Context: an optimization exercise on an open-source flow, tuned for small area, a short achievable clock period and few clock cycles. The choices shown serve that exercise and are no tape-out recipe. In this exercise RTL edits were held to simulation tests only and were not proved equivalent to the original. The series may have gaps, and a smaller design here may also do less where the tests do not look.

run_1/final_placement.png
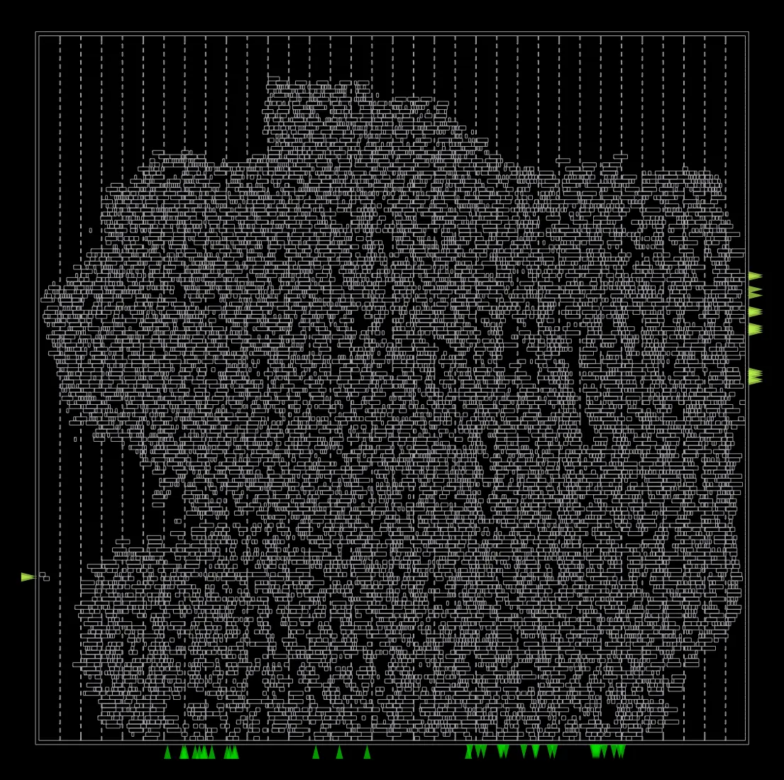
run_1/registers.png
(1.5 px per um) Other sequential cells in the stronger grey, the rest of the logic in the fainter grey.
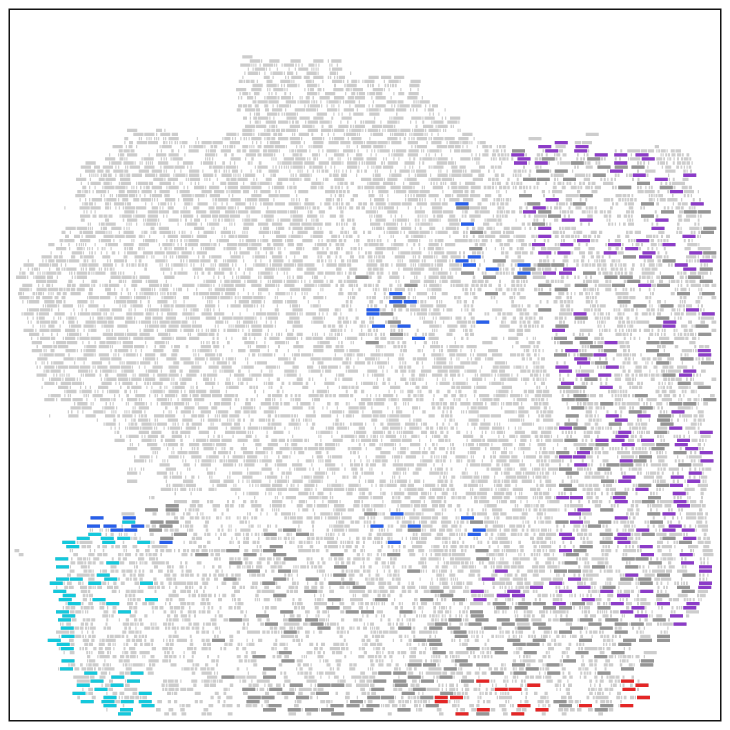
run_1/drive_strength.png
(1.5 px per um)
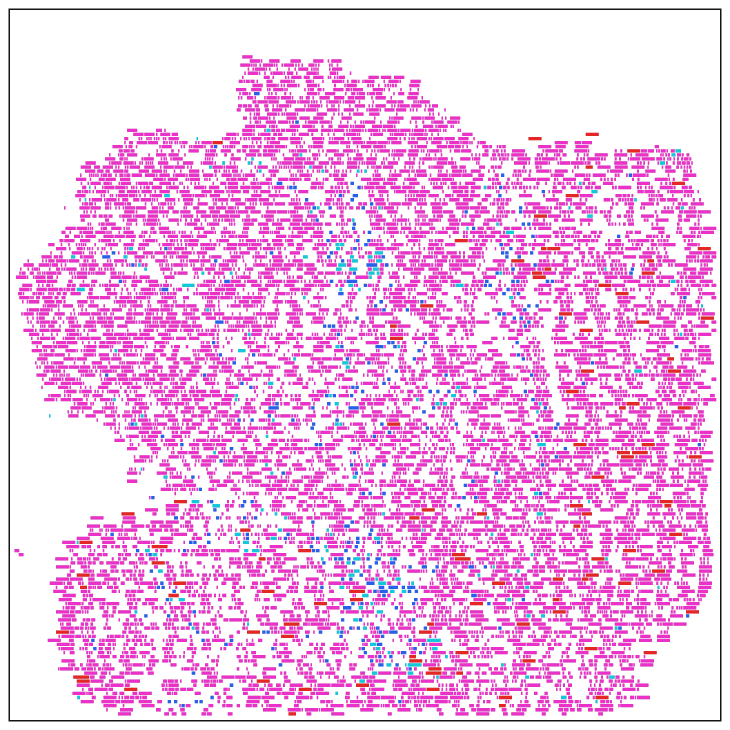
==> design/flow/constraint.sdc <==
create_clock -name core_clock -period 16.0 [get_ports {Clock_50}]
set_input_delay 3.2000 -clock core_clock [delete_from_list [all_inputs] [get_ports {Clock_50}]]
set_output_delay 3.2000 -clock core_clock [all_outputs]
set_load 0.01 [all_outputs]
==> design/flow/design.v <==
typedef enum logic [2:0] {
	S_IDLE,
	S_ENABLE_UART_RX,
	S_WAIT_UART_RX,
	S_M1,
	S_M2
} top_state_type;
typedef enum logic [1:0] {
	S_RXC_IDLE,
	S_RXC_SYNC,
	S_RXC_ASSEMBLE_DATA,
	S_RXC_STOP_BIT
} RX_Controller_state_type;
typedef enum logic [2:0] {
	S_US_IDLE,
	S_US_STRIP_FILE_HEADER_1,
	S_US_STRIP_FILE_HEADER_2,
	S_US_START_FIRST_BYTE_RECEIVE,
	S_US_WRITE_FIRST_BYTE,
	S_US_START_SECOND_BYTE_RECEIVE,
	S_US_WRITE_SECOND_BYTE
} UART_SRAM_state_type;
typedef enum logic [3:0] {
	S_VS_WAIT_NEW_PIXEL_ROW,
	S_VS_NEW_PIXEL_ROW_DELAY_1,
	S_VS_NEW_PIXEL_ROW_DELAY_2,
	S_VS_NEW_PIXEL_ROW_DELAY_3,
	S_VS_NEW_PIXEL_ROW_DELAY_4,
	S_VS_NEW_PIXEL_ROW_DELAY_5,
	S_VS_FETCH_PIXEL_DATA_0,
	S_VS_FETCH_PIXEL_DATA_1,
	S_VS_FETCH_PIXEL_DATA_2,
	S_VS_FETCH_PIXEL_DATA_3
} VGA_SRAM_state_type;
typedef enum logic [5:0] {
	STATE_IDLE,
	STATE_00,
	STATE_01,
	STATE_02,
	STATE_03,
	STATE_04,
	STATE_05,
	STATE_06,
	STATE_07,
	STATE_08,
	STATE_09,
	STATE_10,
	STATE_11,
	STATE_12,
	STATE_13,
	STATE_14,
	STATE_15,
	STATE_16,
	STATE_17,
	STATE_18,
	STATE_19,
	STATE_20,
	STATE_21,
	STATE_22
} M1_STATE_type;
typedef enum logic [5:0] {
	STATE_2_IDLE,
	S_INIT_00,
	S_INIT_01,
	S_INIT_02,
	S_FETCH_S,
	S_COMPUTE_T,
	S_COMMON_1,
	S_COMMON_2,
	S_COMPUTE_S,
	S_WRITE_S,
	S_PRE_IDLE,
	STATE_PRE_IDLE
} M2_STATE_type;
`timescale 1ns/100ps
`default_nettype none
module fundamental_milestone (
		input logic Clock_50,
		input logic Resetn,
		input logic m1_enable,
		input logic [15:0] SRAM_read_data,
		output logic [15:0] SRAM_write_data,
		output logic SRAM_we_n,
		output logic [17:0] SRAM_address,
		output logic m1_disable
		);
parameter OFFSET_U = 18'd38400,
		  OFFSET_V = 18'd57600,
		  OFFSET_RGB = 18'd146944;
logic [17:0] counter_uv;
logic [17:0] counter_y;
logic [17:0] counter_rgb; 
logic [9:0] counter_pixel;
logic [9:0] counter_row;
logic signed [31:0] operator_0a, operator_0b, operator_1a, operator_1b, operator_2a, operator_2b;
logic signed [63:0] product_generator0, product_generator1, product_generator2;
logic signed [31:0] interpolating_sum_compiler;
logic signed [31:0] convertable_red_even_sum_compiler, convertable_green_even_sum_compiler, convertable_blue_even_sum_compiler;
logic signed [31:0] convertable_red_odd_sum_compiler, convertable_green_odd_sum_compiler, convertable_blue_odd_sum_compiler;
M1_STATE_type M1_STATE;
logic [15:0] YVAL_sram_data[1:0];
logic [15:0] UVAL_sram_data[3:0];
logic [15:0] VVAL_sram_data[3:0];
logic [39:0] Uprimez;  
logic [39:0] Vprimez;  
logic [63:0] RGB_even_terms[4:0];
logic [7:0] RGB_even_data[2:0];
logic [63:0] RGB_odd_terms[4:0];
logic [7:0] RGB_odd_data[2:0];
always_ff @ (posedge Clock_50 or negedge Resetn) begin
    if (Resetn == 1'b0) begin
        M1_STATE <= STATE_IDLE;
		counter_uv <= 18'd0;
		counter_y <= 18'd0;
		counter_rgb <= 18'd0;
		counter_pixel <= 10'd0;
		counter_row <= 10'd0;
		SRAM_address <= 18'd0;
		SRAM_we_n <= 1'b1;
		SRAM_write_data <= 16'd0;
		m1_disable <= 1'b0;
		YVAL_sram_data[1] <= 16'd0;
		YVAL_sram_data[0] <= 16'd0;	
		UVAL_sram_data[3] <= 16'd0;
		UVAL_sram_data[2] <= 16'd0;
		UVAL_sram_data[1] <= 16'd0;
		UVAL_sram_data[0] <= 16'd0;
		VVAL_sram_data[3] <= 16'd0;
		VVAL_sram_data[2] <= 16'd0;
		VVAL_sram_data[1] <= 16'd0;
		VVAL_sram_data[0] <= 16'd0;
		Uprimez <= 40'd0;
		Vprimez <= 40'd0;
		RGB_even_terms[4] <= 64'd0;
		RGB_even_terms[3] <= 64'd0;
		RGB_even_terms[2] <= 64'd0;
		RGB_even_terms[1] <= 64'd0;
		RGB_even_terms[0] <= 64'd0;
		RGB_odd_terms[4] <= 64'd0;
		RGB_odd_terms[3] <= 64'd0;
		RGB_odd_terms[2] <= 64'd0;
		RGB_odd_terms[1] <= 64'd0;
		RGB_odd_terms[0] <= 64'd0;
    end else begin
        case (M1_STATE)
			STATE_IDLE: begin
			counter_uv <= 18'd0;
			counter_y <= 18'd0;
			counter_rgb <= 18'd0;
			counter_pixel <= 10'd0;
			counter_row <= 10'd0;
			SRAM_address <= 18'd0;
			SRAM_we_n <= 1'b1;
			SRAM_write_data <= 16'd0;
			m1_disable <= 1'b0;
			YVAL_sram_data[1] <= 16'd0;
			YVAL_sram_data[0] <= 16'd0;	
			UVAL_sram_data[3] <= 16'd0;
			UVAL_sram_data[2] <= 16'd0;
			UVAL_sram_data[1] <= 16'd0;
			UVAL_sram_data[0] <= 16'd0;
			VVAL_sram_data[3] <= 16'd0;
			VVAL_sram_data[2] <= 16'd0;
			VVAL_sram_data[1] <= 16'd0;
			VVAL_sram_data[0] <= 16'd0;
			Uprimez <= 40'd0;
			Vprimez <= 40'd0;
			RGB_even_terms[4] <= 64'd0;
			RGB_even_terms[3] <= 64'd0;
			RGB_even_terms[2] <= 64'd0;
			RGB_even_terms[1] <= 64'd0;
			RGB_even_terms[0] <= 64'd0;
			RGB_odd_terms[4] <= 64'd0;
			RGB_odd_terms[3] <= 64'd0;
			RGB_odd_terms[2] <= 64'd0;
			RGB_odd_terms[1] <= 64'd0;
			RGB_odd_terms[0] <= 64'd0;
               if (m1_enable == 1'b1) begin
					M1_STATE  <= STATE_00;
					m1_disable <= 1'b0;
					counter_row <= 10'd0;
				end  
			end
            STATE_00: begin
				SRAM_we_n <= 1'b1;  
                SRAM_address <= OFFSET_U + counter_uv;  
				counter_pixel <= 10'd0;
                M1_STATE <= STATE_01; 
            end
            STATE_01: begin
                SRAM_address <= OFFSET_U + counter_uv +  18'd1 ;  
				M1_STATE <= STATE_02; 
            end
            STATE_02: begin
                SRAM_address <= OFFSET_V + counter_uv;  
				counter_uv <= counter_uv + 18'd1;  
				M1_STATE <= STATE_03; 
            end
            STATE_03: begin
                SRAM_address <= OFFSET_V + counter_uv;  
				counter_uv <= counter_uv + 18'd1;  
				UVAL_sram_data[3] <= {SRAM_read_data[15:8], SRAM_read_data[15:8]};  
				UVAL_sram_data[2] <= SRAM_read_data;  
				Uprimez[39:32] <= SRAM_read_data[15:8];  
				M1_STATE <= STATE_04;
            end
            STATE_04: begin
                SRAM_address <= counter_y;  
				counter_y <= counter_y + 18'd1;  
				UVAL_sram_data[1] <= SRAM_read_data;  
				Uprimez[31:0] <= interpolating_sum_compiler >>> 8; 
				M1_STATE <= STATE_05;
            end
            STATE_05: begin
                SRAM_address <= OFFSET_U + counter_uv;  
				VVAL_sram_data[3] <= {SRAM_read_data[15:8], SRAM_read_data[15:8]};  
				VVAL_sram_data[2] <= SRAM_read_data;  
				Vprimez[39:32] <= SRAM_read_data[15:8];  
				M1_STATE <= STATE_06;
            end
            STATE_06: begin
                SRAM_address <= OFFSET_V + counter_uv;  
				counter_uv <= counter_uv + 18'd1;  
				VVAL_sram_data[1] <= SRAM_read_data;  
				Vprimez[31:0] <= interpolating_sum_compiler >>> 8; 
				M1_STATE <= STATE_07;
            end
            STATE_07: begin
				YVAL_sram_data[0] <= SRAM_read_data;  
				RGB_even_terms[0] <= product_generator0;
				RGB_even_terms[1] <= product_generator1;
				RGB_even_terms[2] <= product_generator2;				
				M1_STATE <= STATE_08;
            end
            STATE_08: begin
                SRAM_address <= counter_y;  
				counter_y <= counter_y + 18'd1;  
				UVAL_sram_data[0] <= SRAM_read_data;  
				RGB_even_terms[3] <= product_generator0;
				RGB_even_terms[4] <= product_generator1;
				M1_STATE <= STATE_09;
            end
            STATE_09: begin
				VVAL_sram_data[0] <= SRAM_read_data;  
				RGB_odd_terms[0] <= product_generator0;
				RGB_odd_terms[1] <= product_generator1;
				RGB_odd_terms[2] <= product_generator2;	
				M1_STATE <= STATE_10;
            end
            STATE_10: begin
				RGB_odd_terms[3] <= product_generator0;
				RGB_odd_terms[4] <= product_generator1;
				M1_STATE <= STATE_11;
            end
            STATE_11: begin  
				YVAL_sram_data[1] <= YVAL_sram_data[0];  
				YVAL_sram_data[0] <= SRAM_read_data;  
				SRAM_we_n <= 1'b0;  
                SRAM_address <= OFFSET_RGB + counter_rgb;  
				counter_rgb <= counter_rgb + 18'd1;  
				SRAM_write_data <= {RGB_even_data[0],RGB_even_data[1]};	
				counter_pixel <= counter_pixel+ 10'd1;  
				Uprimez <= {UVAL_sram_data[2][7:0], (interpolating_sum_compiler >>> 8)};  
				M1_STATE <= STATE_12;
            end
            STATE_12: begin
                SRAM_address <= OFFSET_RGB + counter_rgb;  
				counter_rgb <= counter_rgb + 18'd1;  
				SRAM_write_data <= {RGB_even_data[2],RGB_odd_data[0]};						
				Vprimez <= {VVAL_sram_data[2][7:0], (interpolating_sum_compiler >>> 8)};  
				M1_STATE <= STATE_13;
            end
            STATE_13: begin
                SRAM_address <= OFFSET_RGB + counter_rgb;  
				counter_rgb <= counter_rgb + 18'd1;  
				SRAM_write_data <= {RGB_odd_data[1],RGB_odd_data[2]};	
				counter_pixel <= counter_pixel+ 10'd1;	 
				RGB_even_terms[0] <= product_generator0;
				RGB_even_terms[1] <= product_generator1;
				RGB_even_terms[2] <= product_generator2;					
				M1_STATE <= STATE_14;
            end
            STATE_14: begin
				SRAM_we_n <= 1'b1;  
				SRAM_address <= counter_y;  
				if ( counter_pixel < 10'd316) counter_y <= counter_y + 18'd1;  
				RGB_even_terms[3] <= product_generator0;
				RGB_even_terms[4] <= product_generator1;
				M1_STATE <= STATE_15;
            end
            STATE_15: begin
                SRAM_address <= OFFSET_U + counter_uv;  
				RGB_odd_terms[0] <= product_generator0;
				RGB_odd_terms[1] <= product_generator1;
				RGB_odd_terms[2] <= product_generator2;		
				M1_STATE <= STATE_16;
            end
            STATE_16: begin
                SRAM_address <= OFFSET_V + counter_uv;  
				if(counter_pixel < 10'd308) counter_uv <= counter_uv + 18'd1;  
				RGB_odd_terms[3] <= product_generator0;
				RGB_odd_terms[4] <= product_generator1;
				M1_STATE <= STATE_17;
            end
            STATE_17: begin
				if (counter_pixel >= 10'd318) begin
					YVAL_sram_data[1] <= YVAL_sram_data[0];  
				end
				else begin
					YVAL_sram_data[1] <= YVAL_sram_data[0];  
					YVAL_sram_data[0] <= SRAM_read_data;  
				end
				SRAM_we_n <= 1'b0;  
                SRAM_address <= OFFSET_RGB + counter_rgb;  
				counter_rgb <= counter_rgb + 18'd1;  
				SRAM_write_data <= {RGB_even_data[0],RGB_even_data[1]};
				counter_pixel <= counter_pixel+ 10'd1;
				Uprimez <= {UVAL_sram_data[1][15:8], (interpolating_sum_compiler >>> 8)};  
				M1_STATE <= STATE_18;
			end
            STATE_18: begin
				if (counter_pixel >= 10'd308) begin
					UVAL_sram_data[3] <= UVAL_sram_data[2];  
					UVAL_sram_data[2] <= UVAL_sram_data[1];
					UVAL_sram_data[1] <= UVAL_sram_data[0];
					UVAL_sram_data[0] <= {UVAL_sram_data[0][7:0],UVAL_sram_data[0][7:0]};					
				end else begin 
					UVAL_sram_data[3] <= UVAL_sram_data[2];  
					UVAL_sram_data[2] <= UVAL_sram_data[1];
					UVAL_sram_data[1] <= UVAL_sram_data[0];
					UVAL_sram_data[0] <= SRAM_read_data;  
				end 
                SRAM_address <= OFFSET_RGB + counter_rgb;  
				counter_rgb <= counter_rgb + 18'd1;  
				SRAM_write_data <= {RGB_even_data[2],RGB_odd_data[0]};
				Vprimez <= {VVAL_sram_data[1][15:8], (interpolating_sum_compiler >>> 8)};  
				M1_STATE <= STATE_19;
            end
            STATE_19: begin
				if (counter_pixel >= 10'd308) begin
					VVAL_sram_data[3] <= VVAL_sram_data[2];  
					VVAL_sram_data[2] <= VVAL_sram_data[1];
					VVAL_sram_data[1] <= VVAL_sram_data[0];
					VVAL_sram_data[0] <= {VVAL_sram_data[0][7:0],VVAL_sram_data[0][7:0]};	
				end else begin 
					VVAL_sram_data[3] <= VVAL_sram_data[2];
					VVAL_sram_data[2] <= VVAL_sram_data[1];
					VVAL_sram_data[1] <= VVAL_sram_data[0];
					VVAL_sram_data[0] <= SRAM_read_data;  
				end 
                SRAM_address <= OFFSET_RGB + counter_rgb;  
				counter_rgb <= counter_rgb + 18'd1;  
				SRAM_write_data <= {RGB_odd_data[1],RGB_odd_data[2]};
				counter_pixel <= counter_pixel+ 10'd1;
				RGB_even_terms[0] <= product_generator0;
				RGB_even_terms[1] <= product_generator1;
				RGB_even_terms[2] <= product_generator2;
				M1_STATE <= STATE_20;
            end
			STATE_20: begin
				SRAM_we_n <= 1'b1;  
				SRAM_address <= counter_y;  
				if ( counter_pixel < 10'd318) counter_y <= counter_y + 18'd1;  
				RGB_even_terms[3] <= product_generator0;
				RGB_even_terms[4] <= product_generator1;
				M1_STATE <= STATE_21;
            end
            STATE_21: begin
				RGB_odd_terms[0] <= product_generator0;
				RGB_odd_terms[1] <= product_generator1;
				RGB_odd_terms[2] <= product_generator2;		
				M1_STATE <= STATE_22;
            end
            STATE_22: begin
				RGB_odd_terms[3] <= product_generator0;
				RGB_odd_terms[4] <= product_generator1;
				if(counter_pixel == 10'd320) begin
					if(counter_row == 10'd239)  begin
						m1_disable <= 1'b1;
						M1_STATE <= STATE_IDLE;					
					end
					else begin
						M1_STATE <= STATE_00;
						counter_row <=  counter_row + 10'd1;
					end
				end 
				else M1_STATE <= STATE_11;  
			end
			default: M1_STATE <= STATE_IDLE;
			endcase
		end
	end
always_comb begin
	if	(M1_STATE == STATE_14 || M1_STATE == STATE_20 || M1_STATE == STATE_16 || M1_STATE == STATE_22) begin  
		operator_0a = 32'd104595;
		operator_1a = 32'd53281;
		operator_2a = 32'd0;  
		operator_2b = 32'd0;	
		if(M1_STATE == STATE_14 || M1_STATE == STATE_20) begin  
			operator_0b = {24'd0,Vprimez[39:32]} - 32'd128;  
			operator_1b = {24'd0,Vprimez[39:32]} - 32'd128;  
		end else begin		
			operator_0b = Vprimez[31:0] - 32'd128;  
			operator_1b = Vprimez[31:0] - 32'd128;  
		end
	end else begin	
		if (M1_STATE == STATE_13 || M1_STATE == STATE_19 || M1_STATE == STATE_15 || M1_STATE == STATE_21) begin  
			operator_0a = 32'd76284;
			operator_1a = 32'd25624;
			operator_2a = 32'd132251;	
			if(M1_STATE == STATE_13 || M1_STATE == STATE_19) begin  
				operator_0b =  {24'd0,YVAL_sram_data[0][15:8]} - 32'd16  ;  
				operator_1b =  {24'd0,Uprimez[39:32]} - 32'd128;  
				operator_2b =  {24'd0,Uprimez[39:32]} - 32'd128;  
			end else begin  
				operator_0b =  {24'd0,YVAL_sram_data[0][7:0]} - 32'd16  ;  
				operator_1b =  Uprimez[31:0] - 32'd128;  
				operator_2b =  Uprimez[31:0] - 32'd128;  
			end
		end 
		else begin
			if (M1_STATE == STATE_11 || M1_STATE == STATE_17 || M1_STATE == STATE_12 || M1_STATE == STATE_18) begin  
				operator_0a = 32'd21;
				operator_1a = 32'd52;
				operator_2a = 32'd159;
				if(M1_STATE == STATE_11 || M1_STATE == STATE_17) begin  
				operator_0b = M1_STATE == STATE_11 ? {24'd0,UVAL_sram_data[3][7:0]}  + {24'd0,UVAL_sram_data[0][15:8]} : {24'd0,UVAL_sram_data[2][15:8]} + {24'd0,UVAL_sram_data[0][7:0]};
				operator_1b = M1_STATE == STATE_11 ? {24'd0,UVAL_sram_data[2][15:8]} + {24'd0,UVAL_sram_data[1][7:0]}  : {24'd0,UVAL_sram_data[2][7:0]}  + {24'd0,UVAL_sram_data[0][15:8]};
				operator_2b = M1_STATE == STATE_11 ? {24'd0,UVAL_sram_data[2][7:0]}  + {24'd0,UVAL_sram_data[1][15:8]} : {24'd0,UVAL_sram_data[1][15:8]} + {24'd0,UVAL_sram_data[1][7:0]};
				end else begin  
				operator_0b = M1_STATE == STATE_12 ? {24'd0,VVAL_sram_data[3][7:0]}  + {24'd0,VVAL_sram_data[0][15:8]} : {24'd0,VVAL_sram_data[2][15:8]} + {24'd0,VVAL_sram_data[0][7:0]};
				operator_1b = M1_STATE == STATE_12 ? {24'd0,VVAL_sram_data[2][15:8]} + {24'd0,VVAL_sram_data[1][7:0]}  : {24'd0,VVAL_sram_data[2][7:0]}  + {24'd0,VVAL_sram_data[0][15:8]};
				operator_2b = M1_STATE == STATE_12 ? {24'd0,VVAL_sram_data[2][7:0]}  + {24'd0,VVAL_sram_data[1][15:8]} : {24'd0,VVAL_sram_data[1][15:8]} + {24'd0,VVAL_sram_data[1][7:0]};		
				end
			end
			else begin
				if(M1_STATE == STATE_10) begin  
					operator_0a = Vprimez[31:0] - 32'd128;  
					operator_0b = 32'd104595;
					operator_1a = Vprimez[31:0] - 32'd128;  
					operator_1b = 32'd53281;
					operator_2a = 32'd0;  
					operator_2b = 32'd0;			
				end else begin
					if(M1_STATE == STATE_09) begin  
						operator_0a = {24'd0,YVAL_sram_data[0][7:0]} - 32'd16;  
						operator_0b = 32'd76284;
						operator_1a = Uprimez[31:0] - 32'd128;  
						operator_1b = 32'd25624;
						operator_2a = Uprimez[31:0] - 32'd128;  
						operator_2b = 32'd132251;	
					end
					else begin
						if (M1_STATE == STATE_08) begin  
							operator_0a = {24'd0,Vprimez[39:32]} - 32'd128;  
							operator_0b = 32'd104595;
							operator_1a = {24'd0,Vprimez[39:32]} - 32'd128;  
							operator_1b = 32'd53281;
							operator_2a = 32'd0;  
							operator_2b = 32'd0;
						end
						else begin
							if (M1_STATE == STATE_07) begin  
								operator_0a = {24'd0,SRAM_read_data[15:8]} - 32'd16;  
								operator_0b = 32'd76284;
								operator_1a = {24'd0,Uprimez[39:32]} - 32'd128;  
								operator_1b = 32'd25624;
								operator_2a = {24'd0,Uprimez[39:32]} - 32'd128;  
								operator_2b = 32'd132251;
							end
							else begin 
								if (M1_STATE == STATE_06) begin  
									operator_0a = 32'd21;
									operator_1a = 32'd52;
									operator_2a = 32'd159;
									operator_0b = {24'd0,SRAM_read_data[7:0]} + {24'd0,VVAL_sram_data[3][7:0]};
									operator_1b = {24'd0,SRAM_read_data[15:8]} + {24'd0,VVAL_sram_data[3][7:0]};
									operator_2b = {24'd0,VVAL_sram_data[3][7:0]} + {24'd0,VVAL_sram_data[2][7:0]};		
								end else begin
									if (M1_STATE == STATE_04) begin  
										operator_0a = 32'd21;
										operator_1a = 32'd52;
										operator_2a = 32'd159;
										operator_0b = {24'd0,SRAM_read_data[7:0]} + {24'd0,UVAL_sram_data[3][7:0]};
										operator_1b = {24'd0,SRAM_read_data[15:8]} + {24'd0,UVAL_sram_data[3][7:0]};
										operator_2b = {24'd0,UVAL_sram_data[3][7:0]} + {24'd0,UVAL_sram_data[2][7:0]};
									end
									else begin
										operator_0a = 32'd0;
										operator_1a = 32'd0;
										operator_2a = 32'd0;
										operator_0b = 32'd0;
										operator_1b = 32'd0;
										operator_2b = 32'd0;						
									end
								end
							end
						end
					end	
				end
			end
		end
	end
end
assign product_generator0 = operator_0a * operator_0b;
assign product_generator1 = operator_1a * operator_1b;
assign product_generator2 = operator_2a * operator_2b;
assign interpolating_sum_compiler = 32'd128 + product_generator0[31:0] - product_generator1[31:0] + product_generator2[31:0];
assign convertable_red_even_sum_compiler = RGB_even_terms[0] + RGB_even_terms[3];  
assign convertable_green_even_sum_compiler = RGB_even_terms[0] - RGB_even_terms[1] - RGB_even_terms[4];  
assign convertable_blue_even_sum_compiler = RGB_even_terms[0] + RGB_even_terms[2];  
assign convertable_red_odd_sum_compiler = RGB_odd_terms[0] + RGB_odd_terms[3];
assign convertable_green_odd_sum_compiler = RGB_odd_terms[0] - RGB_odd_terms[1] - RGB_odd_terms[4];
assign convertable_blue_odd_sum_compiler = RGB_odd_terms[0] + RGB_odd_terms[2];
assign RGB_even_data[0] = convertable_red_even_sum_compiler[31] == 1'b1 ? 8'd0 : |convertable_red_even_sum_compiler[30:24] ? 8'd255 : convertable_red_even_sum_compiler[23:16];  
assign RGB_even_data[1] = convertable_green_even_sum_compiler[31] == 1'b1 ? 8'd0 : |convertable_green_even_sum_compiler[30:24] ? 8'd255 : convertable_green_even_sum_compiler[23:16];  
assign RGB_even_data[2] = convertable_blue_even_sum_compiler[31] == 1'b1 ? 8'd0 : |convertable_blue_even_sum_compiler[30:24] ? 8'd255 : convertable_blue_even_sum_compiler[23:16];  
assign RGB_odd_data[0] = convertable_red_odd_sum_compiler[31] == 1'b1 ? 8'd0 : |convertable_red_odd_sum_compiler[30:24] ? 8'd255 : convertable_red_odd_sum_compiler[23:16];  
assign RGB_odd_data[1] = convertable_green_odd_sum_compiler[31] == 1'b1 ? 8'd0 : |convertable_green_odd_sum_compiler[30:24] ? 8'd255 : convertable_green_odd_sum_compiler[23:16];  
assign RGB_odd_data[2] = convertable_blue_odd_sum_compiler[31] == 1'b1 ? 8'd0 : |convertable_blue_odd_sum_compiler[30:24] ? 8'd255 : convertable_blue_odd_sum_compiler[23:16];  
endmodule
==> design/flow/config.mk <==
export PLATFORM = sky130hd
export DESIGN_NAME = fundamental_milestone
export DESIGN_NICKNAME = fundamental_milestone
export VERILOG_FILES = /design/flow/design.v
export SDC_FILE = /design/flow/constraint.sdc
export NUM_CORES = 4
export LEC_CHECK = 0
export CAP_MARGIN = 20
export CORE_MARGIN = 2
export CORE_UTILIZATION = 40
export PLACE_DENSITY = 0.6
export SLEW_MARGIN = 20
==> design/flow/run.sh <==
#!/bin/bash
# synth_recipe.tcl (not shown) runs the flow's synth.tcl, then flattens the netlist and writes it again
# the make line also repeats each setting of config.mk as NAME=value (left out here)
make -C /OpenROAD-flow-scripts/flow DESIGN_CONFIG=/design/flow/config.mk WORK_HOME=/design/flow/orfs CLKGATE_MAP_FILE= SYNTH_SCRIPT=/design/flow/synth_recipe.tcl finish
==> impl_metrics.env, run 1 <==
export IMPL_status="complete, no violations"
export IMPL_synth_area_per_cell_sq_um=9.129
export IMPL_path_common_cell="fa_1"
export IMPL_grt_usage_pct=28.25
export IMPL_dr_pass1_iters=7
export IMPL_critPathMaxFanout=8
export IMPL_wl_met2_um=135000
export IMPL_ys_seq_elements=627
export IMPL_arrival_ns=15.50
export IMPL_grt_ovfl_total=0
export IMPL_placed_cells=12890
export IMPL_wl_um=315000
export IMPL_synth_top_cell_by_area="fa_1"
export IMPL_cts_buffers=75
export IMPL_slowest_stage="clkdlybuf4s50_1"
export IMPL_cp_end_kind="register"
export IMPL_start_util_pct=40.17
export IMPL_mostFrequentLayoutCells="1904 x inv_1, 1329 x fa_1, 839 x ha_1"
export IMPL_vias_per_cell=5.533
export IMPL_gp_congestion=1.004
export IMPL_clockBufferDepth=3
export IMPL_fin_util_pct=44.39
export IMPL_postCtsSetupBuffers=0
export IMPL_drv_slew=0
export IMPL_drive_gt1_share_pct=6.286
export IMPL_skew_ns=0.05316
export IMPL_numPortBuffers=54
export IMPL_yosys_top_cells_area="fa_1 30%, dfrtp_1 18%, ha_1 12%"
export IMPL_route_vias_total=72060
export IMPL_holdWs_ns=0.4945
export IMPL_grt_pass1_wl_um=472800
export IMPL_layout_nets=12280
export IMPL_fp_dieW_um=473.3
export IMPL_grt_pass1_vias=74240
export IMPL_drc=0
export IMPL_clk_latency_ns=0.73
export IMPL_clk_pin_slew_ns=0.06
export IMPL_nFillCells=21330
export IMPL_pre_cts_slack_ns=0.4459
export IMPL_h_tree_depth=3
export IMPL_critPathLaunchType="input pin"
export IMPL_top_layer_used="met5"
export IMPL_fin_crit_ns=14.92
export IMPL_die_area_sq_um=224000
export IMPL_maxSlewHeadroom_pct=15.66
export IMPL_final_common_cell="inv_1"
export IMPL_postCtsHoldBufs=0
export IMPL_fin_crit_sh_pct=93.24
export IMPL_wl_met3_um=31740
export IMPL_rr_worst_depth=54
export IMPL_synth_edf_count=0
export IMPL_drtIter0Drc=7631
export IMPL_grt_antenna_before_repair=11
export IMPL_crit_required_ns=16.58
export IMPL_wl_per_cell_um=24.19
export IMPL_setup_viol=0
export IMPL_post_dp_hpwl_um=252200
export IMPL_timing_fmax_mhz=67.03
export IMPL_ys_warn_count=8
export IMPL_cpPeakStageDelay_ns=0.67
export IMPL_cap_violations=0
export IMPL_criticalPathCategory="input pin to register"
export IMPL_post_dp_cell_area_sq_um=94820
export IMPL_syn_inst=9650
export IMPL_hold_viol=0
export IMPL_root_buffer="clkbuf_16"
export IMPL_pin_count=55
export IMPL_synthArstFlopShare_pct=100.0
export IMPL_die_y_um=473.3
Testbench counts for the RTL of run 1, summed over its fixed seeds: cycles 1,864,336.
About final_placement.png:
Std-Cell Rows: 172
non-filler cells in the finished layout: 13020

About registers.png:
- blue: `Vprimez` (sequential cells 32)
- red: `counter_uv` (sequential cells 18)
- purple: `RGB_odd_terms` (sequential cells 160)
- cyan: `VVAL_sram_data` (sequential cells 56; where bottom left)
- not coloured: 361

About drive_strength.png:
- cyan: drive 2 (cells 193; share 1.9%; most used or2_2)
- red: drive 6 and up (cells 108; share 1.1%; most used clkbuf_16)
- blue: drive 3 to 4 (cells 337; share 3.3%; most used buf_4)
- magenta: drive 1 or less (cells 9512; share 94%; most used inv_1)
Design Area, Final: 97350 sq um
count of plain and timing-repair buffers: 363
setup ws final: 1.081 ns
area delta synth->final: 10.50%

## run 1: cell type report
type	count	area [sq um]	area share, %
Clock buffer	111	2172	2.231
Clock inverter	24	337.8	0.3470
Antenna cell	3	7.507	0.007712
Tap cell	2871	3592	3.690
Multi-Input combinational cell	7113	65440	67.22
Timing Repair Buffer	363	2932	3.011
Inverter	1912	7177	7.372
Sequential cell	627	15690	16.12
## run 1: synth_stat cells (39+ instances only)
library cell  count
nand2b_1         76
xnor2_1         262
a221oi_1         39
a211oi_1         43
or2_2            72
a22o_1           40
a21oi_1         372
a21o_1          128
a222oi_1         74
buf_1            54
dfrtp_1         626
nor2b_1          87
a221o_1          43
and2_1           47
nand2_1         512
nor2_1          772
o21ai_0         606
inv_1          1904
fa_1           1329
xor2_1          155
ha_1            839
clkbuf_1        294
nor3_1           93
o21a_1           59
and3_1           48
nand3_1         441
## run 1: routing by layer
layer | track usage, % | vias to the layer above
met2 | 42.78 | 3175
met3 | 6.755 | 642
met5 | 0 | -
li1 | - | 31790
met1 | 39.33 | 36440
met4 | 10.04 | 8
## run 1: state kept, by name (all words and copies together), names as in the netlist
register	flops
counter_uv	18
m1_disable	1
Uprimez	32
counter_pixel	10
UVAL_sram_data	56
counter_rgb	18
YVAL_sram_data	16
SRAM_we_n	1
counter_y	18
RGB_even_terms	160
SRAM_address	18
RGB_odd_terms	160
Vprimez	32
M1_STATE	5
counter_row	10
VVAL_sram_data	56
SRAM_write_data	16
## run 1: final timing paths
kind,start,slack [ns],to
worst max-delay path,SRAM_read_data[0],1.08,Vprimez[30]$_DFFE_PN0P_
worst min-delay path,RGB_even_terms[1][30]$_DFFE_PN0P_,0.49,RGB_even_terms[1][30]$_DFFE_PN0P_
worst max register to register,M1_STATE[1]$_DFFE_PN0P_,2.02,Vprimez[30]$_DFFE_PN0P_
worst min register to register,RGB_even_terms[1][30]$_DFFE_PN0P_,0.49,RGB_even_terms[1][30]$_DFFE_PN0P_
max in group asynchronous,Resetn,10.38,RGB_even_terms[2][22]$_DFFE_PN0P_
min in group asynchronous,Resetn,2.61,UVAL_sram_data[2][9]$_DFFE_PN0P_
## run 1: worst max-delay path: cells and delay by family
kind | cells | cell delay [ns]
buf+inv | 9 | 1.33
xor+xnor | 2 | 0.57
simple gates | 9 | 2.01
compound gates | 20 | 3.07
fa+ha+maj | 14 | 5.31
## run 1: cell families (layout without fill, tap and decap cells)
family | Yosys count | after routing | share of synthesized area (%)
and+or+nand+nor | 2325 | 2325 | 12.44
muxes | 31 | 31 | 0.3622
adders and majority gates | 2169 | 2169 | 42.13
AOI/OAI and AO/OA | 1779 | 1779 | 13.05
other | 2 | 386 | 0.008525
DFF | 627 | 627 | 17.81
buffers and inverters | 2291 | 2410 | 9.847
xor gates and xnor gates | 426 | 426 | 4.349
run_1/port_nets.png
(1 px per um)
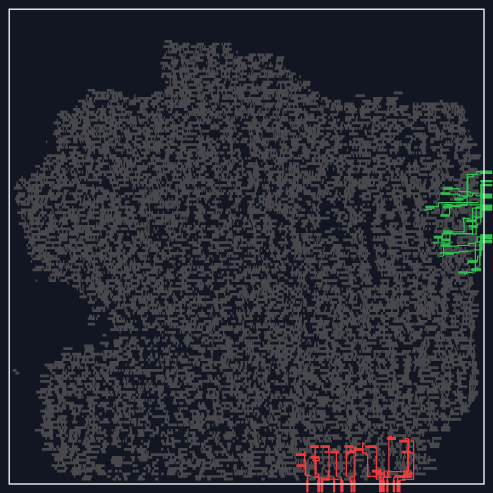

--- run 2 (changed files replaced; the others as in run 1) ---
==> design/flow/design.v <==
typedef enum logic [2:0] {
	S_IDLE,
	S_ENABLE_UART_RX,
	S_WAIT_UART_RX,
	S_M1,
	S_M2
} top_state_type;
typedef enum logic [1:0] {
	S_RXC_IDLE,
	S_RXC_SYNC,
	S_RXC_ASSEMBLE_DATA,
	S_RXC_STOP_BIT
} RX_Controller_state_type;
typedef enum logic [2:0] {
	S_US_IDLE,
	S_US_STRIP_FILE_HEADER_1,
	S_US_STRIP_FILE_HEADER_2,
	S_US_START_FIRST_BYTE_RECEIVE,
	S_US_WRITE_FIRST_BYTE,
	S_US_START_SECOND_BYTE_RECEIVE,
	S_US_WRITE_SECOND_BYTE
} UART_SRAM_state_type;
typedef enum logic [3:0] {
	S_VS_WAIT_NEW_PIXEL_ROW,
	S_VS_NEW_PIXEL_ROW_DELAY_1,
	S_VS_NEW_PIXEL_ROW_DELAY_2,
	S_VS_NEW_PIXEL_ROW_DELAY_3,
	S_VS_NEW_PIXEL_ROW_DELAY_4,
	S_VS_NEW_PIXEL_ROW_DELAY_5,
	S_VS_FETCH_PIXEL_DATA_0,
	S_VS_FETCH_PIXEL_DATA_1,
	S_VS_FETCH_PIXEL_DATA_2,
	S_VS_FETCH_PIXEL_DATA_3
} VGA_SRAM_state_type;
typedef enum logic [5:0] {
	STATE_IDLE,
	STATE_00,
	STATE_01,
	STATE_02,
	STATE_03,
	STATE_04,
	STATE_05,
	STATE_06,
	STATE_07,
	STATE_08,
	STATE_09,
	STATE_10,
	STATE_11,
	STATE_12,
	STATE_13,
	STATE_14,
	STATE_15,
	STATE_16,
	STATE_17,
	STATE_18,
	STATE_19,
	STATE_20,
	STATE_21,
	STATE_22
} M1_STATE_type;
typedef enum logic [5:0] {
	STATE_2_IDLE,
	S_INIT_00,
	S_INIT_01,
	S_INIT_02,
	S_FETCH_S,
	S_COMPUTE_T,
	S_COMMON_1,
	S_COMMON_2,
	S_COMPUTE_S,
	S_WRITE_S,
	S_PRE_IDLE,
	STATE_PRE_IDLE
} M2_STATE_type;
`timescale 1ns/100ps
`default_nettype none
module fundamental_milestone (
		input logic Clock_50,
		input logic Resetn,
		input logic m1_enable,
		input logic [15:0] SRAM_read_data,
		output logic [15:0] SRAM_write_data,
		output logic SRAM_we_n,
		output logic [17:0] SRAM_address,
		output logic m1_disable
		);
localparam [17:0] OFFSET_U = 18'd38400,
                  OFFSET_V = 18'd57600,
                  OFFSET_RGB = 18'd146944;
localparam [16:0] LAST_RGB = 17'd115199;
logic        running;
logic [3:0]  ph;         
logic [1:0]  warm;       
logic [6:0]  col;        
logic [14:0] uvp;        
logic [15:0] yp;         
logic [16:0] wp;         
logic [7:0]  us [0:6];   
logic [7:0]  vs [0:6];   
logic [15:0] ybuf;
logic signed [9:0] fu, fv;
logic [7:0]  px_y;
logic signed [9:0] px_u, px_v;
logic [7:0]  q_r, q_g, q_b;
logic [15:0] hold;
logic        f_isv, f_pre;
logic [7:0]  t [0:5];
logic [7:0]  c [0:5];
logic        first_col, col78, last_col;
always_comb begin
	f_isv = (ph == 4'd2) || (ph == 4'd7);
	f_pre = (ph == 4'd6) || (ph == 4'd7);
	for (int i = 0; i < 6; i++) begin
		if (f_isv) t[i] = f_pre ? vs[i+1] : vs[i];
		else       t[i] = f_pre ? us[i+1] : us[i];
	end
	if (f_pre) begin
		first_col = (col == 7'd79);
		col78     = 1'b0;
		last_col  = (col == 7'd78);
	end else begin
		first_col = (col == 7'd0);
		col78     = (col == 7'd78);
		last_col  = (col == 7'd79);
	end
	for (int i = 0; i < 6; i++) c[i] = t[i];
	if (f_pre) begin
		if (first_col) begin c[0] = t[2]; c[1] = t[2]; end
		if (last_col)  begin c[4] = t[3]; c[5] = t[3]; end
	end else begin
		if (first_col) c[0] = t[1];
		if (col78)     c[5] = t[4];
		if (last_col)  begin c[3] = t[2]; c[4] = t[2]; c[5] = t[2]; end
	end
end
logic [8:0]  p1, p2, p3;
logic signed [18:0] fsum;
logic signed [9:0]  fout;
assign p1 = {1'b0, c[0]} + {1'b0, c[5]};
assign p2 = {1'b0, c[1]} + {1'b0, c[4]};
assign p3 = {1'b0, c[2]} + {1'b0, c[3]};
logic signed [18:0] sp1, sp2, sp3;
assign sp1 = {10'd0, p1};
assign sp2 = {10'd0, p2};
assign sp3 = {10'd0, p3};
assign fsum = sp1 * 19'sd21 - sp2 * 19'sd52 + sp3 * 19'sd159 + 19'sd128;
assign fout = fsum[17:8];
logic signed [8:0]  yd;
logic signed [9:0]  ud, vd;
logic signed [26:0] yt, sr, sg, sb;
assign yd = {1'b0, px_y} - 9'd16;
assign ud = px_u - 10'sd128;
assign vd = px_v - 10'sd128;
assign yt = yd * 27'sd76284;
assign sr = yt + vd * 27'sd104595;
assign sg = yt - ud * 27'sd25624 - vd * 27'sd53281;
assign sb = yt + ud * 27'sd132251;
function automatic [7:0] clip(input logic signed [26:0] x);
	clip = x[26] ? 8'd0 : (|x[25:24]) ? 8'd255 : x[23:16];
endfunction
logic wr_en;
assign wr_en = (warm == 2'd3);
always_ff @(posedge Clock_50 or negedge Resetn) begin
	if (!Resetn) begin
		running <= 1'b0;
		SRAM_we_n <= 1'b1;
		m1_disable <= 1'b0;
		ph <= 4'd0;
		warm <= 2'd0;
		col <= 7'd0;
	end else begin
		m1_disable <= 1'b0;
		if (!running) begin
			SRAM_we_n <= 1'b1;
			if (m1_enable) begin
				running <= 1'b1;
				ph <= 4'd6;
				warm <= 2'd0;
				col <= 7'd77;
			end
		end else begin
			ph <= (ph == 4'd9) ? 4'd0 : ph + 4'd1;
			if (ph == 4'd9) begin
				if (warm != 2'd3) warm <= warm + 2'd1;
				col <= (col == 7'd79) ? 7'd0 : col + 7'd1;
			end
			case (ph)
				4'd1, 4'd2, 4'd3, 4'd6, 4'd7, 4'd8: SRAM_we_n <= ~wr_en;
				default: SRAM_we_n <= 1'b1;
			endcase
			if (ph == 4'd8 && wr_en && wp == LAST_RGB) begin
				m1_disable <= 1'b1;
				running <= 1'b0;
			end
		end
	end
end
always_ff @(posedge Clock_50) begin
	if (!running) begin
		uvp <= 15'd0;
		yp <= 16'hFFFD;
		wp <= 17'd0;
		SRAM_address <= OFFSET_V;
	end else begin
		case (ph)
			4'd9, 4'd4: begin
				SRAM_address <= {2'b00, yp};
				yp <= yp + 16'd1;
			end
			4'd0: begin
				SRAM_address <= OFFSET_U + {3'b000, uvp};
				uvp <= uvp + 15'd1;
			end
			4'd5: SRAM_address <= OFFSET_V + {3'b000, uvp};
			default: begin
				SRAM_address <= OFFSET_RGB + {1'b0, wp};
				if (wr_en) wp <= wp + 17'd1;
			end
		endcase
	end
	if (ph == 4'd2 || ph == 4'd7) ybuf <= SRAM_read_data;
	if (ph == 4'd3) begin
		for (int i = 0; i < 5; i++) us[i] <= us[i+2];
		us[5] <= SRAM_read_data[15:8];
		us[6] <= SRAM_read_data[7:0];
	end
	if (ph == 4'd8) begin
		for (int i = 0; i < 5; i++) vs[i] <= vs[i+2];
		vs[5] <= SRAM_read_data[15:8];
		vs[6] <= SRAM_read_data[7:0];
	end
	if (ph == 4'd4 || ph == 4'd6) fu <= fout;
	if (ph == 4'd2 || ph == 4'd7) fv <= fout;
	case (ph)
		4'd9: begin px_y <= ybuf[15:8]; px_u <= {2'b00, us[3]}; px_v <= {2'b00, vs[1]}; end
		4'd0: begin px_y <= ybuf[7:0];  px_u <= fu;             px_v <= fv;             end
		4'd4: begin px_y <= ybuf[15:8]; px_u <= {2'b00, us[2]}; px_v <= {2'b00, vs[2]}; end
		default: begin px_y <= ybuf[7:0]; px_u <= fu;           px_v <= fv;             end
	endcase
	q_r <= clip(sr);
	q_g <= clip(sg);
	q_b <= clip(sb);
	case (ph)
		4'd1, 4'd6: begin SRAM_write_data <= {q_r, q_g}; hold <= {8'd0, q_b}; end
		4'd2, 4'd7: begin SRAM_write_data <= {hold[7:0], q_r}; hold <= {q_g, q_b}; end
		default:    SRAM_write_data <= hold;
	endcase
end
endmodule
run_2/port_nets.png
(2 px per um)
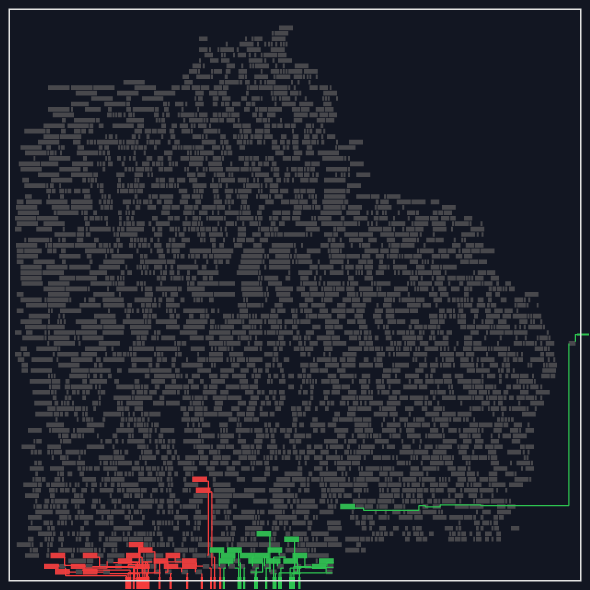
- red: `SRAM_address` (bits 18; direction output; edge bottom; end cells 18; buffers 18; wire 455 um)
- green: `SRAM_write_data` (bits 16; direction output; edge 15 bottom, 1 right; end cells 16; buffers 16; wire 466 um)
PortBufs: 54
I/O Pins: 55

run_2/registers.png
(2 px per um) Other sequential cells in the stronger grey, the rest of the logic in the fainter grey.
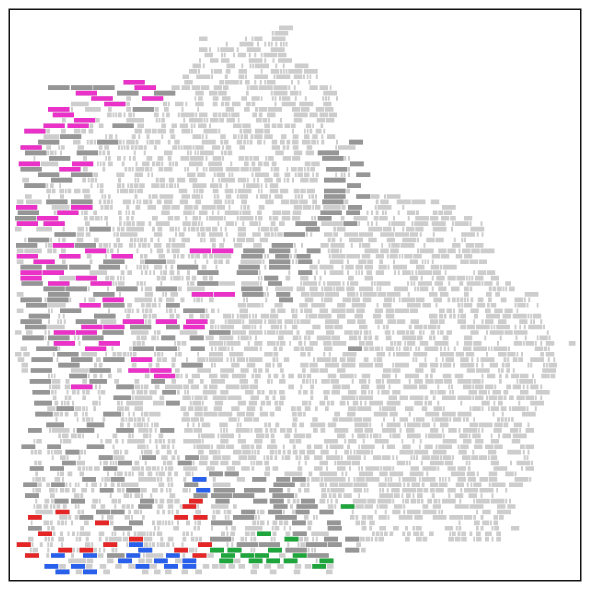
- red: `wp` (sequential cells 17; where bottom left)
- blue: `SRAM_address` (sequential cells 18; where bottom left)
- magenta: `us` (sequential cells 56)
- green: `SRAM_write_data` (sequential cells 16; where bottom middle)

run_2/clock_map.png
(2 px per um)
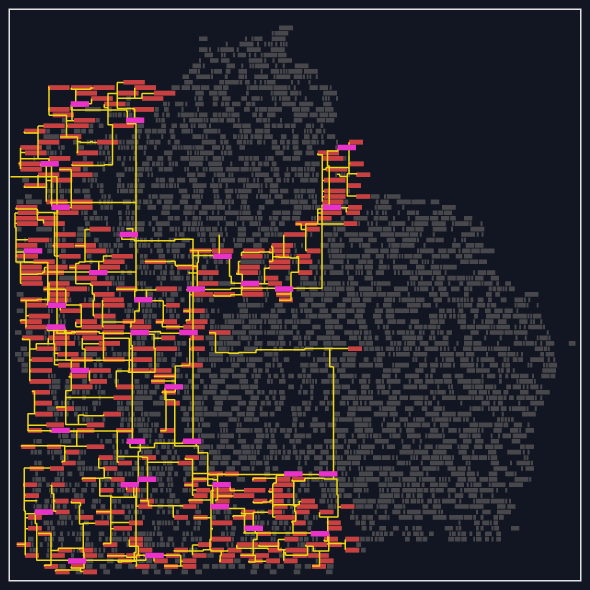
- magenta: cells driving clock nets (count 34)
- red: flip-flops (count 314)
- yellow: clock wires (length 4280 um)
- routed clock nets: 35
skew final: 0.02902 ns
worst-skew pair later-pin latency: 0.54 ns

==> run 2 against run 1 <==
Cell area shrank 65%. First-iteration DRC count shrank 83%. Die area shrank 64%. Critical path type is now register to register. Clock skew shrank 0.024 ns. Non-clock buffer count shrank 288. Largest cell class unchanged. Setup slack gained 4.3 ns. Still clean. Register-to-register slack gained 3.4 ns. Area after synthesis shrank 64%. Utilization shrank 0.56 points.
==> impl_metrics.env, run 2 <==
export IMPL_status="complete, no violations"
export IMPL_rr_startpoint="ph[1]$_DFFE_PN0P_"
export IMPL_drive_gt1_share_pct=3.548
export IMPL_setup_viol=0
export IMPL_critPathLaunchType="register"
export IMPL_criticalPathCategory="register to register"
export IMPL_postCtsSetupBuffers=0
export IMPL_critPathMaxFanout=80
export IMPL_postCtsHoldBufs=0
export IMPL_grt_busiest_layer="met2"
export IMPL_grt_use_met2_pct=29.87
export IMPL_maxSlewHeadroom_pct=32.89
export IMPL_h_tree_depth=2
export IMPL_min_from="q_b[6]$_SDFF_PP0_"
export IMPL_gp_congestion=0.8674
export IMPL_arrival_ns=10.89
export IMPL_ys_seq_elements=314
export IMPL_wl_per_cell_um=16.84
export IMPL_cap_violations=0
export IMPL_cp_end_kind="register"
export IMPL_layout_nets=4142
export IMPL_area_growth_pct=9.104
export IMPL_fin_cells=4378
export IMPL_use_met1_pct=25.48
export IMPL_drtIter0Drc=1293
export IMPL_die_area_sq_um=81220
export IMPL_dr_pass1_iters=5
export IMPL_cpPeakStageDelay_ns=0.83
export IMPL_grt_ovfl_total=0
export IMPL_nFillCells=7677
export IMPL_grt_pass1_wl_um=118400
export IMPL_placed_cells=4314
export IMPL_r2r_slack_ns=5.38
export IMPL_rr_worst_depth=38
export IMPL_path_common_cell="ha_1"
export IMPL_fin_util_pct=43.83
export IMPL_drc=0
export IMPL_reg_largest_list="us: 56 flops, vs: 56 flops, SRAM_address: 18 flops"
Testbench counts for the RTL of run 2, summed over its fixed seeds: cycles 1,536,200.
run 2: changes by cell type in the layout (fill, tap and decap cells not counted), sizes merged, moves of 134 or more:
cell    previous run  this run
nand3            441        64
buf              310        21
o21ai            629        95
inv             1912       590
nor2             783       127
xnor2            265       107
nand2            514       296
fa              1329       245
conb             383         0
dfrtp            626        15
a21oi            379       142
edfxtp             0       164
ha               839       578
dfxtp              0       134
run 2: cell type report:
class	count	area, sq um	share of cell area [%]
diodes	2	5.005	0.01452
clock buffers	45	913.4	2.651
clock inverters	17	183.9	0.5338
inverters	588	2207	6.405
multi-input cells	2287	21130	61.31
flip-flops and latches	314	8009	23.24
well taps	1050	1314	3.813
repair buffers	75	698.2	2.026
run 2: cells by family after synthesis:
group                      Yosys count  share of synthesized area (%)
adders and majority gates          823                          38.43
DFF                                314                          25.36
muxes                               35                          1.470
xor gates and xnor gates           172                          4.794
AOI/OAI and AO/OA                  570                          11.75
and+or+nand+nor                    687                          10.26
buffers and inverters              662                          7.939
run 2: worst max-delay path: cells and delay by family (launching register included):
| family | cells | cell delay (ns) |
|---|---|---|
| adder cells (fa/ha/maj) | 10 | 3.62 |
| AO/OA/AOI/OAI | 11 | 2.37 |
| buffers and inverters | 8 | 1.84 |
| flip-flops | 1 | 0.71 |
| AND/OR/NAND/NOR | 4 | 0.66 |
| XOR/XNOR | 4 | 0.62 |
| multiplexers | 1 | 0.46 |
run 2: per-stage QoR:
step | instance area, sq um | hold WS, ns | setup slack, ns
2_1_floorplan | 31580 | 0.3855 | 6.985
3_3_place_gp | 33350 | 0.3871 | 5.523
3_5_place_dp | 33350 | 0.3905 | 5.409
4_1_cts | 34440 | 0.3975 | 5.346
5_1_grt | 34460 | 0.4098 | 4.566
6_report | 34460 | 0.3939 | 5.375
run 2: worst min path at each step:
stage                             end  slack [ns]
floorplan           hold[0]$_DFFE_PN_        0.39
global placement    hold[3]$_DFFE_PN_        0.39
detailed placement  hold[6]$_DFFE_PN_        0.39
CTS                 hold[6]$_DFFE_PN_        0.40
global route        hold[2]$_DFFE_PN_        0.41
finish              hold[6]$_DFFE_PN_        0.39
run 2: layer usage:
metal  vias up  wire length (um)
met2       407             34080
li1      11120                 -
met4         0              1771
met5         -                 0
met3        89              3004
met1     10710             34870
## Run 3: large edit since run 2, in outline
design/flow/design.v: 249 -> 1562 lines; modules unchanged: 0
  fundamental_milestone: edited, 173 -> 1486 lines
run_3/zoom.png
Region (106, 158) to (156, 208) um. Cells in grey, sequential cells in the stronger grey; small squares are vias.
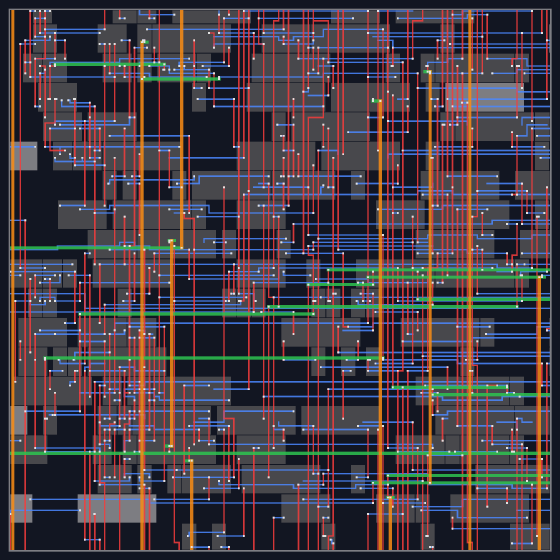
- orange: met4
- blue: met1
- red: met2
- green: met3
- netlist names of flops here include: `px_v` (2)
- cells with their middle in the window: 130
- most frequent: inv_1 (51), fa_1 (35), ha_1 (15)
- sequential cells in the window: 2

run_3/clock_map.png
(2 px per um)
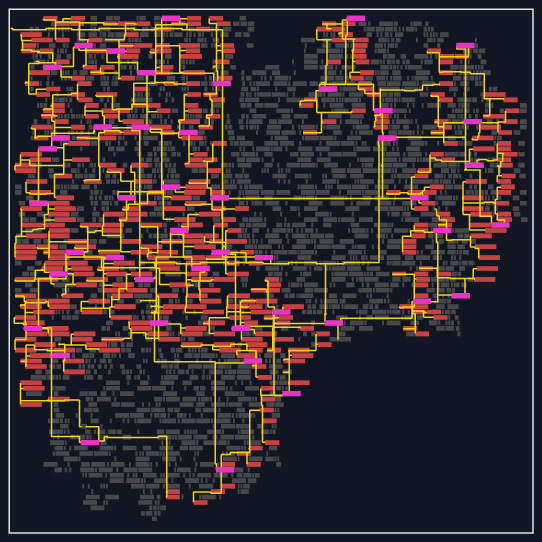
- yellow: clock wires (length 5400 um)
- red: flip-flops (count 396)
- magenta: cells driving clock nets (count 45)
- routed clock nets: 46

==> run 3 against run 2 <==
First-iteration DRC count shrank 1.2%. Global-route usage up 1.5 points. Area after synthesis is 16% lower. Cell count shrank 23%. Clock-buffer cell count increased by 14. Non-clock buffer count rose by 4. Routed wire length fell by 11%.
==> impl_metrics.env, run 3 <==
export IMPL_holdWs_ns=0.4418
export IMPL_fp_dieW_um=261.2
export IMPL_ys_seq_elements=396
export IMPL_final_common_cell="inv_1"
export IMPL_wl_per_cell_um=19.47
export IMPL_arrival_ns=7.25
export IMPL_synthArstFlopShare_pct=4.040
export IMPL_placed_cells=3281
export IMPL_drtIter0Drc=1278
export IMPL_yosysMostFrequentCell="inv_1"
export IMPL_rr_startpoint="ph[1]$_DFFE_PN0P_"
export IMPL_drc=0
export IMPL_post_dp_hpwl_um=50000
export IMPL_vias_per_cell=5.069
export IMPL_grt_ovfl_total=0
export IMPL_rr_worst_depth=19
export IMPL_grt_pass1_wl_um=103100
export IMPL_r2r_slack_ns=9.25
export IMPL_skew_ns=0.04077
export IMPL_finalSetupTns_ns=0
export IMPL_mostFrequentLayoutCells="533 x inv_1, 321 x fa_1, 223 x nand2_1"
export IMPL_syn_inst=2396
export IMPL_status="complete, no violations"
export IMPL_placementRows=94
export IMPL_pre_cts_slack_ns=9.228
export IMPL_synth_area_per_cell_sq_um=11.04
export IMPL_start_util_pct=40.31
export IMPL_drive_gt1_share_pct=7.600
export IMPL_setup_viol=0
export IMPL_cts_buffers=45
export IMPL_synth_seq_area_share_pct=37.12
export IMPL_nFillCells=6102
export IMPL_drv_slew=0
export IMPL_synth_edf_count=181
export IMPL_reg_largest_list="SRAM_address: 18 flops, wp: 18 flops"
export IMPL_pin_count=55
export IMPL_grt_antenna_before_repair=4
export IMPL_cpPeakStageDelay_ns=0.84
export IMPL_synthTopCellsByCount="533 x inv_1, 321 x fa_1, 223 x nand2_1"
export IMPL_cts_resized_gates=0
export IMPL_maxSlewHeadroom_pct=28.20
export IMPL_cap_violations=0
export IMPL_root_buffer="clkbuf_16"
export IMPL_postRouteAntennaNets=0
export IMPL_fin_crit_ns=6.754
export IMPL_die_area_sq_um=68220
export IMPL_fin_ws_ns=9.246
export IMPL_min_from="fu[9]$_DFFE_PP_"
export IMPL_crit_required_ns=16.50
export IMPL_min_delay_path_class="register to register"
export IMPL_postCtsHoldBufs=0
export IMPL_area_growth_pct=11.94
export IMPL_dr_pass1_iters=7
export IMPL_ys_warn_count=1
export IMPL_clk_pin_slew_ns=0.07
export IMPL_timing_fmax_mhz=148.1
export IMPL_cts_sinks=396
export IMPL_criticalPathCategory="register to register"
export IMPL_grt_pass1_vias=18280
export IMPL_clk_latency_ns=0.61
export IMPL_critPathMaxFanout=30
export IMPL_grt_usage_pct=19.74
export IMPL_synth_area_sq_um=26460
export IMPL_layout_nets=2988
export IMPL_fin_util_pct=45.13
export IMPL_hold_viol=0
export IMPL_die_y_um=261.2
export IMPL_path_common_cell="fa_1"
export IMPL_numPortBuffers=54
export IMPL_tritoncts="yes"
export IMPL_synth_top_cell_by_area="fa_1"
export IMPL_route_vias_total=17060
export IMPL_postCtsSetupBuffers=0
export IMPL_wl_um=65540
export IMPL_clockBufferDepth=3
export IMPL_fin_cells=3366
export IMPL_holdPathEnd="px_u[9]$_DFF_P_"
export IMPL_yosys_top_cells_area="fa_1 24%, edfxtp_1 21%, dfxtp_1 15%"
export IMPL_grt_setup_unrepaired="no"
export IMPL_ys_flop_type="dfxtp_1"
export IMPL_cp_end_kind="register"
export IMPL_hold_depth=1
export IMPL_crit_chain="ha_1 -> and2b_4 -> mux2i_1 -> mux2i_1 -> o21ai_0 -> inv_1 -> ha_1 -> inv_1 -> fa_1 -> fa_1 -> fa_1 -> fa_1 -> inv_1 -> fa_1 -> a31oi_1 -> o22ai_1 -> nor3b_1 -> nor3_1 -> o31a_1"
export IMPL_reg2reg_to="f_c$_DFF_P_"
export IMPL_gp_congestion=0.9152
export IMPL_crit_buf_inv=3
export IMPL_fin_crit_sh_pct=42.21
export IMPL_slowest_stage="mux2i_1"
export IMPL_critPathLaunchType="register"
export IMPL_core_sq_um=65630
export IMPL_h_tree_depth=2
export IMPL_crit_family="adder cells"
export IMPL_grt_max_degree=57
Testbench counts for the RTL of run 3, summed over its fixed seeds: cycles 1,536,200.
run_3/port_nets.png
(2 px per um)
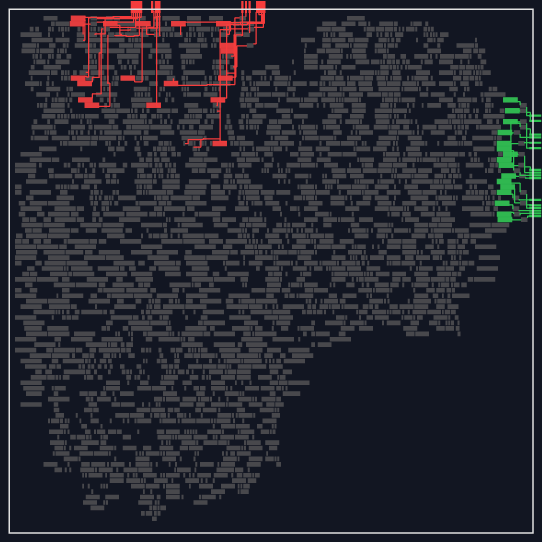
- green: `SRAM_write_data` (bits 16; direction output; edge right; end cells 16; buffers 16; wire 194 um)
- red: `SRAM_address` (bits 18; direction output; edge top; end cells 18; buffers 18; wire 903 um)

-- run 3: cell types whose count changed after synthesis, sizes merged, moves of 41 or more --
cell / delta
nor2: -54
inv: -50
dfxtp: +65
nand2: -72
xor2: -46
o21ai: -41
ha: -394
fa: +76
xnor2: -89
a21oi: -57
and2: -43
-- run 3: worst max path at each step --
stage                           start          end  slack [ns]  cells after the start
floorplan           ph[2]$_DFFE_PN0P_  f_c$_DFF_P_       10.12                     19
global placement    ph[1]$_DFFE_PN0P_  f_c$_DFF_P_        9.28                     18
detailed placement  ph[1]$_DFFE_PN0P_  f_c$_DFF_P_        9.23                     19
CTS                 ph[1]$_DFFE_PN0P_  f_c$_DFF_P_        9.19                     19
global route        ph[1]$_DFFE_PN0P_  f_c$_DFF_P_        8.81                     19
finish              ph[1]$_DFFE_PN0P_  f_c$_DFF_P_        9.25                     19
-- run 3: per-layer routing --
layer  vias up  share of wire [%]  GRT usage (%)
met5         -                  0              0
li1       7879                  -              -
met1      8549                 42          25.71
met3       128                5.3          2.662
met2       505                 49          33.41
met4         0                3.6          7.765
-- run 3: logic make-up after synthesis --
kind of cell | Yosys count | share of synthesized area, %
adder cells (fa/ha/maj) | 515 | 33.38
buffers and inverters | 597 | 8.664
flip-flops | 396 | 37.12
AO/OA/AOI/OAI | 329 | 8.669
AND/OR/NAND/NOR | 443 | 7.637
XOR/XNOR | 37 | 1.225
multiplexers | 79 | 3.310
-- run 3: stage by stage --
| stage | instance area [sq um] |
|---|---|
| floorplan | 26460 |
| global placement | 28030 |
| detailed placement | 28040 |
| CTS | 29610 |
| global route | 29620 |
| finish | 29620 |
-- run 3: layout make-up --
class / count / area (sq um) / area share (%)
antenna: 2 / 5.005 / 0.01690
clock buffer: 59 / 1271 / 4.292
clock inverter: 24 / 299.0 / 1.010
inverter: 539 / 2023 / 6.831
multi-input combinational: 1403 / 14390 / 48.58
sequential: 396 / 9821 / 33.16
tap: 864 / 1081 / 3.650
timing repair buffer: 79 / 728.2 / 2.459
run_3/drive_strength.png
(3 px per um)
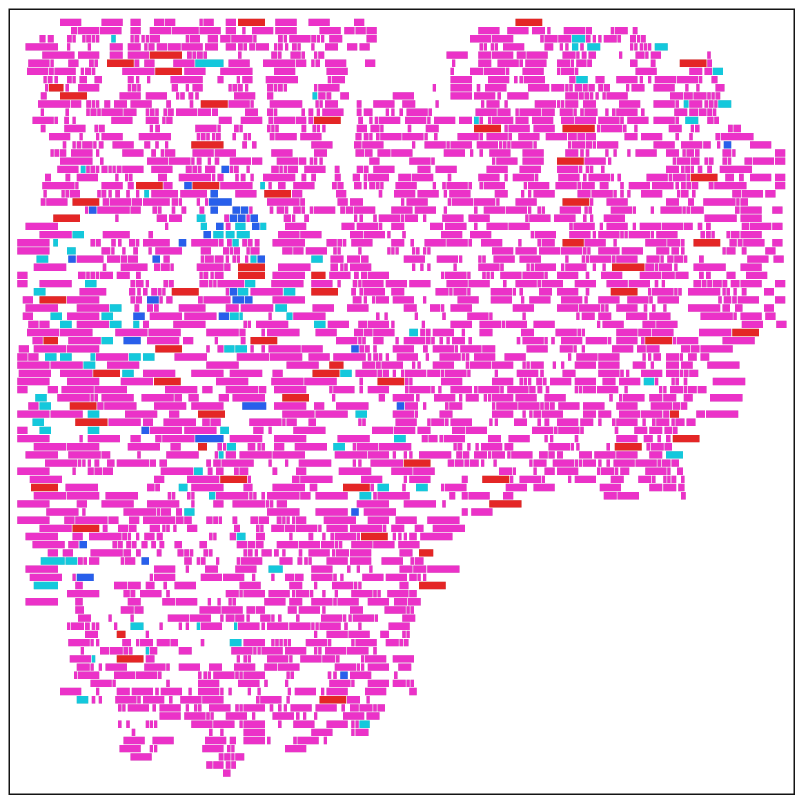

==> run 4: too many edits to list; what changed since run 3 <==
design/flow/design.v: 1562 -> 1582 lines; modules unchanged: 0
  fundamental_milestone: edited, 1486 -> 1498 lines
  m1_fa: new, 4 lines
  m1_ha: new, 4 lines
==> module m1_fa as of run 4 <==
module m1_fa (input logic a, input logic b, input logic c, output logic s, output logic co);
assign s = a ^ b ^ c;
assign co = (a & b) | (a & c) | (b & c);
endmodule
==> module m1_ha as of run 4 <==
module m1_ha (input logic a, input logic b, output logic s, output logic co);
assign s = a ^ b;
assign co = a & b;
endmodule
--- a/design/flow/config.mk
+++ b/design/flow/config.mk
@@ -11,2 +11,4 @@
 export PLACE_DENSITY = 0.6
 export SLEW_MARGIN = 20
+export SYNTH_HIERARCHICAL = 1
+export SYNTH_MINIMUM_KEEP_SIZE = 0
run_4/drive_strength.png
(3 px per um)
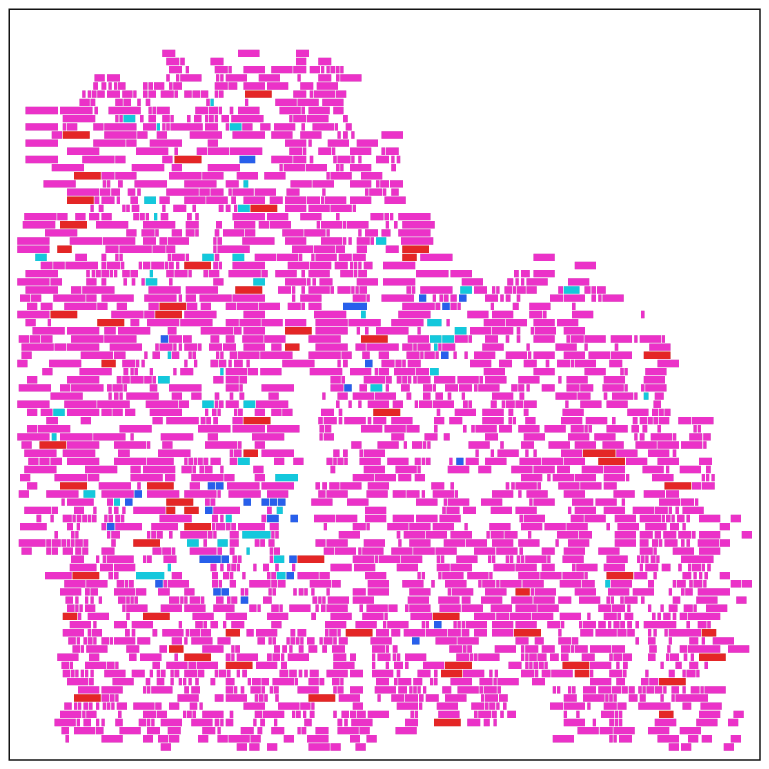
- blue: drive 3 to 4 (cells 32; share 1.4%; most used buf_4)
- cyan: drive 2 (cells 48; share 2.2%; most used mux2_2)
- magenta: drive 1 or less (cells 2082; share 94%; most used inv_1)
- red: drive 6 and up (cells 59; share 2.7%; most used clkbuf_16)
count of plain and timing-repair buffers: 81
Design Area, Final: 27060 sq um
area delta synth->final: 12.04%
setup ws final: 10.36 ns

run_4/zoom.png
Region (100, 150) to (150, 200) um. Cells in grey, sequential cells in the stronger grey; small squares are vias.
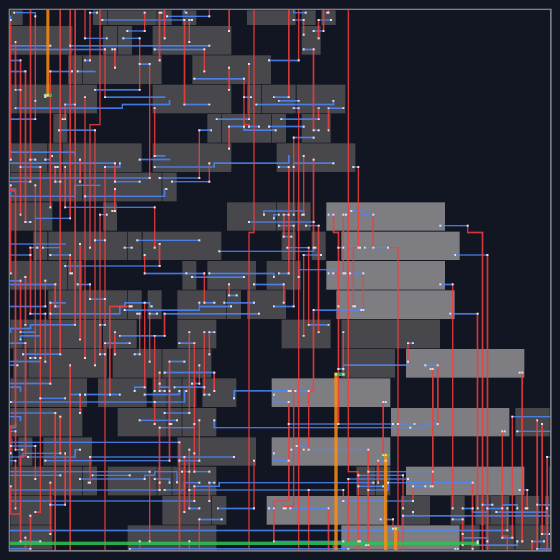
- green: met3
- blue: met1
- red: met2
- orange: met4
- cells with their middle in the window: 112
- netlist names of flops here include: `fu` (7), `fv` (4)
- sequential cells in the window: 11
- most frequent: inv_1 (34), fa_1 (23), ha_1 (17)

run_4/port_nets.png
(2 px per um)
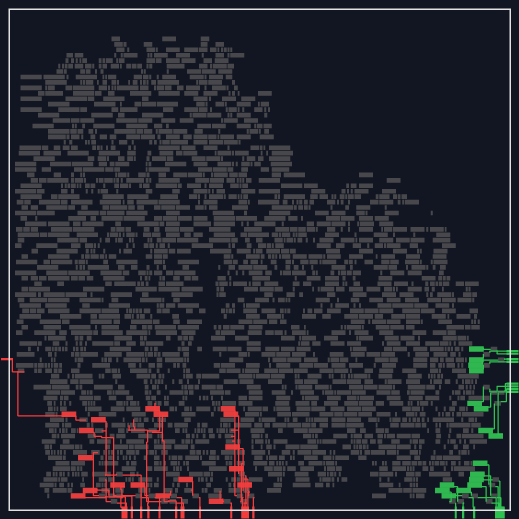
- green: `SRAM_write_data` (bits 16; direction output; edge 8 bottom, 8 right; end cells 16; buffers 16; wire 270 um)
- red: `SRAM_address` (bits 18; direction output; edge 17 bottom, 1 left; end cells 18; buffers 18; wire 688 um)

==> run 4 against run 3 <==
Still clean on timing, DRC and antenna. Non-clock buffer count rose by 2. Global-route usage fell by 0.84 points. Clock skew fell by 0.015 ns. Routed wire length fell by 12%. Setup slack improved by 1.1 ns. Utilization barely moved. Critical endpoint is now r_c$_DFF_P_.
==> impl_metrics.env, run 4 <==
export IMPL_postCtsHoldBufs=0
export IMPL_ys_flop_type="dfxtp_1"
export IMPL_post_dp_cell_area_sq_um=25690
export IMPL_wl_um=57520
export IMPL_fin_crit_sh_pct=35.25
export IMPL_placed_cells=2930
export IMPL_route_vias_total=15370
export IMPL_skew_ns=0.02537
export IMPL_fin_crit_ns=5.639
export IMPL_multi_input_area_sq_um=13980
export IMPL_vias_per_cell=5.117
export IMPL_arrival_ns=6.11
export IMPL_cts_resized_gates=0
export IMPL_synth_edf_count=156
export IMPL_nFillCells=5521
export IMPL_grt_usage_pct=18.89
export IMPL_final_common_cell="inv_1"
export IMPL_fp_dieW_um=249.7
export IMPL_synthArstFlopShare_pct=4.533
export IMPL_syn_inst=2125
export IMPL_synth_area_sq_um=24150
export IMPL_synth_seq_area_share_pct=36.06
export IMPL_die_area_sq_um=62370
export IMPL_fin_util_pct=45.09
export IMPL_cts_buffers=40
export IMPL_drtIter0Drc=881
export IMPL_yosys_top_cells_area="fa_1 24%, edfxtp_1 19%, dfxtp_1 15%"
export IMPL_clk_pin_slew_ns=0.06
export IMPL_critPathLaunchType="register"
export IMPL_setup_viol=0
export IMPL_criticalPathCategory="register to register"
export IMPL_status="complete, no violations"
export IMPL_antenna_cells=0
export IMPL_clockBufferDepth=3
export IMPL_drc=0
export IMPL_grt_pass1_vias=16490
export IMPL_cap_violations=0
export IMPL_grt_pass1_wl_um=91510
export IMPL_regArea_sq_um=8712
export IMPL_wl_per_cell_um=19.15
export IMPL_tritoncts="yes"
export IMPL_grt_max_degree=92
export IMPL_gp_congestion=0.8832
export IMPL_maxSlewHeadroom_pct=32.23
export IMPL_ys_seq_elements=353
export IMPL_postRouteAntennaNets=0
export IMPL_drive_gt1_share_pct=6.258
export IMPL_pin_count=55
Testbench counts for the RTL of run 4, summed over its fixed seeds: cycles 1,536,200.
## run 4: cell count changes after synthesis, moves of 25 or more
cell | previous run | this run
mux2i_1 | 40 | 84
a21boi_1 | 1 | 38
inv_1 | 533 | 331
edfxtp_1 | 181 | 156
fa_1 | 321 | 285
nand2_1 | 223 | 186
ha_1 | 184 | 214
nor2_1 | 71 | 110
## run 4: modules after synthesis, one instance, submodules excluded
| module | flip-flops and latches | area [sq um] | cells | copies in the design |
|---|---|---|---|---|
| m1_fa | 0 | 20.02 | 1 | 260 |
| m1_ha | 0 | 12.51 | 1 | 27 |
| fundamental_milestone | 353 | 18610 | 1838 | 1 |
## run 4: layer usage
metal | global-route usage [%] | share of wire, % | vias to the layer above
met5 | 0 | 0 | -
met4 | 5.542 | 2.5 | 0
met3 | 2.910 | 5.0 | 84
met2 | 31.72 | 48 | 374
met1 | 25.29 | 44 | 7771
li1 | - | - | 7138
## run 4: critical path, stage by stage, from the launching register on
cell and delay, ns:
dfxtp_2 0.92, mux2i_1 0.32, inv_1 0.75, fa_1 0.59
fa_1 0.58, fa_1 0.45, fa_1 0.50, a222oi_1 0.32
o21ai_0 0.13, a31oi_1 0.17, a21oi_1 0.07, maj3_1 0.36
maj3_1 0.35
## run 4: worst paths after layout
path,end,startpoint,slack [ns],depth (start not counted)
worst max-delay path,r_c$_DFF_P_,ev$_DFF_P_,10.36,12
worst min-delay path,vs2[5]$_DFFE_PP_,vs3[5]$_DFFE_PP_,0.44,0
worst max register to register,r_c$_DFF_P_,ev$_DFF_P_,10.36,12
worst min register to register,vs2[5]$_DFFE_PP_,vs3[5]$_DFFE_PP_,0.44,0
max in group asynchronous,running$_DFF_PN0_,Resetn,12.37,1
min in group asynchronous,col[2]$_DFFE_PN0P_,Resetn,3.08,1
## run 4: area by class of cell
type / instances / area share [%]
clock inverter: 8 / 0.3190
timing repair buffer: 81 / 2.746
multi-input combinational: 1374 / 51.64
inverter: 340 / 4.716
tap: 782 / 3.616
clock buffer: 65 / 4.767
sequential: 353 / 32.19
## run 4: kinds of logic after synthesis
logic type	share of synthesized area (%)
compound gates	8.433
xor+xnor	1.886
fa+ha+maj	35.35
buf+inv	6.257
flops	36.06
mux	5.139
simple gates	6.874
## Run 5: what changed since run 4
--- a/design/flow/design.v
+++ b/design/flow/design.v
@@ -102,3 +102,2 @@
 logic [9:0]  px_u, px_v;        
-logic        ev, ev0;           
 logic [10:0] r_a, r_b, g_a, g_b, b_a, b_b;
@@ -113,3 +112,6 @@
 end
-logic        f_isv, f_pre, first_col, col78, last_col;
+logic        f_isv, f_pre;
+logic        c01, c02, c12, c32, c43, c42, c54, c53, c52;    
+logic [3:0]  nph;
+logic        n_isv, n_pre, n_first, n_78, n_last;
 logic [7:0]  t0, t1, t2, t3, t4, t5;
@@ -117,24 +119,35 @@
 always_comb begin
-	f_isv = (ph == 4'd1) || (ph == 4'd7);
-	f_pre = (ph == 4'd6) || (ph == 4'd7);
-	if (f_isv) begin s0 = vs0; s1 = vs1; s2 = vs2; s3 = vs3; s4 = vs4; s5 = vs5; end
-	else       begin s0 = us0; s1 = us1; s2 = us2; s3 = us3; s4 = us4; s5 = us5; end
-	if (f_pre) begin
-		first_col = (col == 7'd79);
-		col78     = 1'b0;
-		last_col  = (col == 7'd78);
-	end else begin
-		first_col = (col == 7'd0);
-		col78     = (col == 7'd78);
-		last_col  = (col == 7'd79);
-	end
-	t0 = s0; t1 = s1; t2 = s2; t3 = s3; t4 = s4; t5 = s5;
-	if (f_pre) begin
-		if (first_col) begin t0 = s2; t1 = s2; end
-		if (last_col)  begin t4 = s3; t5 = s3; end
+	nph = ph + 4'd1;
+	n_isv = (nph == 4'd1) || (nph == 4'd7);
+	n_pre = (nph == 4'd5) || (nph == 4'd7);
+	if (n_pre) begin
+		n_first = (col == 7'd79);
+		n_78    = 1'b0;
+		n_last  = (col == 7'd78);
 	end else begin
-		if (first_col) t0 = s1;
-		if (col78)     t5 = s4;
-		if (last_col)  begin t3 = s2; t4 = s2; t5 = s2; end
+		n_first = (col == 7'd0);
+		n_78    = (col == 7'd78);
+		n_last  = (col == 7'd79);
 	end
+	if (f_isv) begin s0 = vs0; s1 = vs1; s2 = vs2; s3 = vs3; s4 = vs4; s5 = vs5; end
+	else       begin s0 = us0; s1 = us1; s2 = us2; s3 = us3; s4 = us4; s5 = us5; end
+	t0 = c02 ? s2 : c01 ? s1 : s0;
+	t1 = c12 ? s2 : s1;
+	t2 = s2;
+	t3 = c32 ? s2 : s3;
+	t4 = c42 ? s2 : c43 ? s3 : s4;
+	t5 = c52 ? s2 : c53 ? s3 : c54 ? s4 : s5;
+end
+always_ff @(posedge Clock_50) begin
+	f_isv <= n_isv;
+	f_pre <= n_pre;
+	c02 <= n_pre & n_first;
+	c12 <= n_pre & n_first;
+	c01 <= ~n_pre & n_first;
+	c43 <= n_pre & n_last;
+	c53 <= n_pre & n_last;
+	c54 <= ~n_pre & n_78;
+	c32 <= ~n_pre & n_last;
+	c42 <= ~n_pre & n_last;
+	c52 <= ~n_pre & n_last;
 end
@@ -487,40 +500,52 @@
 wire fi_194 = fi_137 | 1'b1;
-wire fi_195 = fi_169 | (fi_170 & fi_166);
-wire fi_196 = fi_175 | (fi_176 & fi_172);
-wire fi_197 = fi_176 & fi_173;
-wire fi_198 = fi_181 | (fi_182 & fi_178);
-wire fi_199 = fi_182 & fi_179;
-wire fi_200 = fi_187 | (fi_188 & fi_184);
-wire fi_201 = fi_188 & fi_185;
-wire fi_202 = fi_193 | (fi_194 & fi_190);
-wire fi_203 = fi_194 & fi_191;
-wire fi_204 = fi_172 | (fi_173 & fi_195);
-wire fi_205 = fi_196 | (fi_197 & fi_195);
-wire fi_206 = fi_184 | (fi_185 & fi_198);
-wire fi_207 = fi_185 & fi_199;
-wire fi_208 = fi_200 | (fi_201 & fi_198);
-wire fi_209 = fi_201 & fi_199;
-wire fi_210 = 1'b1 & fi_202;
-wire fi_211 = 1'b1 & fi_203;
-wire fi_212 = fi_178 | (fi_179 & fi_205);
-wire fi_213 = fi_198 | (fi_199 & fi_205);
-wire fi_214 = fi_206 | (fi_207 & fi_205);
-wire fi_215 = fi_208 | (fi_209 & fi_205);
-wire fi_216 = fi_190 | (fi_191 & fi_215);
-wire fi_217 = fi_202 | (fi_203 & fi_215);
-wire fi_218 = fi_210 | (fi_211 & fi_215);
-wire fi_219 = fi_168 ^ fi_166;
-wire fi_220 = fi_171 ^ fi_195;
-wire fi_221 = fi_174 ^ fi_204;
-wire fi_222 = fi_177 ^ fi_205;
-wire fi_223 = fi_180 ^ fi_212;
-wire fi_224 = fi_183 ^ fi_213;
-wire fi_225 = fi_186 ^ fi_214;
-wire fi_226 = fi_189 ^ fi_215;
-wire fi_227 = fi_192 ^ fi_216;
-wire fi_228 = 1'b1 ^ fi_217;
-assign fout = {fi_228, fi_227, fi_226, fi_225, fi_224, fi_223, fi_222, fi_221, fi_220, fi_219};
-assign px_y = ev ? ybuf[15:8] : ybuf[7:0];
-assign px_u = ev ? {2'b00, (ev0 ? us2 : us1)} : fu;
-assign px_v = ev ? {2'b00, vs1} : fv;
+wire fi_195 = fi_172 | (fi_173 & fi_169);
+wire fi_196 = fi_173 & fi_170;
+wire fi_197 = fi_178 | (fi_179 & fi_175);
+wire fi_198 = fi_179 & fi_176;
+wire fi_199 = fi_184 | (fi_185 & fi_181);
+wire fi_200 = fi_185 & fi_182;
+wire fi_201 = fi_190 | (fi_191 & fi_187);
+wire fi_202 = fi_191 & fi_188;
+wire fi_203 = 1'b1 & fi_193;
+wire fi_204 = 1'b1 & fi_194;
+wire fi_205 = fi_175 | (fi_176 & fi_195);
+wire fi_206 = fi_176 & fi_196;
+wire fi_207 = fi_197 | (fi_198 & fi_195);
+wire fi_208 = fi_198 & fi_196;
+wire fi_209 = fi_187 | (fi_188 & fi_199);
+wire fi_210 = fi_188 & fi_200;
+wire fi_211 = fi_201 | (fi_202 & fi_199);
+wire fi_212 = fi_202 & fi_200;
+wire fi_213 = fi_181 | (fi_182 & fi_207);
+wire fi_214 = fi_182 & fi_208;
+wire fi_215 = fi_199 | (fi_200 & fi_207);
+wire fi_216 = fi_200 & fi_208;
+wire fi_217 = fi_209 | (fi_210 & fi_207);
+wire fi_218 = fi_210 & fi_208;
+wire fi_219 = fi_211 | (fi_212 & fi_207);
+wire fi_220 = fi_212 & fi_208;
+wire fi_221 = fi_193 | (fi_194 & fi_219);
+wire fi_222 = fi_194 & fi_220;
+wire fi_223 = fi_203 | (fi_204 & fi_219);
+wire fi_224 = fi_204 & fi_220;
+wire fi_225 = fi_168 ^ fi_166;
+wire fi_226 = fi_169 | (fi_170 & fi_166);
+wire fi_227 = fi_171 ^ fi_226;
+wire fi_228 = fi_195 | (fi_196 & fi_166);
+wire fi_229 = fi_174 ^ fi_228;
+wire fi_230 = fi_205 | (fi_206 & fi_166);
+wire fi_231 = fi_177 ^ fi_230;
+wire fi_232 = fi_207 | (fi_208 & fi_166);
+wire fi_233 = fi_180 ^ fi_232;
+wire fi_234 = fi_213 | (fi_214 & fi_166);
+wire fi_235 = fi_183 ^ fi_234;
+wire fi_236 = fi_215 | (fi_216 & fi_166);
+wire fi_237 = fi_186 ^ fi_236;
+wire fi_238 = fi_217 | (fi_218 & fi_166);
+wire fi_239 = fi_189 ^ fi_238;
+wire fi_240 = fi_219 | (fi_220 & fi_166);
+wire fi_241 = fi_192 ^ fi_240;
+wire fi_242 = fi_221 | (fi_222 & fi_166);
+wire fi_243 = 1'b1 ^ fi_242;
+assign fout = {fi_243, fi_241, fi_239, fi_237, fi_235, fi_233, fi_231, fi_229, fi_227, fi_225};
 logic [10:0] r_a_d, r_b_d, g_a_d, g_b_d, b_a_d, b_b_d;
@@ -1523,3 +1548,3 @@
 			endcase
-			if (ph == 4'd8 && wr_en && (&inc)) begin
+			if (ph == 4'd8 && wr_en && SRAM_address == 18'h3FFFE) begin
 				m1_disable <= 1'b1;
@@ -1560,6 +1585,9 @@
 	p1 <= p1_d; p2 <= p2_d; p3 <= p3_d;
-	if (ph == 4'd4 || ph == 4'd7) fu <= fout;
+	if (ph == 4'd4 || ph == 4'd6) fu <= fout;
 	if (ph == 4'd2 || ph == 4'd8) fv <= fout;
-	ev <= (ph == 4'd9) || (ph == 4'd4);
-	ev0 <= (ph == 4'd9);
+	case (ph)
+		4'd9: begin px_y <= ybuf[15:8]; px_u <= {2'b00, us2}; px_v <= {2'b00, vs1}; end
+		4'd4: begin px_y <= ybuf[15:8]; px_u <= {2'b00, us1}; px_v <= {2'b00, vs1}; end
+		default: begin px_y <= ybuf[7:0]; px_u <= fu; px_v <= fv; end
+	endcase
 	r_a <= r_a_d; r_b <= r_b_d; r_c <= r_c_d;
--- a/design/flow/config.mk
+++ b/design/flow/config.mk
@@ -10,2 +10,4 @@
 export CORE_UTILIZATION = 40
+export CTS_BUF_LIST = sky130_fd_sc_hd__clkbuf_4
+export CTS_CLUSTER_SIZE = 30
 export PLACE_DENSITY = 0.6
run_5/final_placement.png
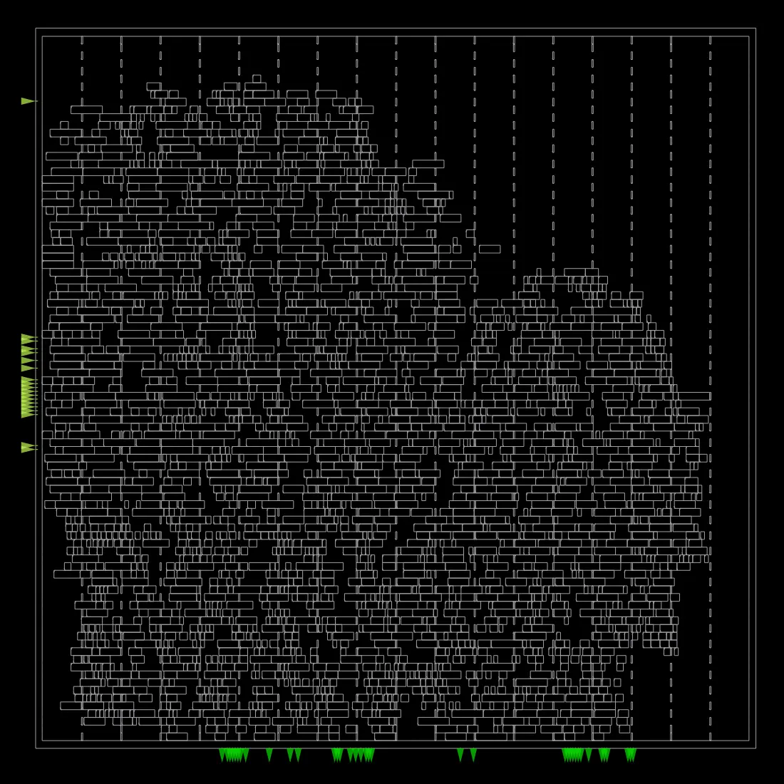
flip-flop and latch count: 385
Seq/total area: 33.62%
non-filler cells in the finished layout: 3163
# Taps: 790
Std-Cell Rows: 91

run_5/zoom.png
Region (102, 152) to (152, 202) um. Cells in grey, sequential cells in the stronger grey; small squares are vias.
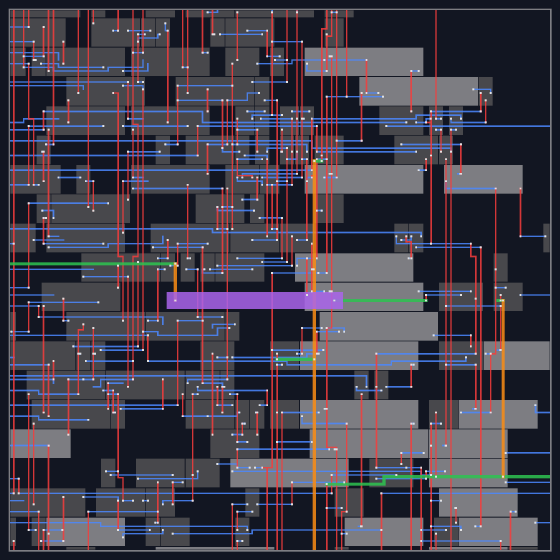
- blue: met1
- purple: met5
- green: met3
- orange: met4
- red: met2
- cells with their middle in the window: 117
- sequential cells in the window: 20
- most frequent: inv_1 (27), fa_1 (21)
- netlist names of flops here include: `fv` (6), `px_v` (5), `fu` (4)

==> run 5 against run 4 <==
Clock-buffer cell count up 86. Highest routed layer is now met5. Critical path type is now register to primary output. Non-clock buffer count rose by 6. Setup slack improved by 0.51 ns. Maximum frequency grew 10%.
==> impl_metrics.env, run 5 <==
export IMPL_cts_resized_gates=0
export IMPL_criticalPathCategory="register to primary output"
export IMPL_rr_worst_depth=14
export IMPL_drc=0
export IMPL_grt_antenna_before_repair=6
export IMPL_grt_pass1_wl_um=91000
export IMPL_fin_crit_ns=5.128
export IMPL_synth_area_sq_um=24830
export IMPL_route_vias_total=16070
export IMPL_cpPeakStageDelay_ns=0.55
export IMPL_crit_required_ns=12.80
export IMPL_postCtsSetupBuffers=0
export IMPL_clockBufferDepth=3
export IMPL_drive_gt1_share_pct=11.66
export IMPL_critPathLaunchType="register"
export IMPL_arrival_ns=1.93
export IMPL_core_sq_um=61480
export IMPL_grt_ovfl_total=0
export IMPL_postCtsHoldBufs=0
export IMPL_final_common_cell="inv_1"
export IMPL_area_growth_pct=12.04
export IMPL_startpoint="SRAM_we_n$_DFF_PN1_"
export IMPL_ys_flop_type="dfxtp_1"
export IMPL_yosysMostFrequentCell="inv_1"
export IMPL_endpoint="SRAM_we_n"
export IMPL_layout_nets=2804
export IMPL_fin_crit_sh_pct=32.05
export IMPL_root_buffer="clkbuf_4"
export IMPL_syn_inst=2155
export IMPL_reg_largest_list="SRAM_address: 18 flops, wp: 18 flops, up: 17 flops"
export IMPL_nFillCells=5778
export IMPL_crit_family="flip-flops"
export IMPL_start_util_pct=40.38
export IMPL_dr_pass1_iters=6
export IMPL_synthTopCellsByCount="348 x inv_1, 282 x fa_1, 216 x ha_1"
export IMPL_die_y_um=253.1
export IMPL_grt_max_degree=57
export IMPL_maxSlewHeadroom_pct=30.27
export IMPL_clk_latency_ns=0.88
export IMPL_min_delay_path_class="register to register"
export IMPL_crit_chain="clkdlybuf4s50_1"
export IMPL_rr_startpoint="p1[7]$_DFF_P_"
export IMPL_cts_sinks=385
export IMPL_synth_area_per_cell_sq_um=11.52
export IMPL_wl_um=56040
export IMPL_cap_violations=0
export IMPL_cts_buffers=102
export IMPL_die_area_sq_um=64080
export IMPL_numPortBuffers=54
export IMPL_r2r_slack_ns=10.99
export IMPL_synth_edf_count=156
export IMPL_crit_buf_inv=1
export IMPL_synth_seq_area_share_pct=37.66
export IMPL_synth_top_cell_by_area="fa_1"
export IMPL_yosys_top_cells_area="fa_1 23%, edfxtp_1 19%, dfxtp_1 17%"
export IMPL_postRouteAntennaNets=0
export IMPL_synthArstFlopShare_pct=4.156
export IMPL_multi_input_area_sq_um=14000
export IMPL_pin_count=55
export IMPL_drtIter0Drc=986
export IMPL_timing_fmax_mhz=195.0
export IMPL_grt_pass1_vias=17270
export IMPL_fp_dieW_um=253.1
export IMPL_slowest_stage="dfstp_2"
export IMPL_setup_viol=0
export IMPL_hold_viol=0
export IMPL_status="complete, no violations"
export IMPL_vias_per_cell=5.081
export IMPL_drv_slew=0
export IMPL_skew_ns=0.06532
Testbench counts for the RTL of run 5, summed over its fixed seeds: cycles 1,536,200.
run_5/clock_map.png
(2 px per um)
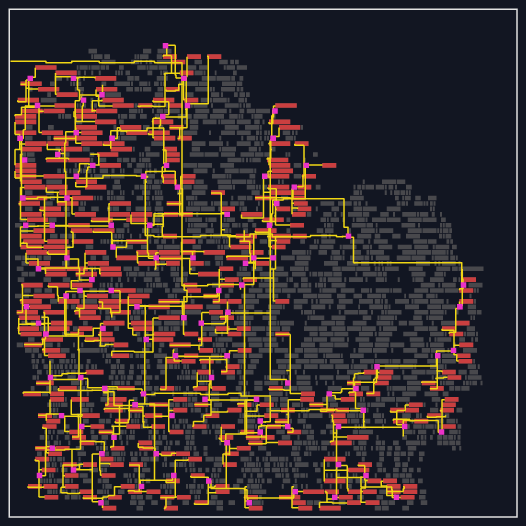
- red: flip-flops (count 385)
- magenta: cells driving clock nets (count 102)
- yellow: clock wires (length 5770 um)
- routed clock nets: 103
- flops lie: widely spread

## run 5: cell count changes in the layout (fill, tap and decap cells not counted), sizes merged, moves of 12 or more
cell,before,now
dfxtp,181,213
nor3,10,32
a21oi,63,51
clkinv,5,28
nor2b,10,23
nor2,110,82
clkbuf,65,151
mux2i,86,27
o311ai,1,20
mux4,0,12
## run 5: stage by stage
stage	utilization, %	std cells	hold WS [ns]	setup slack (ns)	cell area [sq um]
5_1_grt	45.24	3162	0.4337	10.64	27810
4_1_cts	45.22	3158	0.4203	10.77	27800
2_1_floorplan	-	2155	0.4155	11.48	24830
3_5_place_dp	43.00	2973	0.4258	10.99	26440
3_3_place_gp	43.00	2973	0.4238	11.06	26440
6_report	45.24	3163	0.4210	10.87	27820
## run 5: Yosys stat by module, one instance, submodules excluded
module	copies in the design	area, sq um	flip-flops and latches	cells
fundamental_milestone	1	19280	385	1868
m1_fa	260	20.02	0	1
m1_ha	27	12.51	0	1
## run 5: cell families after synthesis
logic type / Yosys count / share of synthesized area [%]
flip-flops: 385 / 37.66
adder cells (fa/ha/maj): 505 / 33.91
XOR/XNOR: 49 / 1.729
buffers and inverters: 408 / 6.189
multiplexers: 82 / 4.127
AND/OR/NAND/NOR: 413 / 7.443
AO/OA/AOI/OAI: 313 / 8.940
## run 5: routing by layer
layer  up-vias  GRT usage, %  share of wire, %
met3       109         3.814               4.7
met1      8079         23.16                43
met5         -             0             0.025
met2       348         31.03                50
li1       7533             -                 -
met4         2         6.086               2.3
## run 5: cell type report
cell class / count / area share, %
multi-input cells: 1362 / 50.33
diodes: 5 / 0.04498
repair buffers: 87 / 2.834
clock inverters: 34 / 0.8276
well taps: 790 / 3.553
inverters: 349 / 4.709
clock buffers: 151 / 4.075
flip-flops and latches: 385 / 33.62
## run 5: worst min path at each step
stage	start	to	slack, ns	depth (start not counted)
after floorplan	fu[7]$_DFFE_PP_	px_u[7]$_DFF_P_	0.42	2
after global placement	vs3[1]$_DFFE_PN_	vs2[1]$_DFFE_PN_	0.42	0
after detailed placement	us5[5]$_DFFE_PP_	us4[5]$_DFFE_PP_	0.43	0
after CTS	fu[8]$_DFFE_PP_	px_u[8]$_DFF_P_	0.42	1
after global routing	fu[8]$_DFFE_PP_	px_u[8]$_DFF_P_	0.43	1
final	fu[8]$_DFFE_PP_	px_u[8]$_DFF_P_	0.42	1
## Run 6: what changed since run 5
--- a/design/flow/config.mk
+++ b/design/flow/config.mk
@@ -10,4 +10,2 @@
 export CORE_UTILIZATION = 40
-export CTS_BUF_LIST = sky130_fd_sc_hd__clkbuf_4
-export CTS_CLUSTER_SIZE = 30
 export PLACE_DENSITY = 0.6
run_6/drive_strength.png
(3 px per um)
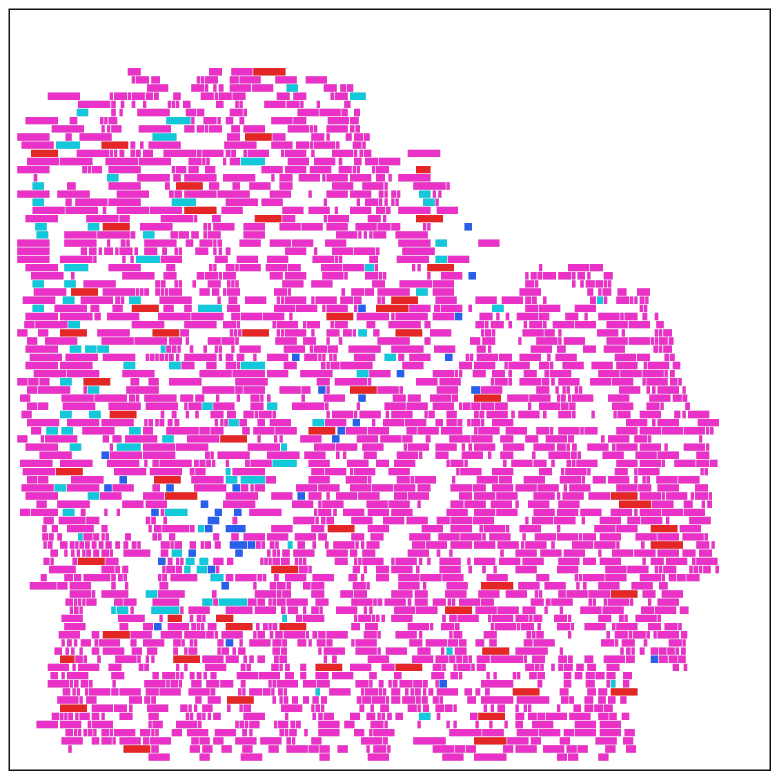
- red: drive 6 and up (cells 56; share 2.5%; most used clkbuf_16)
- blue: drive 3 to 4 (cells 37; share 1.6%; most used buf_4)
- cyan: drive 2 (cells 85; share 3.8%; most used mux2_2)
- magenta: drive 1 or less (cells 2087; share 92%; most used inv_1)

run_6/zoom.png
Region (102, 152) to (152, 202) um. Cells in grey, sequential cells in the stronger grey; small squares are vias.
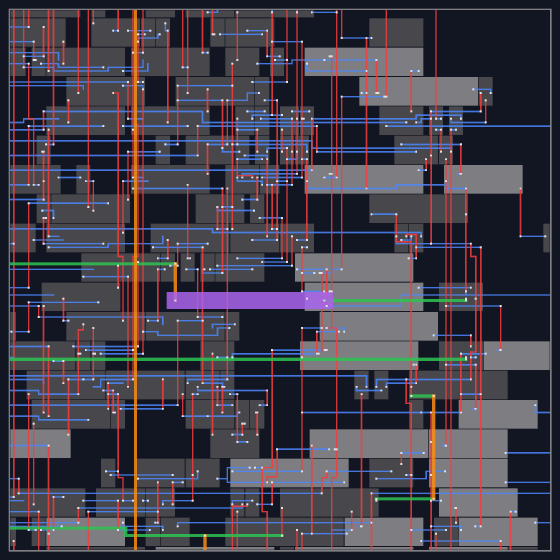
- blue: met1
- green: met3
- purple: met5
- red: met2
- orange: met4
- netlist names of flops here include: `fv` (5), `px_v` (5), `fu` (4)
- most frequent: inv_1 (27), fa_1 (21)
- sequential cells in the window: 19
- cells with their middle in the window: 113

run_6/port_nets.png
(2 px per um)
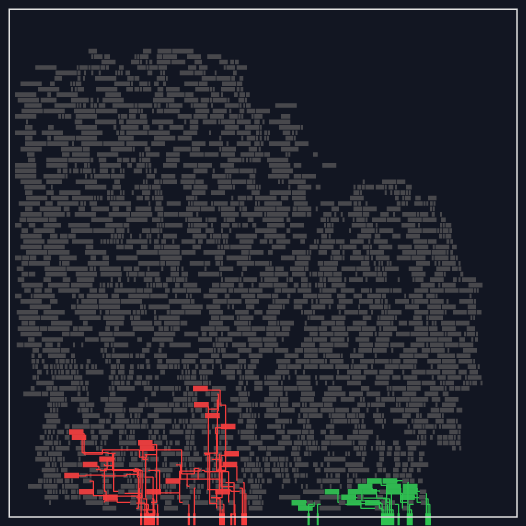
- red: `SRAM_address` (bits 18; direction output; edge bottom; end cells 18; buffers 18; wire 1090 um)
- green: `SRAM_write_data` (bits 16; direction output; edge bottom; end cells 16; buffers 16; wire 257 um)

==> run 6 against run 5 <==
Routed wire length is 0.61% lower. Highest routed layer unchanged. Utilization is 0.22 points higher. Critical endpoint is now fu[8]$_DFFE_PP_. Worst hold slack better by 0.0089 ns. Still clean on timing, DRC and antenna. Largest cell class unchanged. Critical path depth is 13 higher.
==> impl_metrics.env, run 6 <==
export IMPL_clk_latency_ns=0.59
export IMPL_maxSlewHeadroom_pct=30.19
export IMPL_finalSetupTns_ns=0
export IMPL_fin_crit_ns=4.970
export IMPL_cp_end_kind="register"
export IMPL_skew_ns=0.03204
export IMPL_use_met1_pct=23.65
export IMPL_fin_cells=3055
export IMPL_synth_top_cell_by_area="fa_1"
export IMPL_layout_nets=2746
export IMPL_numPortBuffers=54
export IMPL_synth_area_per_cell_sq_um=11.52
export IMPL_clk_pin_slew_ns=0.07
export IMPL_die_y_um=253.1
export IMPL_fin_ws_ns=11.03
export IMPL_ys_seq_elements=385
export IMPL_fp_dieW_um=253.1
export IMPL_grt_use_met2_pct=30.78
export IMPL_timing_fmax_mhz=201.2
export IMPL_postCtsSetupBuffers=0
export IMPL_wl_per_cell_um=18.23
export IMPL_cts_buffers=44
export IMPL_start_util_pct=40.38
export IMPL_antenna_cells=0
export IMPL_vias_per_cell=5.142
export IMPL_postCtsHoldBufs=0
export IMPL_drv_slew=0
export IMPL_r2r_slack_ns=11.03
export IMPL_gp_congestion=0.8361
export IMPL_synthTopCellsByCount="348 x inv_1, 282 x fa_1, 216 x ha_1"
export IMPL_grt_pass1_wl_um=90180
export IMPL_drive_gt1_share_pct=7.859
export IMPL_cts_resized_gates=0
export IMPL_crit_required_ns=16.31
export IMPL_h_tree_depth=2
export IMPL_yosys_top_cells_area="fa_1 23%, edfxtp_1 19%, dfxtp_1 17%"
export IMPL_final_common_cell="inv_1"
export IMPL_post_dp_hpwl_um=41710
export IMPL_cts_sinks=385
export IMPL_synthArstFlopShare_pct=4.156
export IMPL_rr_worst_depth=14
export IMPL_critPathLaunchType="register"
export IMPL_grt_max_degree=57
export IMPL_die_area_sq_um=64080
export IMPL_syn_inst=2155
export IMPL_pre_cts_slack_ns=10.99
export IMPL_wl_um=55700
export IMPL_grt_ovfl_total=0
export IMPL_placed_cells=2973
export IMPL_grt_antenna_before_repair=3
export IMPL_status="complete, no violations"
export IMPL_grt_usage_pct=18.00
export IMPL_cap_violations=0
-- run 6: path summary, 6_finish.rpt --
path / to / startpoint
max reg2reg: fu[8]$_DFFE_PP_ / p1[7]$_DFF_P_
min: px_u[8]$_DFF_P_ / fu[8]$_DFFE_PP_
min reg2reg: px_u[8]$_DFF_P_ / fu[8]$_DFFE_PP_
max: fu[8]$_DFFE_PP_ / p1[7]$_DFF_P_
min in group asynchronous: col[3]$_DFFE_PN0P_ / Resetn
max in group asynchronous: running$_DFF_PN0_ / Resetn
-- run 6: layout make-up --
type | count | area (sq um)
inverter | 349 | 1310
clock inverter | 25 | 331.6
sequential | 385 | 9353
multi-input combinational | 1362 | 14000
tap | 790 | 988.4
clock buffer | 57 | 1180
timing repair buffer | 87 | 788.3
fill | 5688 | 33530
-- run 6: modules after synthesis (local to each module, per instance) --
module | cell area (sq um) | flip-flops and latches
m1_ha | 12.51 | 0
fundamental_milestone | 19280 | 385
m1_fa | 20.02 | 0
-- run 6: metrics by stage --
| stage | cell area (sq um) | utilization [%] | hold slack (ns) |
|---|---|---|---|
| finish | 27950 | 45.46 | 0.4299 |
| global route | 27950 | 45.46 | 0.4528 |
| CTS | 27950 | 45.46 | 0.4375 |
| detailed placement | 26440 | 43.00 | 0.4258 |
| global placement | 26440 | 43.00 | 0.4238 |
| floorplan | 24830 | - | 0.4155 |
-- run 6: per-layer routing --
metal / wire, um / share of wire [%] / vias to the layer above
li1: - / - / 7335
met1: 24540 / 44 / 7965
met2: 27480 / 49 / 303
met3: 2339 / 4.2 / 103
met4: 1331 / 2.4 / 2
met5: 13 / 0.023 / -
-- run 6: worst max-delay path, cell delays in order, from the launching register on --
cell      delay, ns
dfxtp_1        0.41
ha_1           0.28
fa_1           0.56
fa_1           0.43
fa_1           0.47
fa_1           0.56
o21a_1         0.13
nor2_1         0.03
o41ai_1        0.70
a211o_1        0.28
a21oi_2        0.08
o21bai_1       0.28
a221o_1        0.26
a21oi_2        0.08
xor2_1         0.15
-- run 6: logic make-up (layout without fill, tap and decap cells) --
group | count (synthesis) | count (layout) | synth area share, %
xor gates and xnor gates | 49 | 49 | 1.729
buffers and inverters | 408 | 518 | 6.189
and+or+nand+nor | 413 | 413 | 7.443
DFF | 385 | 385 | 37.66
muxes | 82 | 82 | 4.127
AOI/OAI and AO/OA | 313 | 313 | 8.940
adders and majority gates | 505 | 505 | 33.91
## Run 7: what changed since run 6
==> design/flow/flow/run.sh (new file) <==
#!/bin/bash
set -euo pipefail
cat >> config.mk <<'EOC'
export SETUP_SLACK_MARGIN = 11.3
EOC
bash standard.sh > standard.log 2>&1
==> design/flow/standard.sh (new file) <==
#!/bin/bash
# synth_recipe.tcl (not shown) runs the flow's synth.tcl, then flattens the netlist and writes it again
# the make line also repeats each setting of config.mk as NAME=value (left out here)
make -C /OpenROAD-flow-scripts/flow DESIGN_CONFIG=/design/flow/config.mk WORK_HOME=/design/flow/orfs CLKGATE_MAP_FILE= SYNTH_SCRIPT=/design/flow/synth_recipe.tcl "${@:-finish}"
--- a/design/flow/config.mk
+++ b/design/flow/config.mk
@@ -14 +14,2 @@
 export SYNTH_MINIMUM_KEEP_SIZE = 0
+export SETUP_SLACK_MARGIN = 11.3
removed: design/flow/run.sh
==> run 7 against run 6 <==
Cell count rose by 0.13%. Flip-flop and latch count did not move. Register-to-register slack improved by 0.43 ns. Cell area up 0.39%. Via count increased by 0.23%. Routed wire length is 0.18% higher. First-iteration DRC count increased by 0.96%. Critical path depth is 13 lower.
==> impl_metrics.env, run 7 <==
export IMPL_postCtsHoldBufs=0
export IMPL_grt_antenna_before_repair=3
export IMPL_synth_simple_area_share_pct=7.443
export IMPL_clk_pin_slew_ns=0.07
export IMPL_die_y_um=253.1
export IMPL_ys_seq_elements=385
export IMPL_area_growth_pct=13.02
export IMPL_vias_per_cell=5.147
export IMPL_drive_gt1_share_pct=9.167
export IMPL_pin_count=55
export IMPL_root_buffer="clkbuf_16"
export IMPL_grt_pass1_wl_um=90310
export IMPL_fin_crit_ns=4.610
export IMPL_startpoint="SRAM_write_data[7]$_DFF_P_"
export IMPL_grt_ovfl_total=0
export IMPL_synth_seq_area_share_pct=37.66
export IMPL_grt_usage_pct=18.03
export IMPL_criticalPathCategory="register to primary output"
export IMPL_gp_congestion=0.8361
export IMPL_core_sq_um=61480
export IMPL_cp_end_kind="primary output"
export IMPL_layout_nets=2750
export IMPL_drtIter0Drc=947
export IMPL_min_delay_path_class="register to register"
export IMPL_syn_inst=2155
export IMPL_synthTopCellsByCount="348 x inv_1, 282 x fa_1, 216 x ha_1"
export IMPL_grt_max_degree=57
export IMPL_synth_xor_area_share_pct=1.729
export IMPL_critPathLaunchType="register"
export IMPL_pre_cts_slack_ns=10.99
export IMPL_yosys_top_cells_area="fa_1 23%, edfxtp_1 19%, dfxtp_1 17%"
export IMPL_cap_violations=0
export IMPL_crit_required_ns=12.80
export IMPL_drv_slew=0
export IMPL_timing_fmax_mhz=216.9
export IMPL_synth_area_sq_um=24830
export IMPL_final_common_cell="inv_1"
export IMPL_post_dp_cell_area_sq_um=26440
export IMPL_cpPeakStageDelay_ns=0.54
export IMPL_status="complete, no violations"
export IMPL_drc=0
export IMPL_synth_edf_count=156
export IMPL_ys_warn_count=7
export IMPL_crit_buf_inv=1
export IMPL_critPathMaxFanout=1
export IMPL_synth_area_per_cell_sq_um=11.52
export IMPL_h_tree_depth=2
export IMPL_grt_pass1_vias=16810
export IMPL_maxSlewHeadroom_pct=29.23
export IMPL_yosysMostFrequentCell="inv_1"
export IMPL_r2r_slack_ns=11.46
export IMPL_tritoncts="yes"
export IMPL_ys_flop_type="dfxtp_1"
export IMPL_grt_setup_unrepaired="no"
export IMPL_muxShareOfSynthArea_pct=4.127
export IMPL_numPortBuffers=54
export IMPL_reg2reg_to="fu[8]$_DFFE_PP_"
export IMPL_cts_sinks=385
export IMPL_antenna_cells=0
export IMPL_finalSetupTns_ns=0
export IMPL_final_area_sq_um=28060
export IMPL_endpoint="SRAM_write_data[7]"
export IMPL_postRouteAntennaNets=0
export IMPL_arrival_ns=1.41
export IMPL_crit_chain="clkdlybuf4s50_1"
export IMPL_start_util_pct=40.38
export IMPL_hold_viol=0
export IMPL_crit_family="buffers and inverters"
export IMPL_reg_largest_list="SRAM_address: 18 flops, wp: 18 flops, up: 17 flops"
export IMPL_rr_startpoint="p1[7]$_DFF_P_"
export IMPL_dr_pass1_iters=5
export IMPL_mostFrequentLayoutCells="348 x inv_1, 275 x fa_1, 212 x ha_1"
export IMPL_rr_worst_depth=14
export IMPL_fin_crit_sh_pct=28.82
export IMPL_wl_um=55800
export IMPL_worstSetupPathDepth=1
export IMPL_clockBufferDepth=3
export IMPL_synthArstFlopShare_pct=4.156
export IMPL_synth_top_family_by_area="adder cells"
export IMPL_ys_types=67
export IMPL_post_dp_hpwl_um=41710
export IMPL_fp_dieW_um=253.1
export IMPL_synth_compound_area_share_pct=8.940
export IMPL_yosys_area_share_adder_pct=33.91
export IMPL_fin_ws_ns=11.39
export IMPL_slowest_stage="clkdlybuf4s50_1"
## run 7: changes by cell type in the layout (fill, tap and decap cells not counted), moves of 7 or more
cell | before | now
clkdlybuf4s50_1 | 54 | 34
dfxtp_2 | 1 | 10
dlygate4sd2_1 | 0 | 20
fa_2 | 0 | 7
dfxtp_1 | 212 | 202
fa_1 | 282 | 275
## run 7: worst reg2reg max path, cell delays in order (launching register included)
cell      delay, ns
dfxtp_4        0.36
ha_4           0.24
fa_2           0.55
fa_2           0.45
fa_1           0.54
fa_2           0.46
nor2_1         0.12
o31a_1         0.17
o41ai_4        0.10
a211o_1        0.36
a21oi_2        0.18
o21bai_2       0.10
a221o_1        0.37
a21oi_2        0.17
xor2_1         0.20
## run 7: cells by family after synthesis
| kind of cell | after synthesis |
|---|---|
| adders and majority gates | 505 |
| and+or+nand+nor | 413 |
| buffers and inverters | 408 |
| DFF | 385 |
| AOI/OAI and AO/OA | 313 |
| muxes | 82 |
| xor gates and xnor gates | 49 |
## run 7: worst min-delay path by stage
stage | to | slack (ns) | cells past startpoint | from
CTS | px_u[8]$_DFF_P_ | 0.44 | 1 | fu[8]$_DFFE_PP_
finish | px_u[8]$_DFF_P_ | 0.43 | 1 | fu[8]$_DFFE_PP_
floorplan | px_u[7]$_DFF_P_ | 0.42 | 2 | fu[7]$_DFFE_PP_
global route | us4[2]$_DFFE_PP_ | 0.45 | 0 | us5[2]$_DFFE_PP_
global placement | vs2[1]$_DFFE_PN_ | 0.42 | 0 | vs3[1]$_DFFE_PN_
detailed placement | us4[5]$_DFFE_PP_ | 0.43 | 0 | us5[5]$_DFFE_PP_
## run 7: routing by layer
layer / wire length (um) / GRT usage [%]
met5: 13 / 0
met4: 1269 / 5.038
met3: 2244 / 2.868
met2: 27700 / 30.84
met1: 24570 / 23.68
## run 7: Yosys stat by module, one instance, submodules excluded
module	times used	area [sq um]	cells
fundamental_milestone	1	19280	1868
m1_fa	260	20.02	1
m1_ha	27	12.51	1
## run 7: timing repair
action                     4_1_cts  5_1_grt
resized for setup               31       19
cloned                           0        0
setup endpoints to repair       29        7
setup buffers                    0        4
pin swaps                        0       15
hold endpoints to repair         0        0
## run 7: layout make-up
class	instances	area, sq um
clock inverter	25	331.6
clock buffer	57	1180
sequential	385	9368
multi-input combinational	1362	14090
inverter	349	1310
timing repair buffer	91	793.3
fill	5677	33420
tap	790	988.4
## run 7: per-stage QoR
stage | hold WS, ns | std cells
after floorplan | 0.4155 | 2155
after global placement | 0.4238 | 2973
after detailed placement | 0.4258 | 2973
after CTS | 0.4375 | 3055
after global routing | 0.4528 | 3059
final | 0.4301 | 3059
run_7/zoom.png
Region (102, 152) to (152, 202) um. Cells in grey, sequential cells in the stronger grey; small squares are vias.
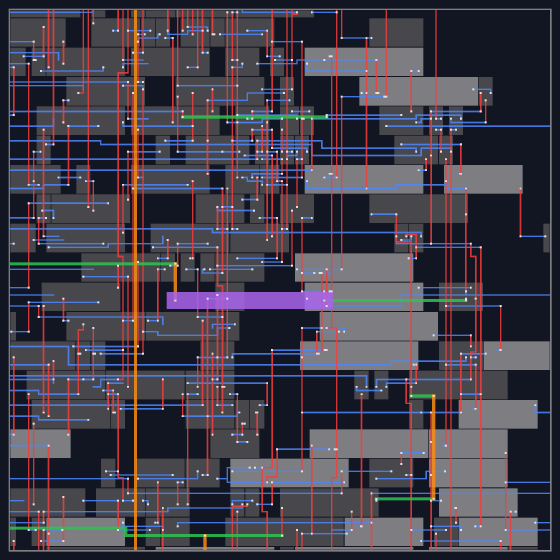
- purple: met5
- blue: met1
- green: met3
- orange: met4
- red: met2
- cells with their middle in the window: 114
- sequential cells in the window: 19
- most frequent: inv_1 (26), fa_1 (18)
- netlist names of flops here include: `fv` (5), `px_v` (5), `fu` (4)

run_7/clock_map.png
(2 px per um)
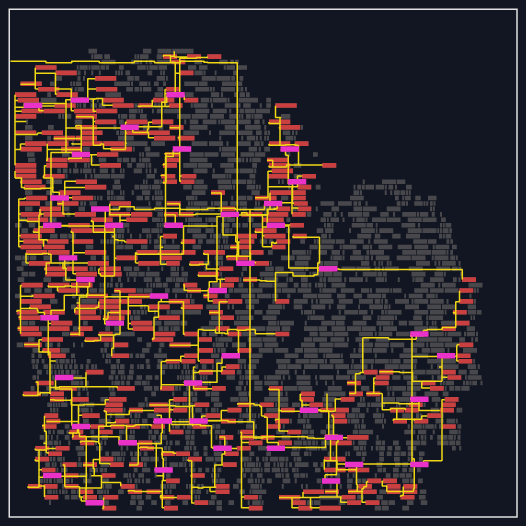
- magenta: cells driving clock nets (count 44)
- yellow: clock wires (length 5180 um)
- red: flip-flops (count 385)
- routed clock nets: 45
- flops lie: widely spread
worst-skew pair later-pin latency: 0.59 ns
skew final: 0.02969 ns

run_7/final_placement.png
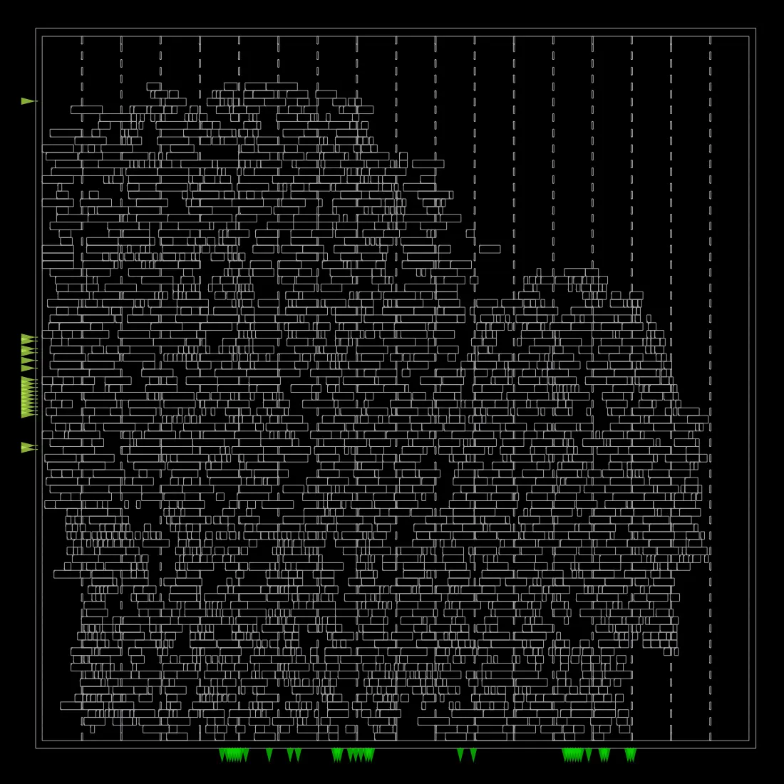
Seq/total area: 33.38%
fillers: 5677
final core occ: 45.64%

## Run 8: what changed since run 7
==> design/flow/flow/run.sh (replaced) <==
#!/bin/bash
set -euo pipefail
cat >> config.mk <<'EOC'
export SETUP_SLACK_MARGIN = 11.8
EOC
bash standard.sh > standard.log 2>&1
--- a/design/flow/config.mk
+++ b/design/flow/config.mk
@@ -14,2 +14,2 @@
 export SYNTH_MINIMUM_KEEP_SIZE = 0
-export SETUP_SLACK_MARGIN = 11.3
+export SETUP_SLACK_MARGIN = 11.8
==> run 8 against run 7 <==
Still clean on timing, DRC and antenna. Cell count rose by 0.72%. Cell area rose by 1.2%. Flip-flop and latch count did not move. Via count rose by 0.54%. Clock skew fell by 0.0040 ns. Critical endpoint is now fv[8]$_DFFE_PP_.
==> impl_metrics.env, run 8 <==
export IMPL_status="complete, no violations"
export IMPL_synth_area_per_cell_sq_um=11.52
export IMPL_yosys_top_cells_area="fa_1 23%, edfxtp_1 19%, dfxtp_1 17%"
export IMPL_synth_top_cell_by_area="fa_1"
export IMPL_route_vias_total=15830
export IMPL_reg_largest_list="SRAM_address: 18 flops, wp: 18 flops, up: 17 flops"
export IMPL_ys_types=67
export IMPL_postRouteAntennaNets=0
export IMPL_synth_seq_area_share_pct=37.66
export IMPL_ys_flop_type="dfxtp_1"
export IMPL_synthArstFlopShare_pct=4.156
export IMPL_placementRows=91
export IMPL_start_util_pct=40.38
export IMPL_yosysMostFrequentCell="inv_1"
export IMPL_fin_crit_sh_pct=27.83
export IMPL_drv_slew=0
export IMPL_rr_startpoint="p1[6]$_DFF_P_"
export IMPL_holdWs_ns=0.4238
export IMPL_grt_pass1_vias=16760
export IMPL_r2r_slack_ns=11.55
export IMPL_cts_sinks=385
export IMPL_fin_cells=3081
export IMPL_final_common_cell="inv_1"
export IMPL_drive_gt1_share_pct=13.75
export IMPL_drc=0
export IMPL_wl_per_cell_um=18.15
export IMPL_ys_warn_count=7
export IMPL_clk_latency_ns=0.59
export IMPL_synth_edf_count=156
export IMPL_wl_um=55910
export IMPL_dr_pass1_iters=8
export IMPL_area_growth_pct=14.40
export IMPL_mostFrequentLayoutCells="348 x inv_1, 276 x fa_1, 203 x ha_1"
export IMPL_min_delay_path_class="register to register"
export IMPL_drtIter0Drc=1158
export IMPL_numPortBuffers=54
export IMPL_cp_end_kind="register"
export IMPL_timing_fmax_mhz=224.6
export IMPL_hold_viol=0
export IMPL_rr_worst_depth=14
[run 8: per-module statistics from Yosys, one instance, submodules excluded]
module / area (sq um) / flip-flops and latches / cells inside / copies in the design
m1_ha: 12.51 / 0 / 1 / 27
m1_fa: 20.02 / 0 / 1 / 260
fundamental_milestone: 19280 / 385 / 1868 / 1
[run 8: worst min-delay path by stage]
| stage | slack (ns) | endpoint | depth (start not counted) | from |
|---|---|---|---|---|
| finish | 0.42 | us4[5]$_DFFE_PP_ | 0 | us5[5]$_DFFE_PP_ |
| global route | 0.45 | us4[6]$_DFFE_PP_ | 0 | us5[6]$_DFFE_PP_ |
| CTS | 0.43 | us4[5]$_DFFE_PP_ | 0 | us5[5]$_DFFE_PP_ |
| detailed placement | 0.43 | us4[6]$_DFFE_PP_ | 0 | us5[6]$_DFFE_PP_ |
| global placement | 0.42 | us4[6]$_DFFE_PP_ | 0 | us5[6]$_DFFE_PP_ |
| floorplan | 0.42 | px_u[7]$_DFF_P_ | 2 | fu[7]$_DFFE_PP_ |
[run 8: worst max-delay path, stage by stage, from the launching register on]
cell and delay, ns:
dfxtp_4 0.37, ha_4 0.24, fa_2 0.54, fa_2 0.44
fa_2 0.55, fa_2 0.48, ha_4 0.19, a21oi_1 0.15
nor2_1 0.06, a211o_1 0.29, a21oi_2 0.19, o21bai_2 0.09
a221o_1 0.34, a21oi_2 0.16, xor2_1 0.09
[run 8: what timing repair did]
item | in CTS | in global routing
pin swaps | 11 | 9
setup buffers | 21 | 9
endpoints found under the setup margin | 48 | 53
resized for setup | 211 | 29
[run 8: metrics by stage]
| stage | utilization [%] | cell area, sq um | setup WS, ns |
|---|---|---|---|
| after global routing | 46.20 | 28400 | 11.41 |
| final | 46.20 | 28400 | 11.55 |
| after global placement | 43.07 | 26480 | 11.45 |
| after detailed placement | 43.07 | 26480 | 11.38 |
| after CTS | 45.92 | 28230 | 11.51 |
| after floorplan | - | 24890 | 11.69 |
[run 8: layer usage]
layer	wire length [um]	vias to the layer above	global-route usage [%]
met5	0	-	0
met4	1506	0	5.393
met3	2529	99	3.084
met2	27560	363	30.81
met1	24320	7963	23.50
li1	-	7404	-
[run 8: cells by family (layout without fill, tap and decap cells)]
kind of cell | count (synthesis) | count (layout) | synth area share, %
XOR/XNOR | 49 | 49 | 1.729
AO/OA/AOI/OAI | 313 | 313 | 8.940
multiplexers | 82 | 82 | 4.127
AND/OR/NAND/NOR | 413 | 413 | 7.443
adder cells (fa/ha/maj) | 505 | 505 | 33.91
buffers and inverters | 408 | 544 | 6.189
flip-flops | 385 | 385 | 37.66
[run 8: final cells by class]
| cell class | count | area (sq um) | area share, % |
|---|---|---|---|
| inverters | 349 | 1310 | 4.612 |
| clock inverters | 21 | 351.6 | 1.238 |
| well taps | 790 | 988.4 | 3.480 |
| repair buffers | 115 | 982.2 | 3.458 |
| clock buffers | 59 | 1187 | 4.180 |
| flip-flops and latches | 385 | 9434 | 33.21 |
| multi-input cells | 1362 | 14150 | 49.82 |
run_8/drive_strength.png
(3 px per um)
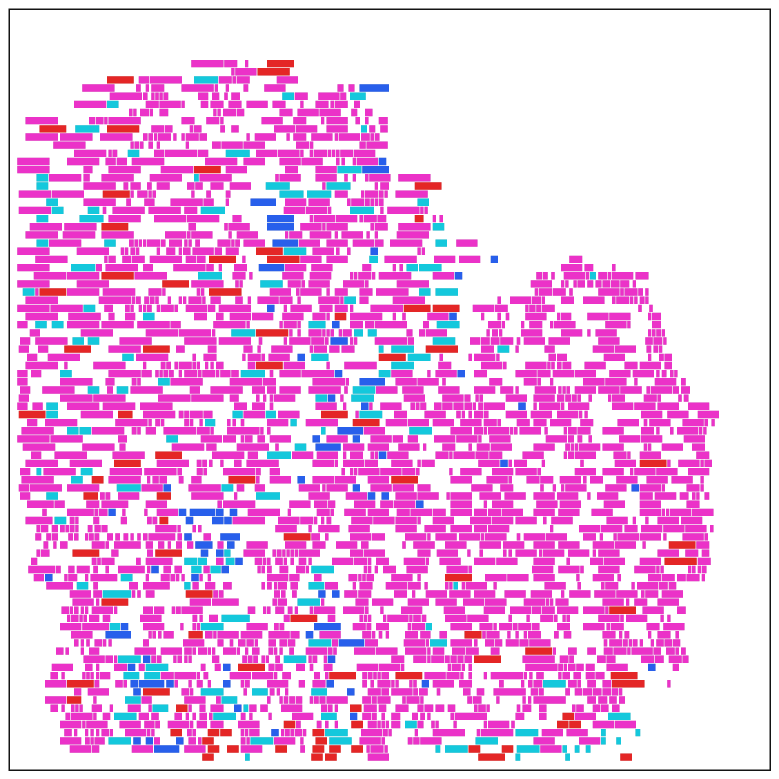
- magenta: drive 1 or less (cells 1976; share 86%; most used inv_1)
- cyan: drive 2 (cells 147; share 6.4%; most used mux2_2)
- red: drive 6 and up (cells 87; share 3.8%; most used clkbuf_16)
- blue: drive 3 to 4 (cells 81; share 3.5%; most used buf_4)
Design Area, Final: 28400 sq um
setup ws final: 11.55 ns
count of plain and timing-repair buffers: 115

run_8/final_placement.png
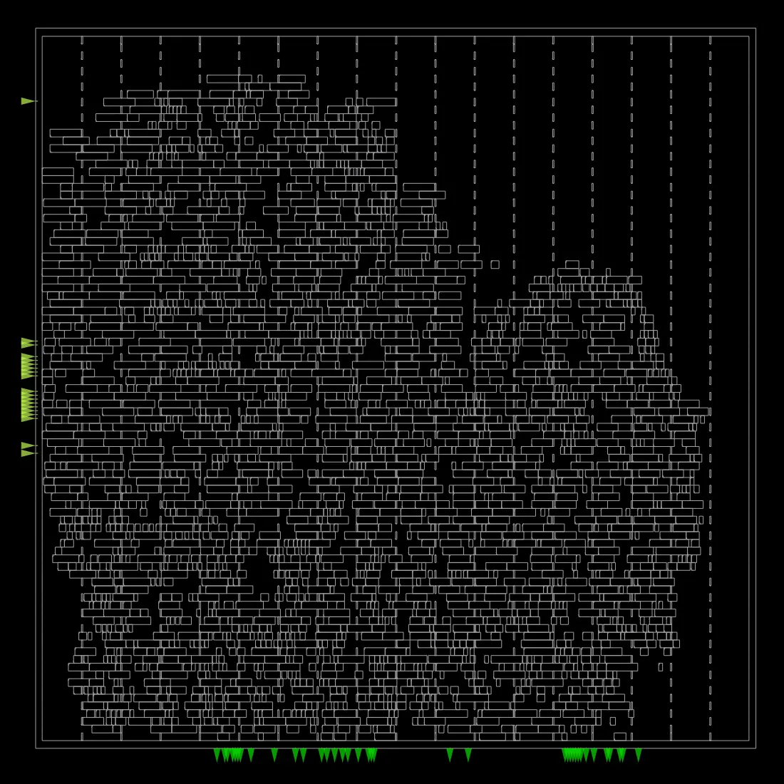
fillers: 5642
total core area: 61480 sq um
Seq/total area: 33.21%
final core occ: 46.20%

run_8/clock_map.png
(2 px per um)
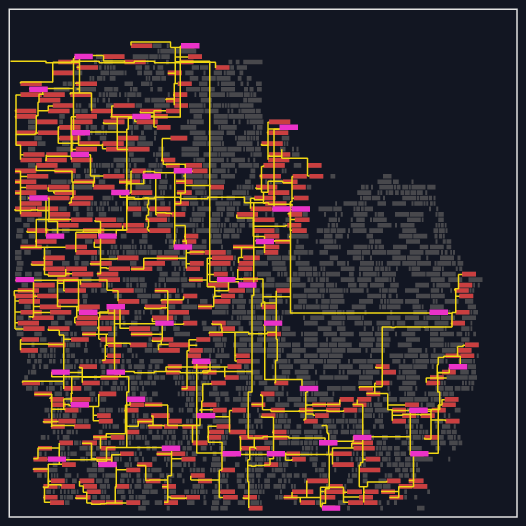
- magenta: cells driving clock nets (count 43)
- red: flip-flops (count 385)
- yellow: clock wires (length 5250 um)
- flops lie: widely spread
skew final: 0.02569 ns

## port drivers added, routing unchanged
How much do the figures lean on ideal ports? The routed layouts below were timed once more, with nothing changed but the port constraints.
Step 1 assumes that a clkbuf_16 drives the clock port and a buf_2 every other input.
Step 2, shift: input delay + t, output delay - t, t = (earliest + latest rising clock arrival at the registers) / 2. This alone moves slack from input paths to output paths.
Three values: no drivers, after step 1, after step 2; two values: the first two.
run	t (ns)	setup WS [ns]	worst hold slack (ns)	clock arrival spread, ns
run 1	0.780	1.081 / 1.131 / 0.351	0.495 / 0.495 / 0.495	0.054 / 0.054
run 2	0.577	5.375 / 5.375 / 5.375	0.394 / 0.394 / 0.394	0.030 / 0.030
run 3	0.648	9.246 / 9.246 / 9.246	0.442 / 0.442 / 0.442	0.047 / 0.046
run 4	0.625	10.361 / 10.361 / 10.361	0.445 / 0.445 / 0.445	0.026 / 0.026
run 5	0.901	10.872 / 10.814 / 10.986	0.421 / 0.421 / 0.421	0.072 / 0.071
run 6	0.636	11.030 / 11.030 / 11.030	0.430 / 0.430 / 0.430	0.033 / 0.032
run 7	0.636	11.390 / 11.331 / 11.388	0.430 / 0.430 / 0.430	0.030 / 0.030
run 8	0.643	11.548 / 11.494 / 11.410	0.424 / 0.424 / 0.424	0.029 / 0.029
After both steps setup and hold are still met in every run listed. For run 1, which loses most, drivers alone change the setup slack by +0.050 ns; drivers and shift together by -0.730 ns.
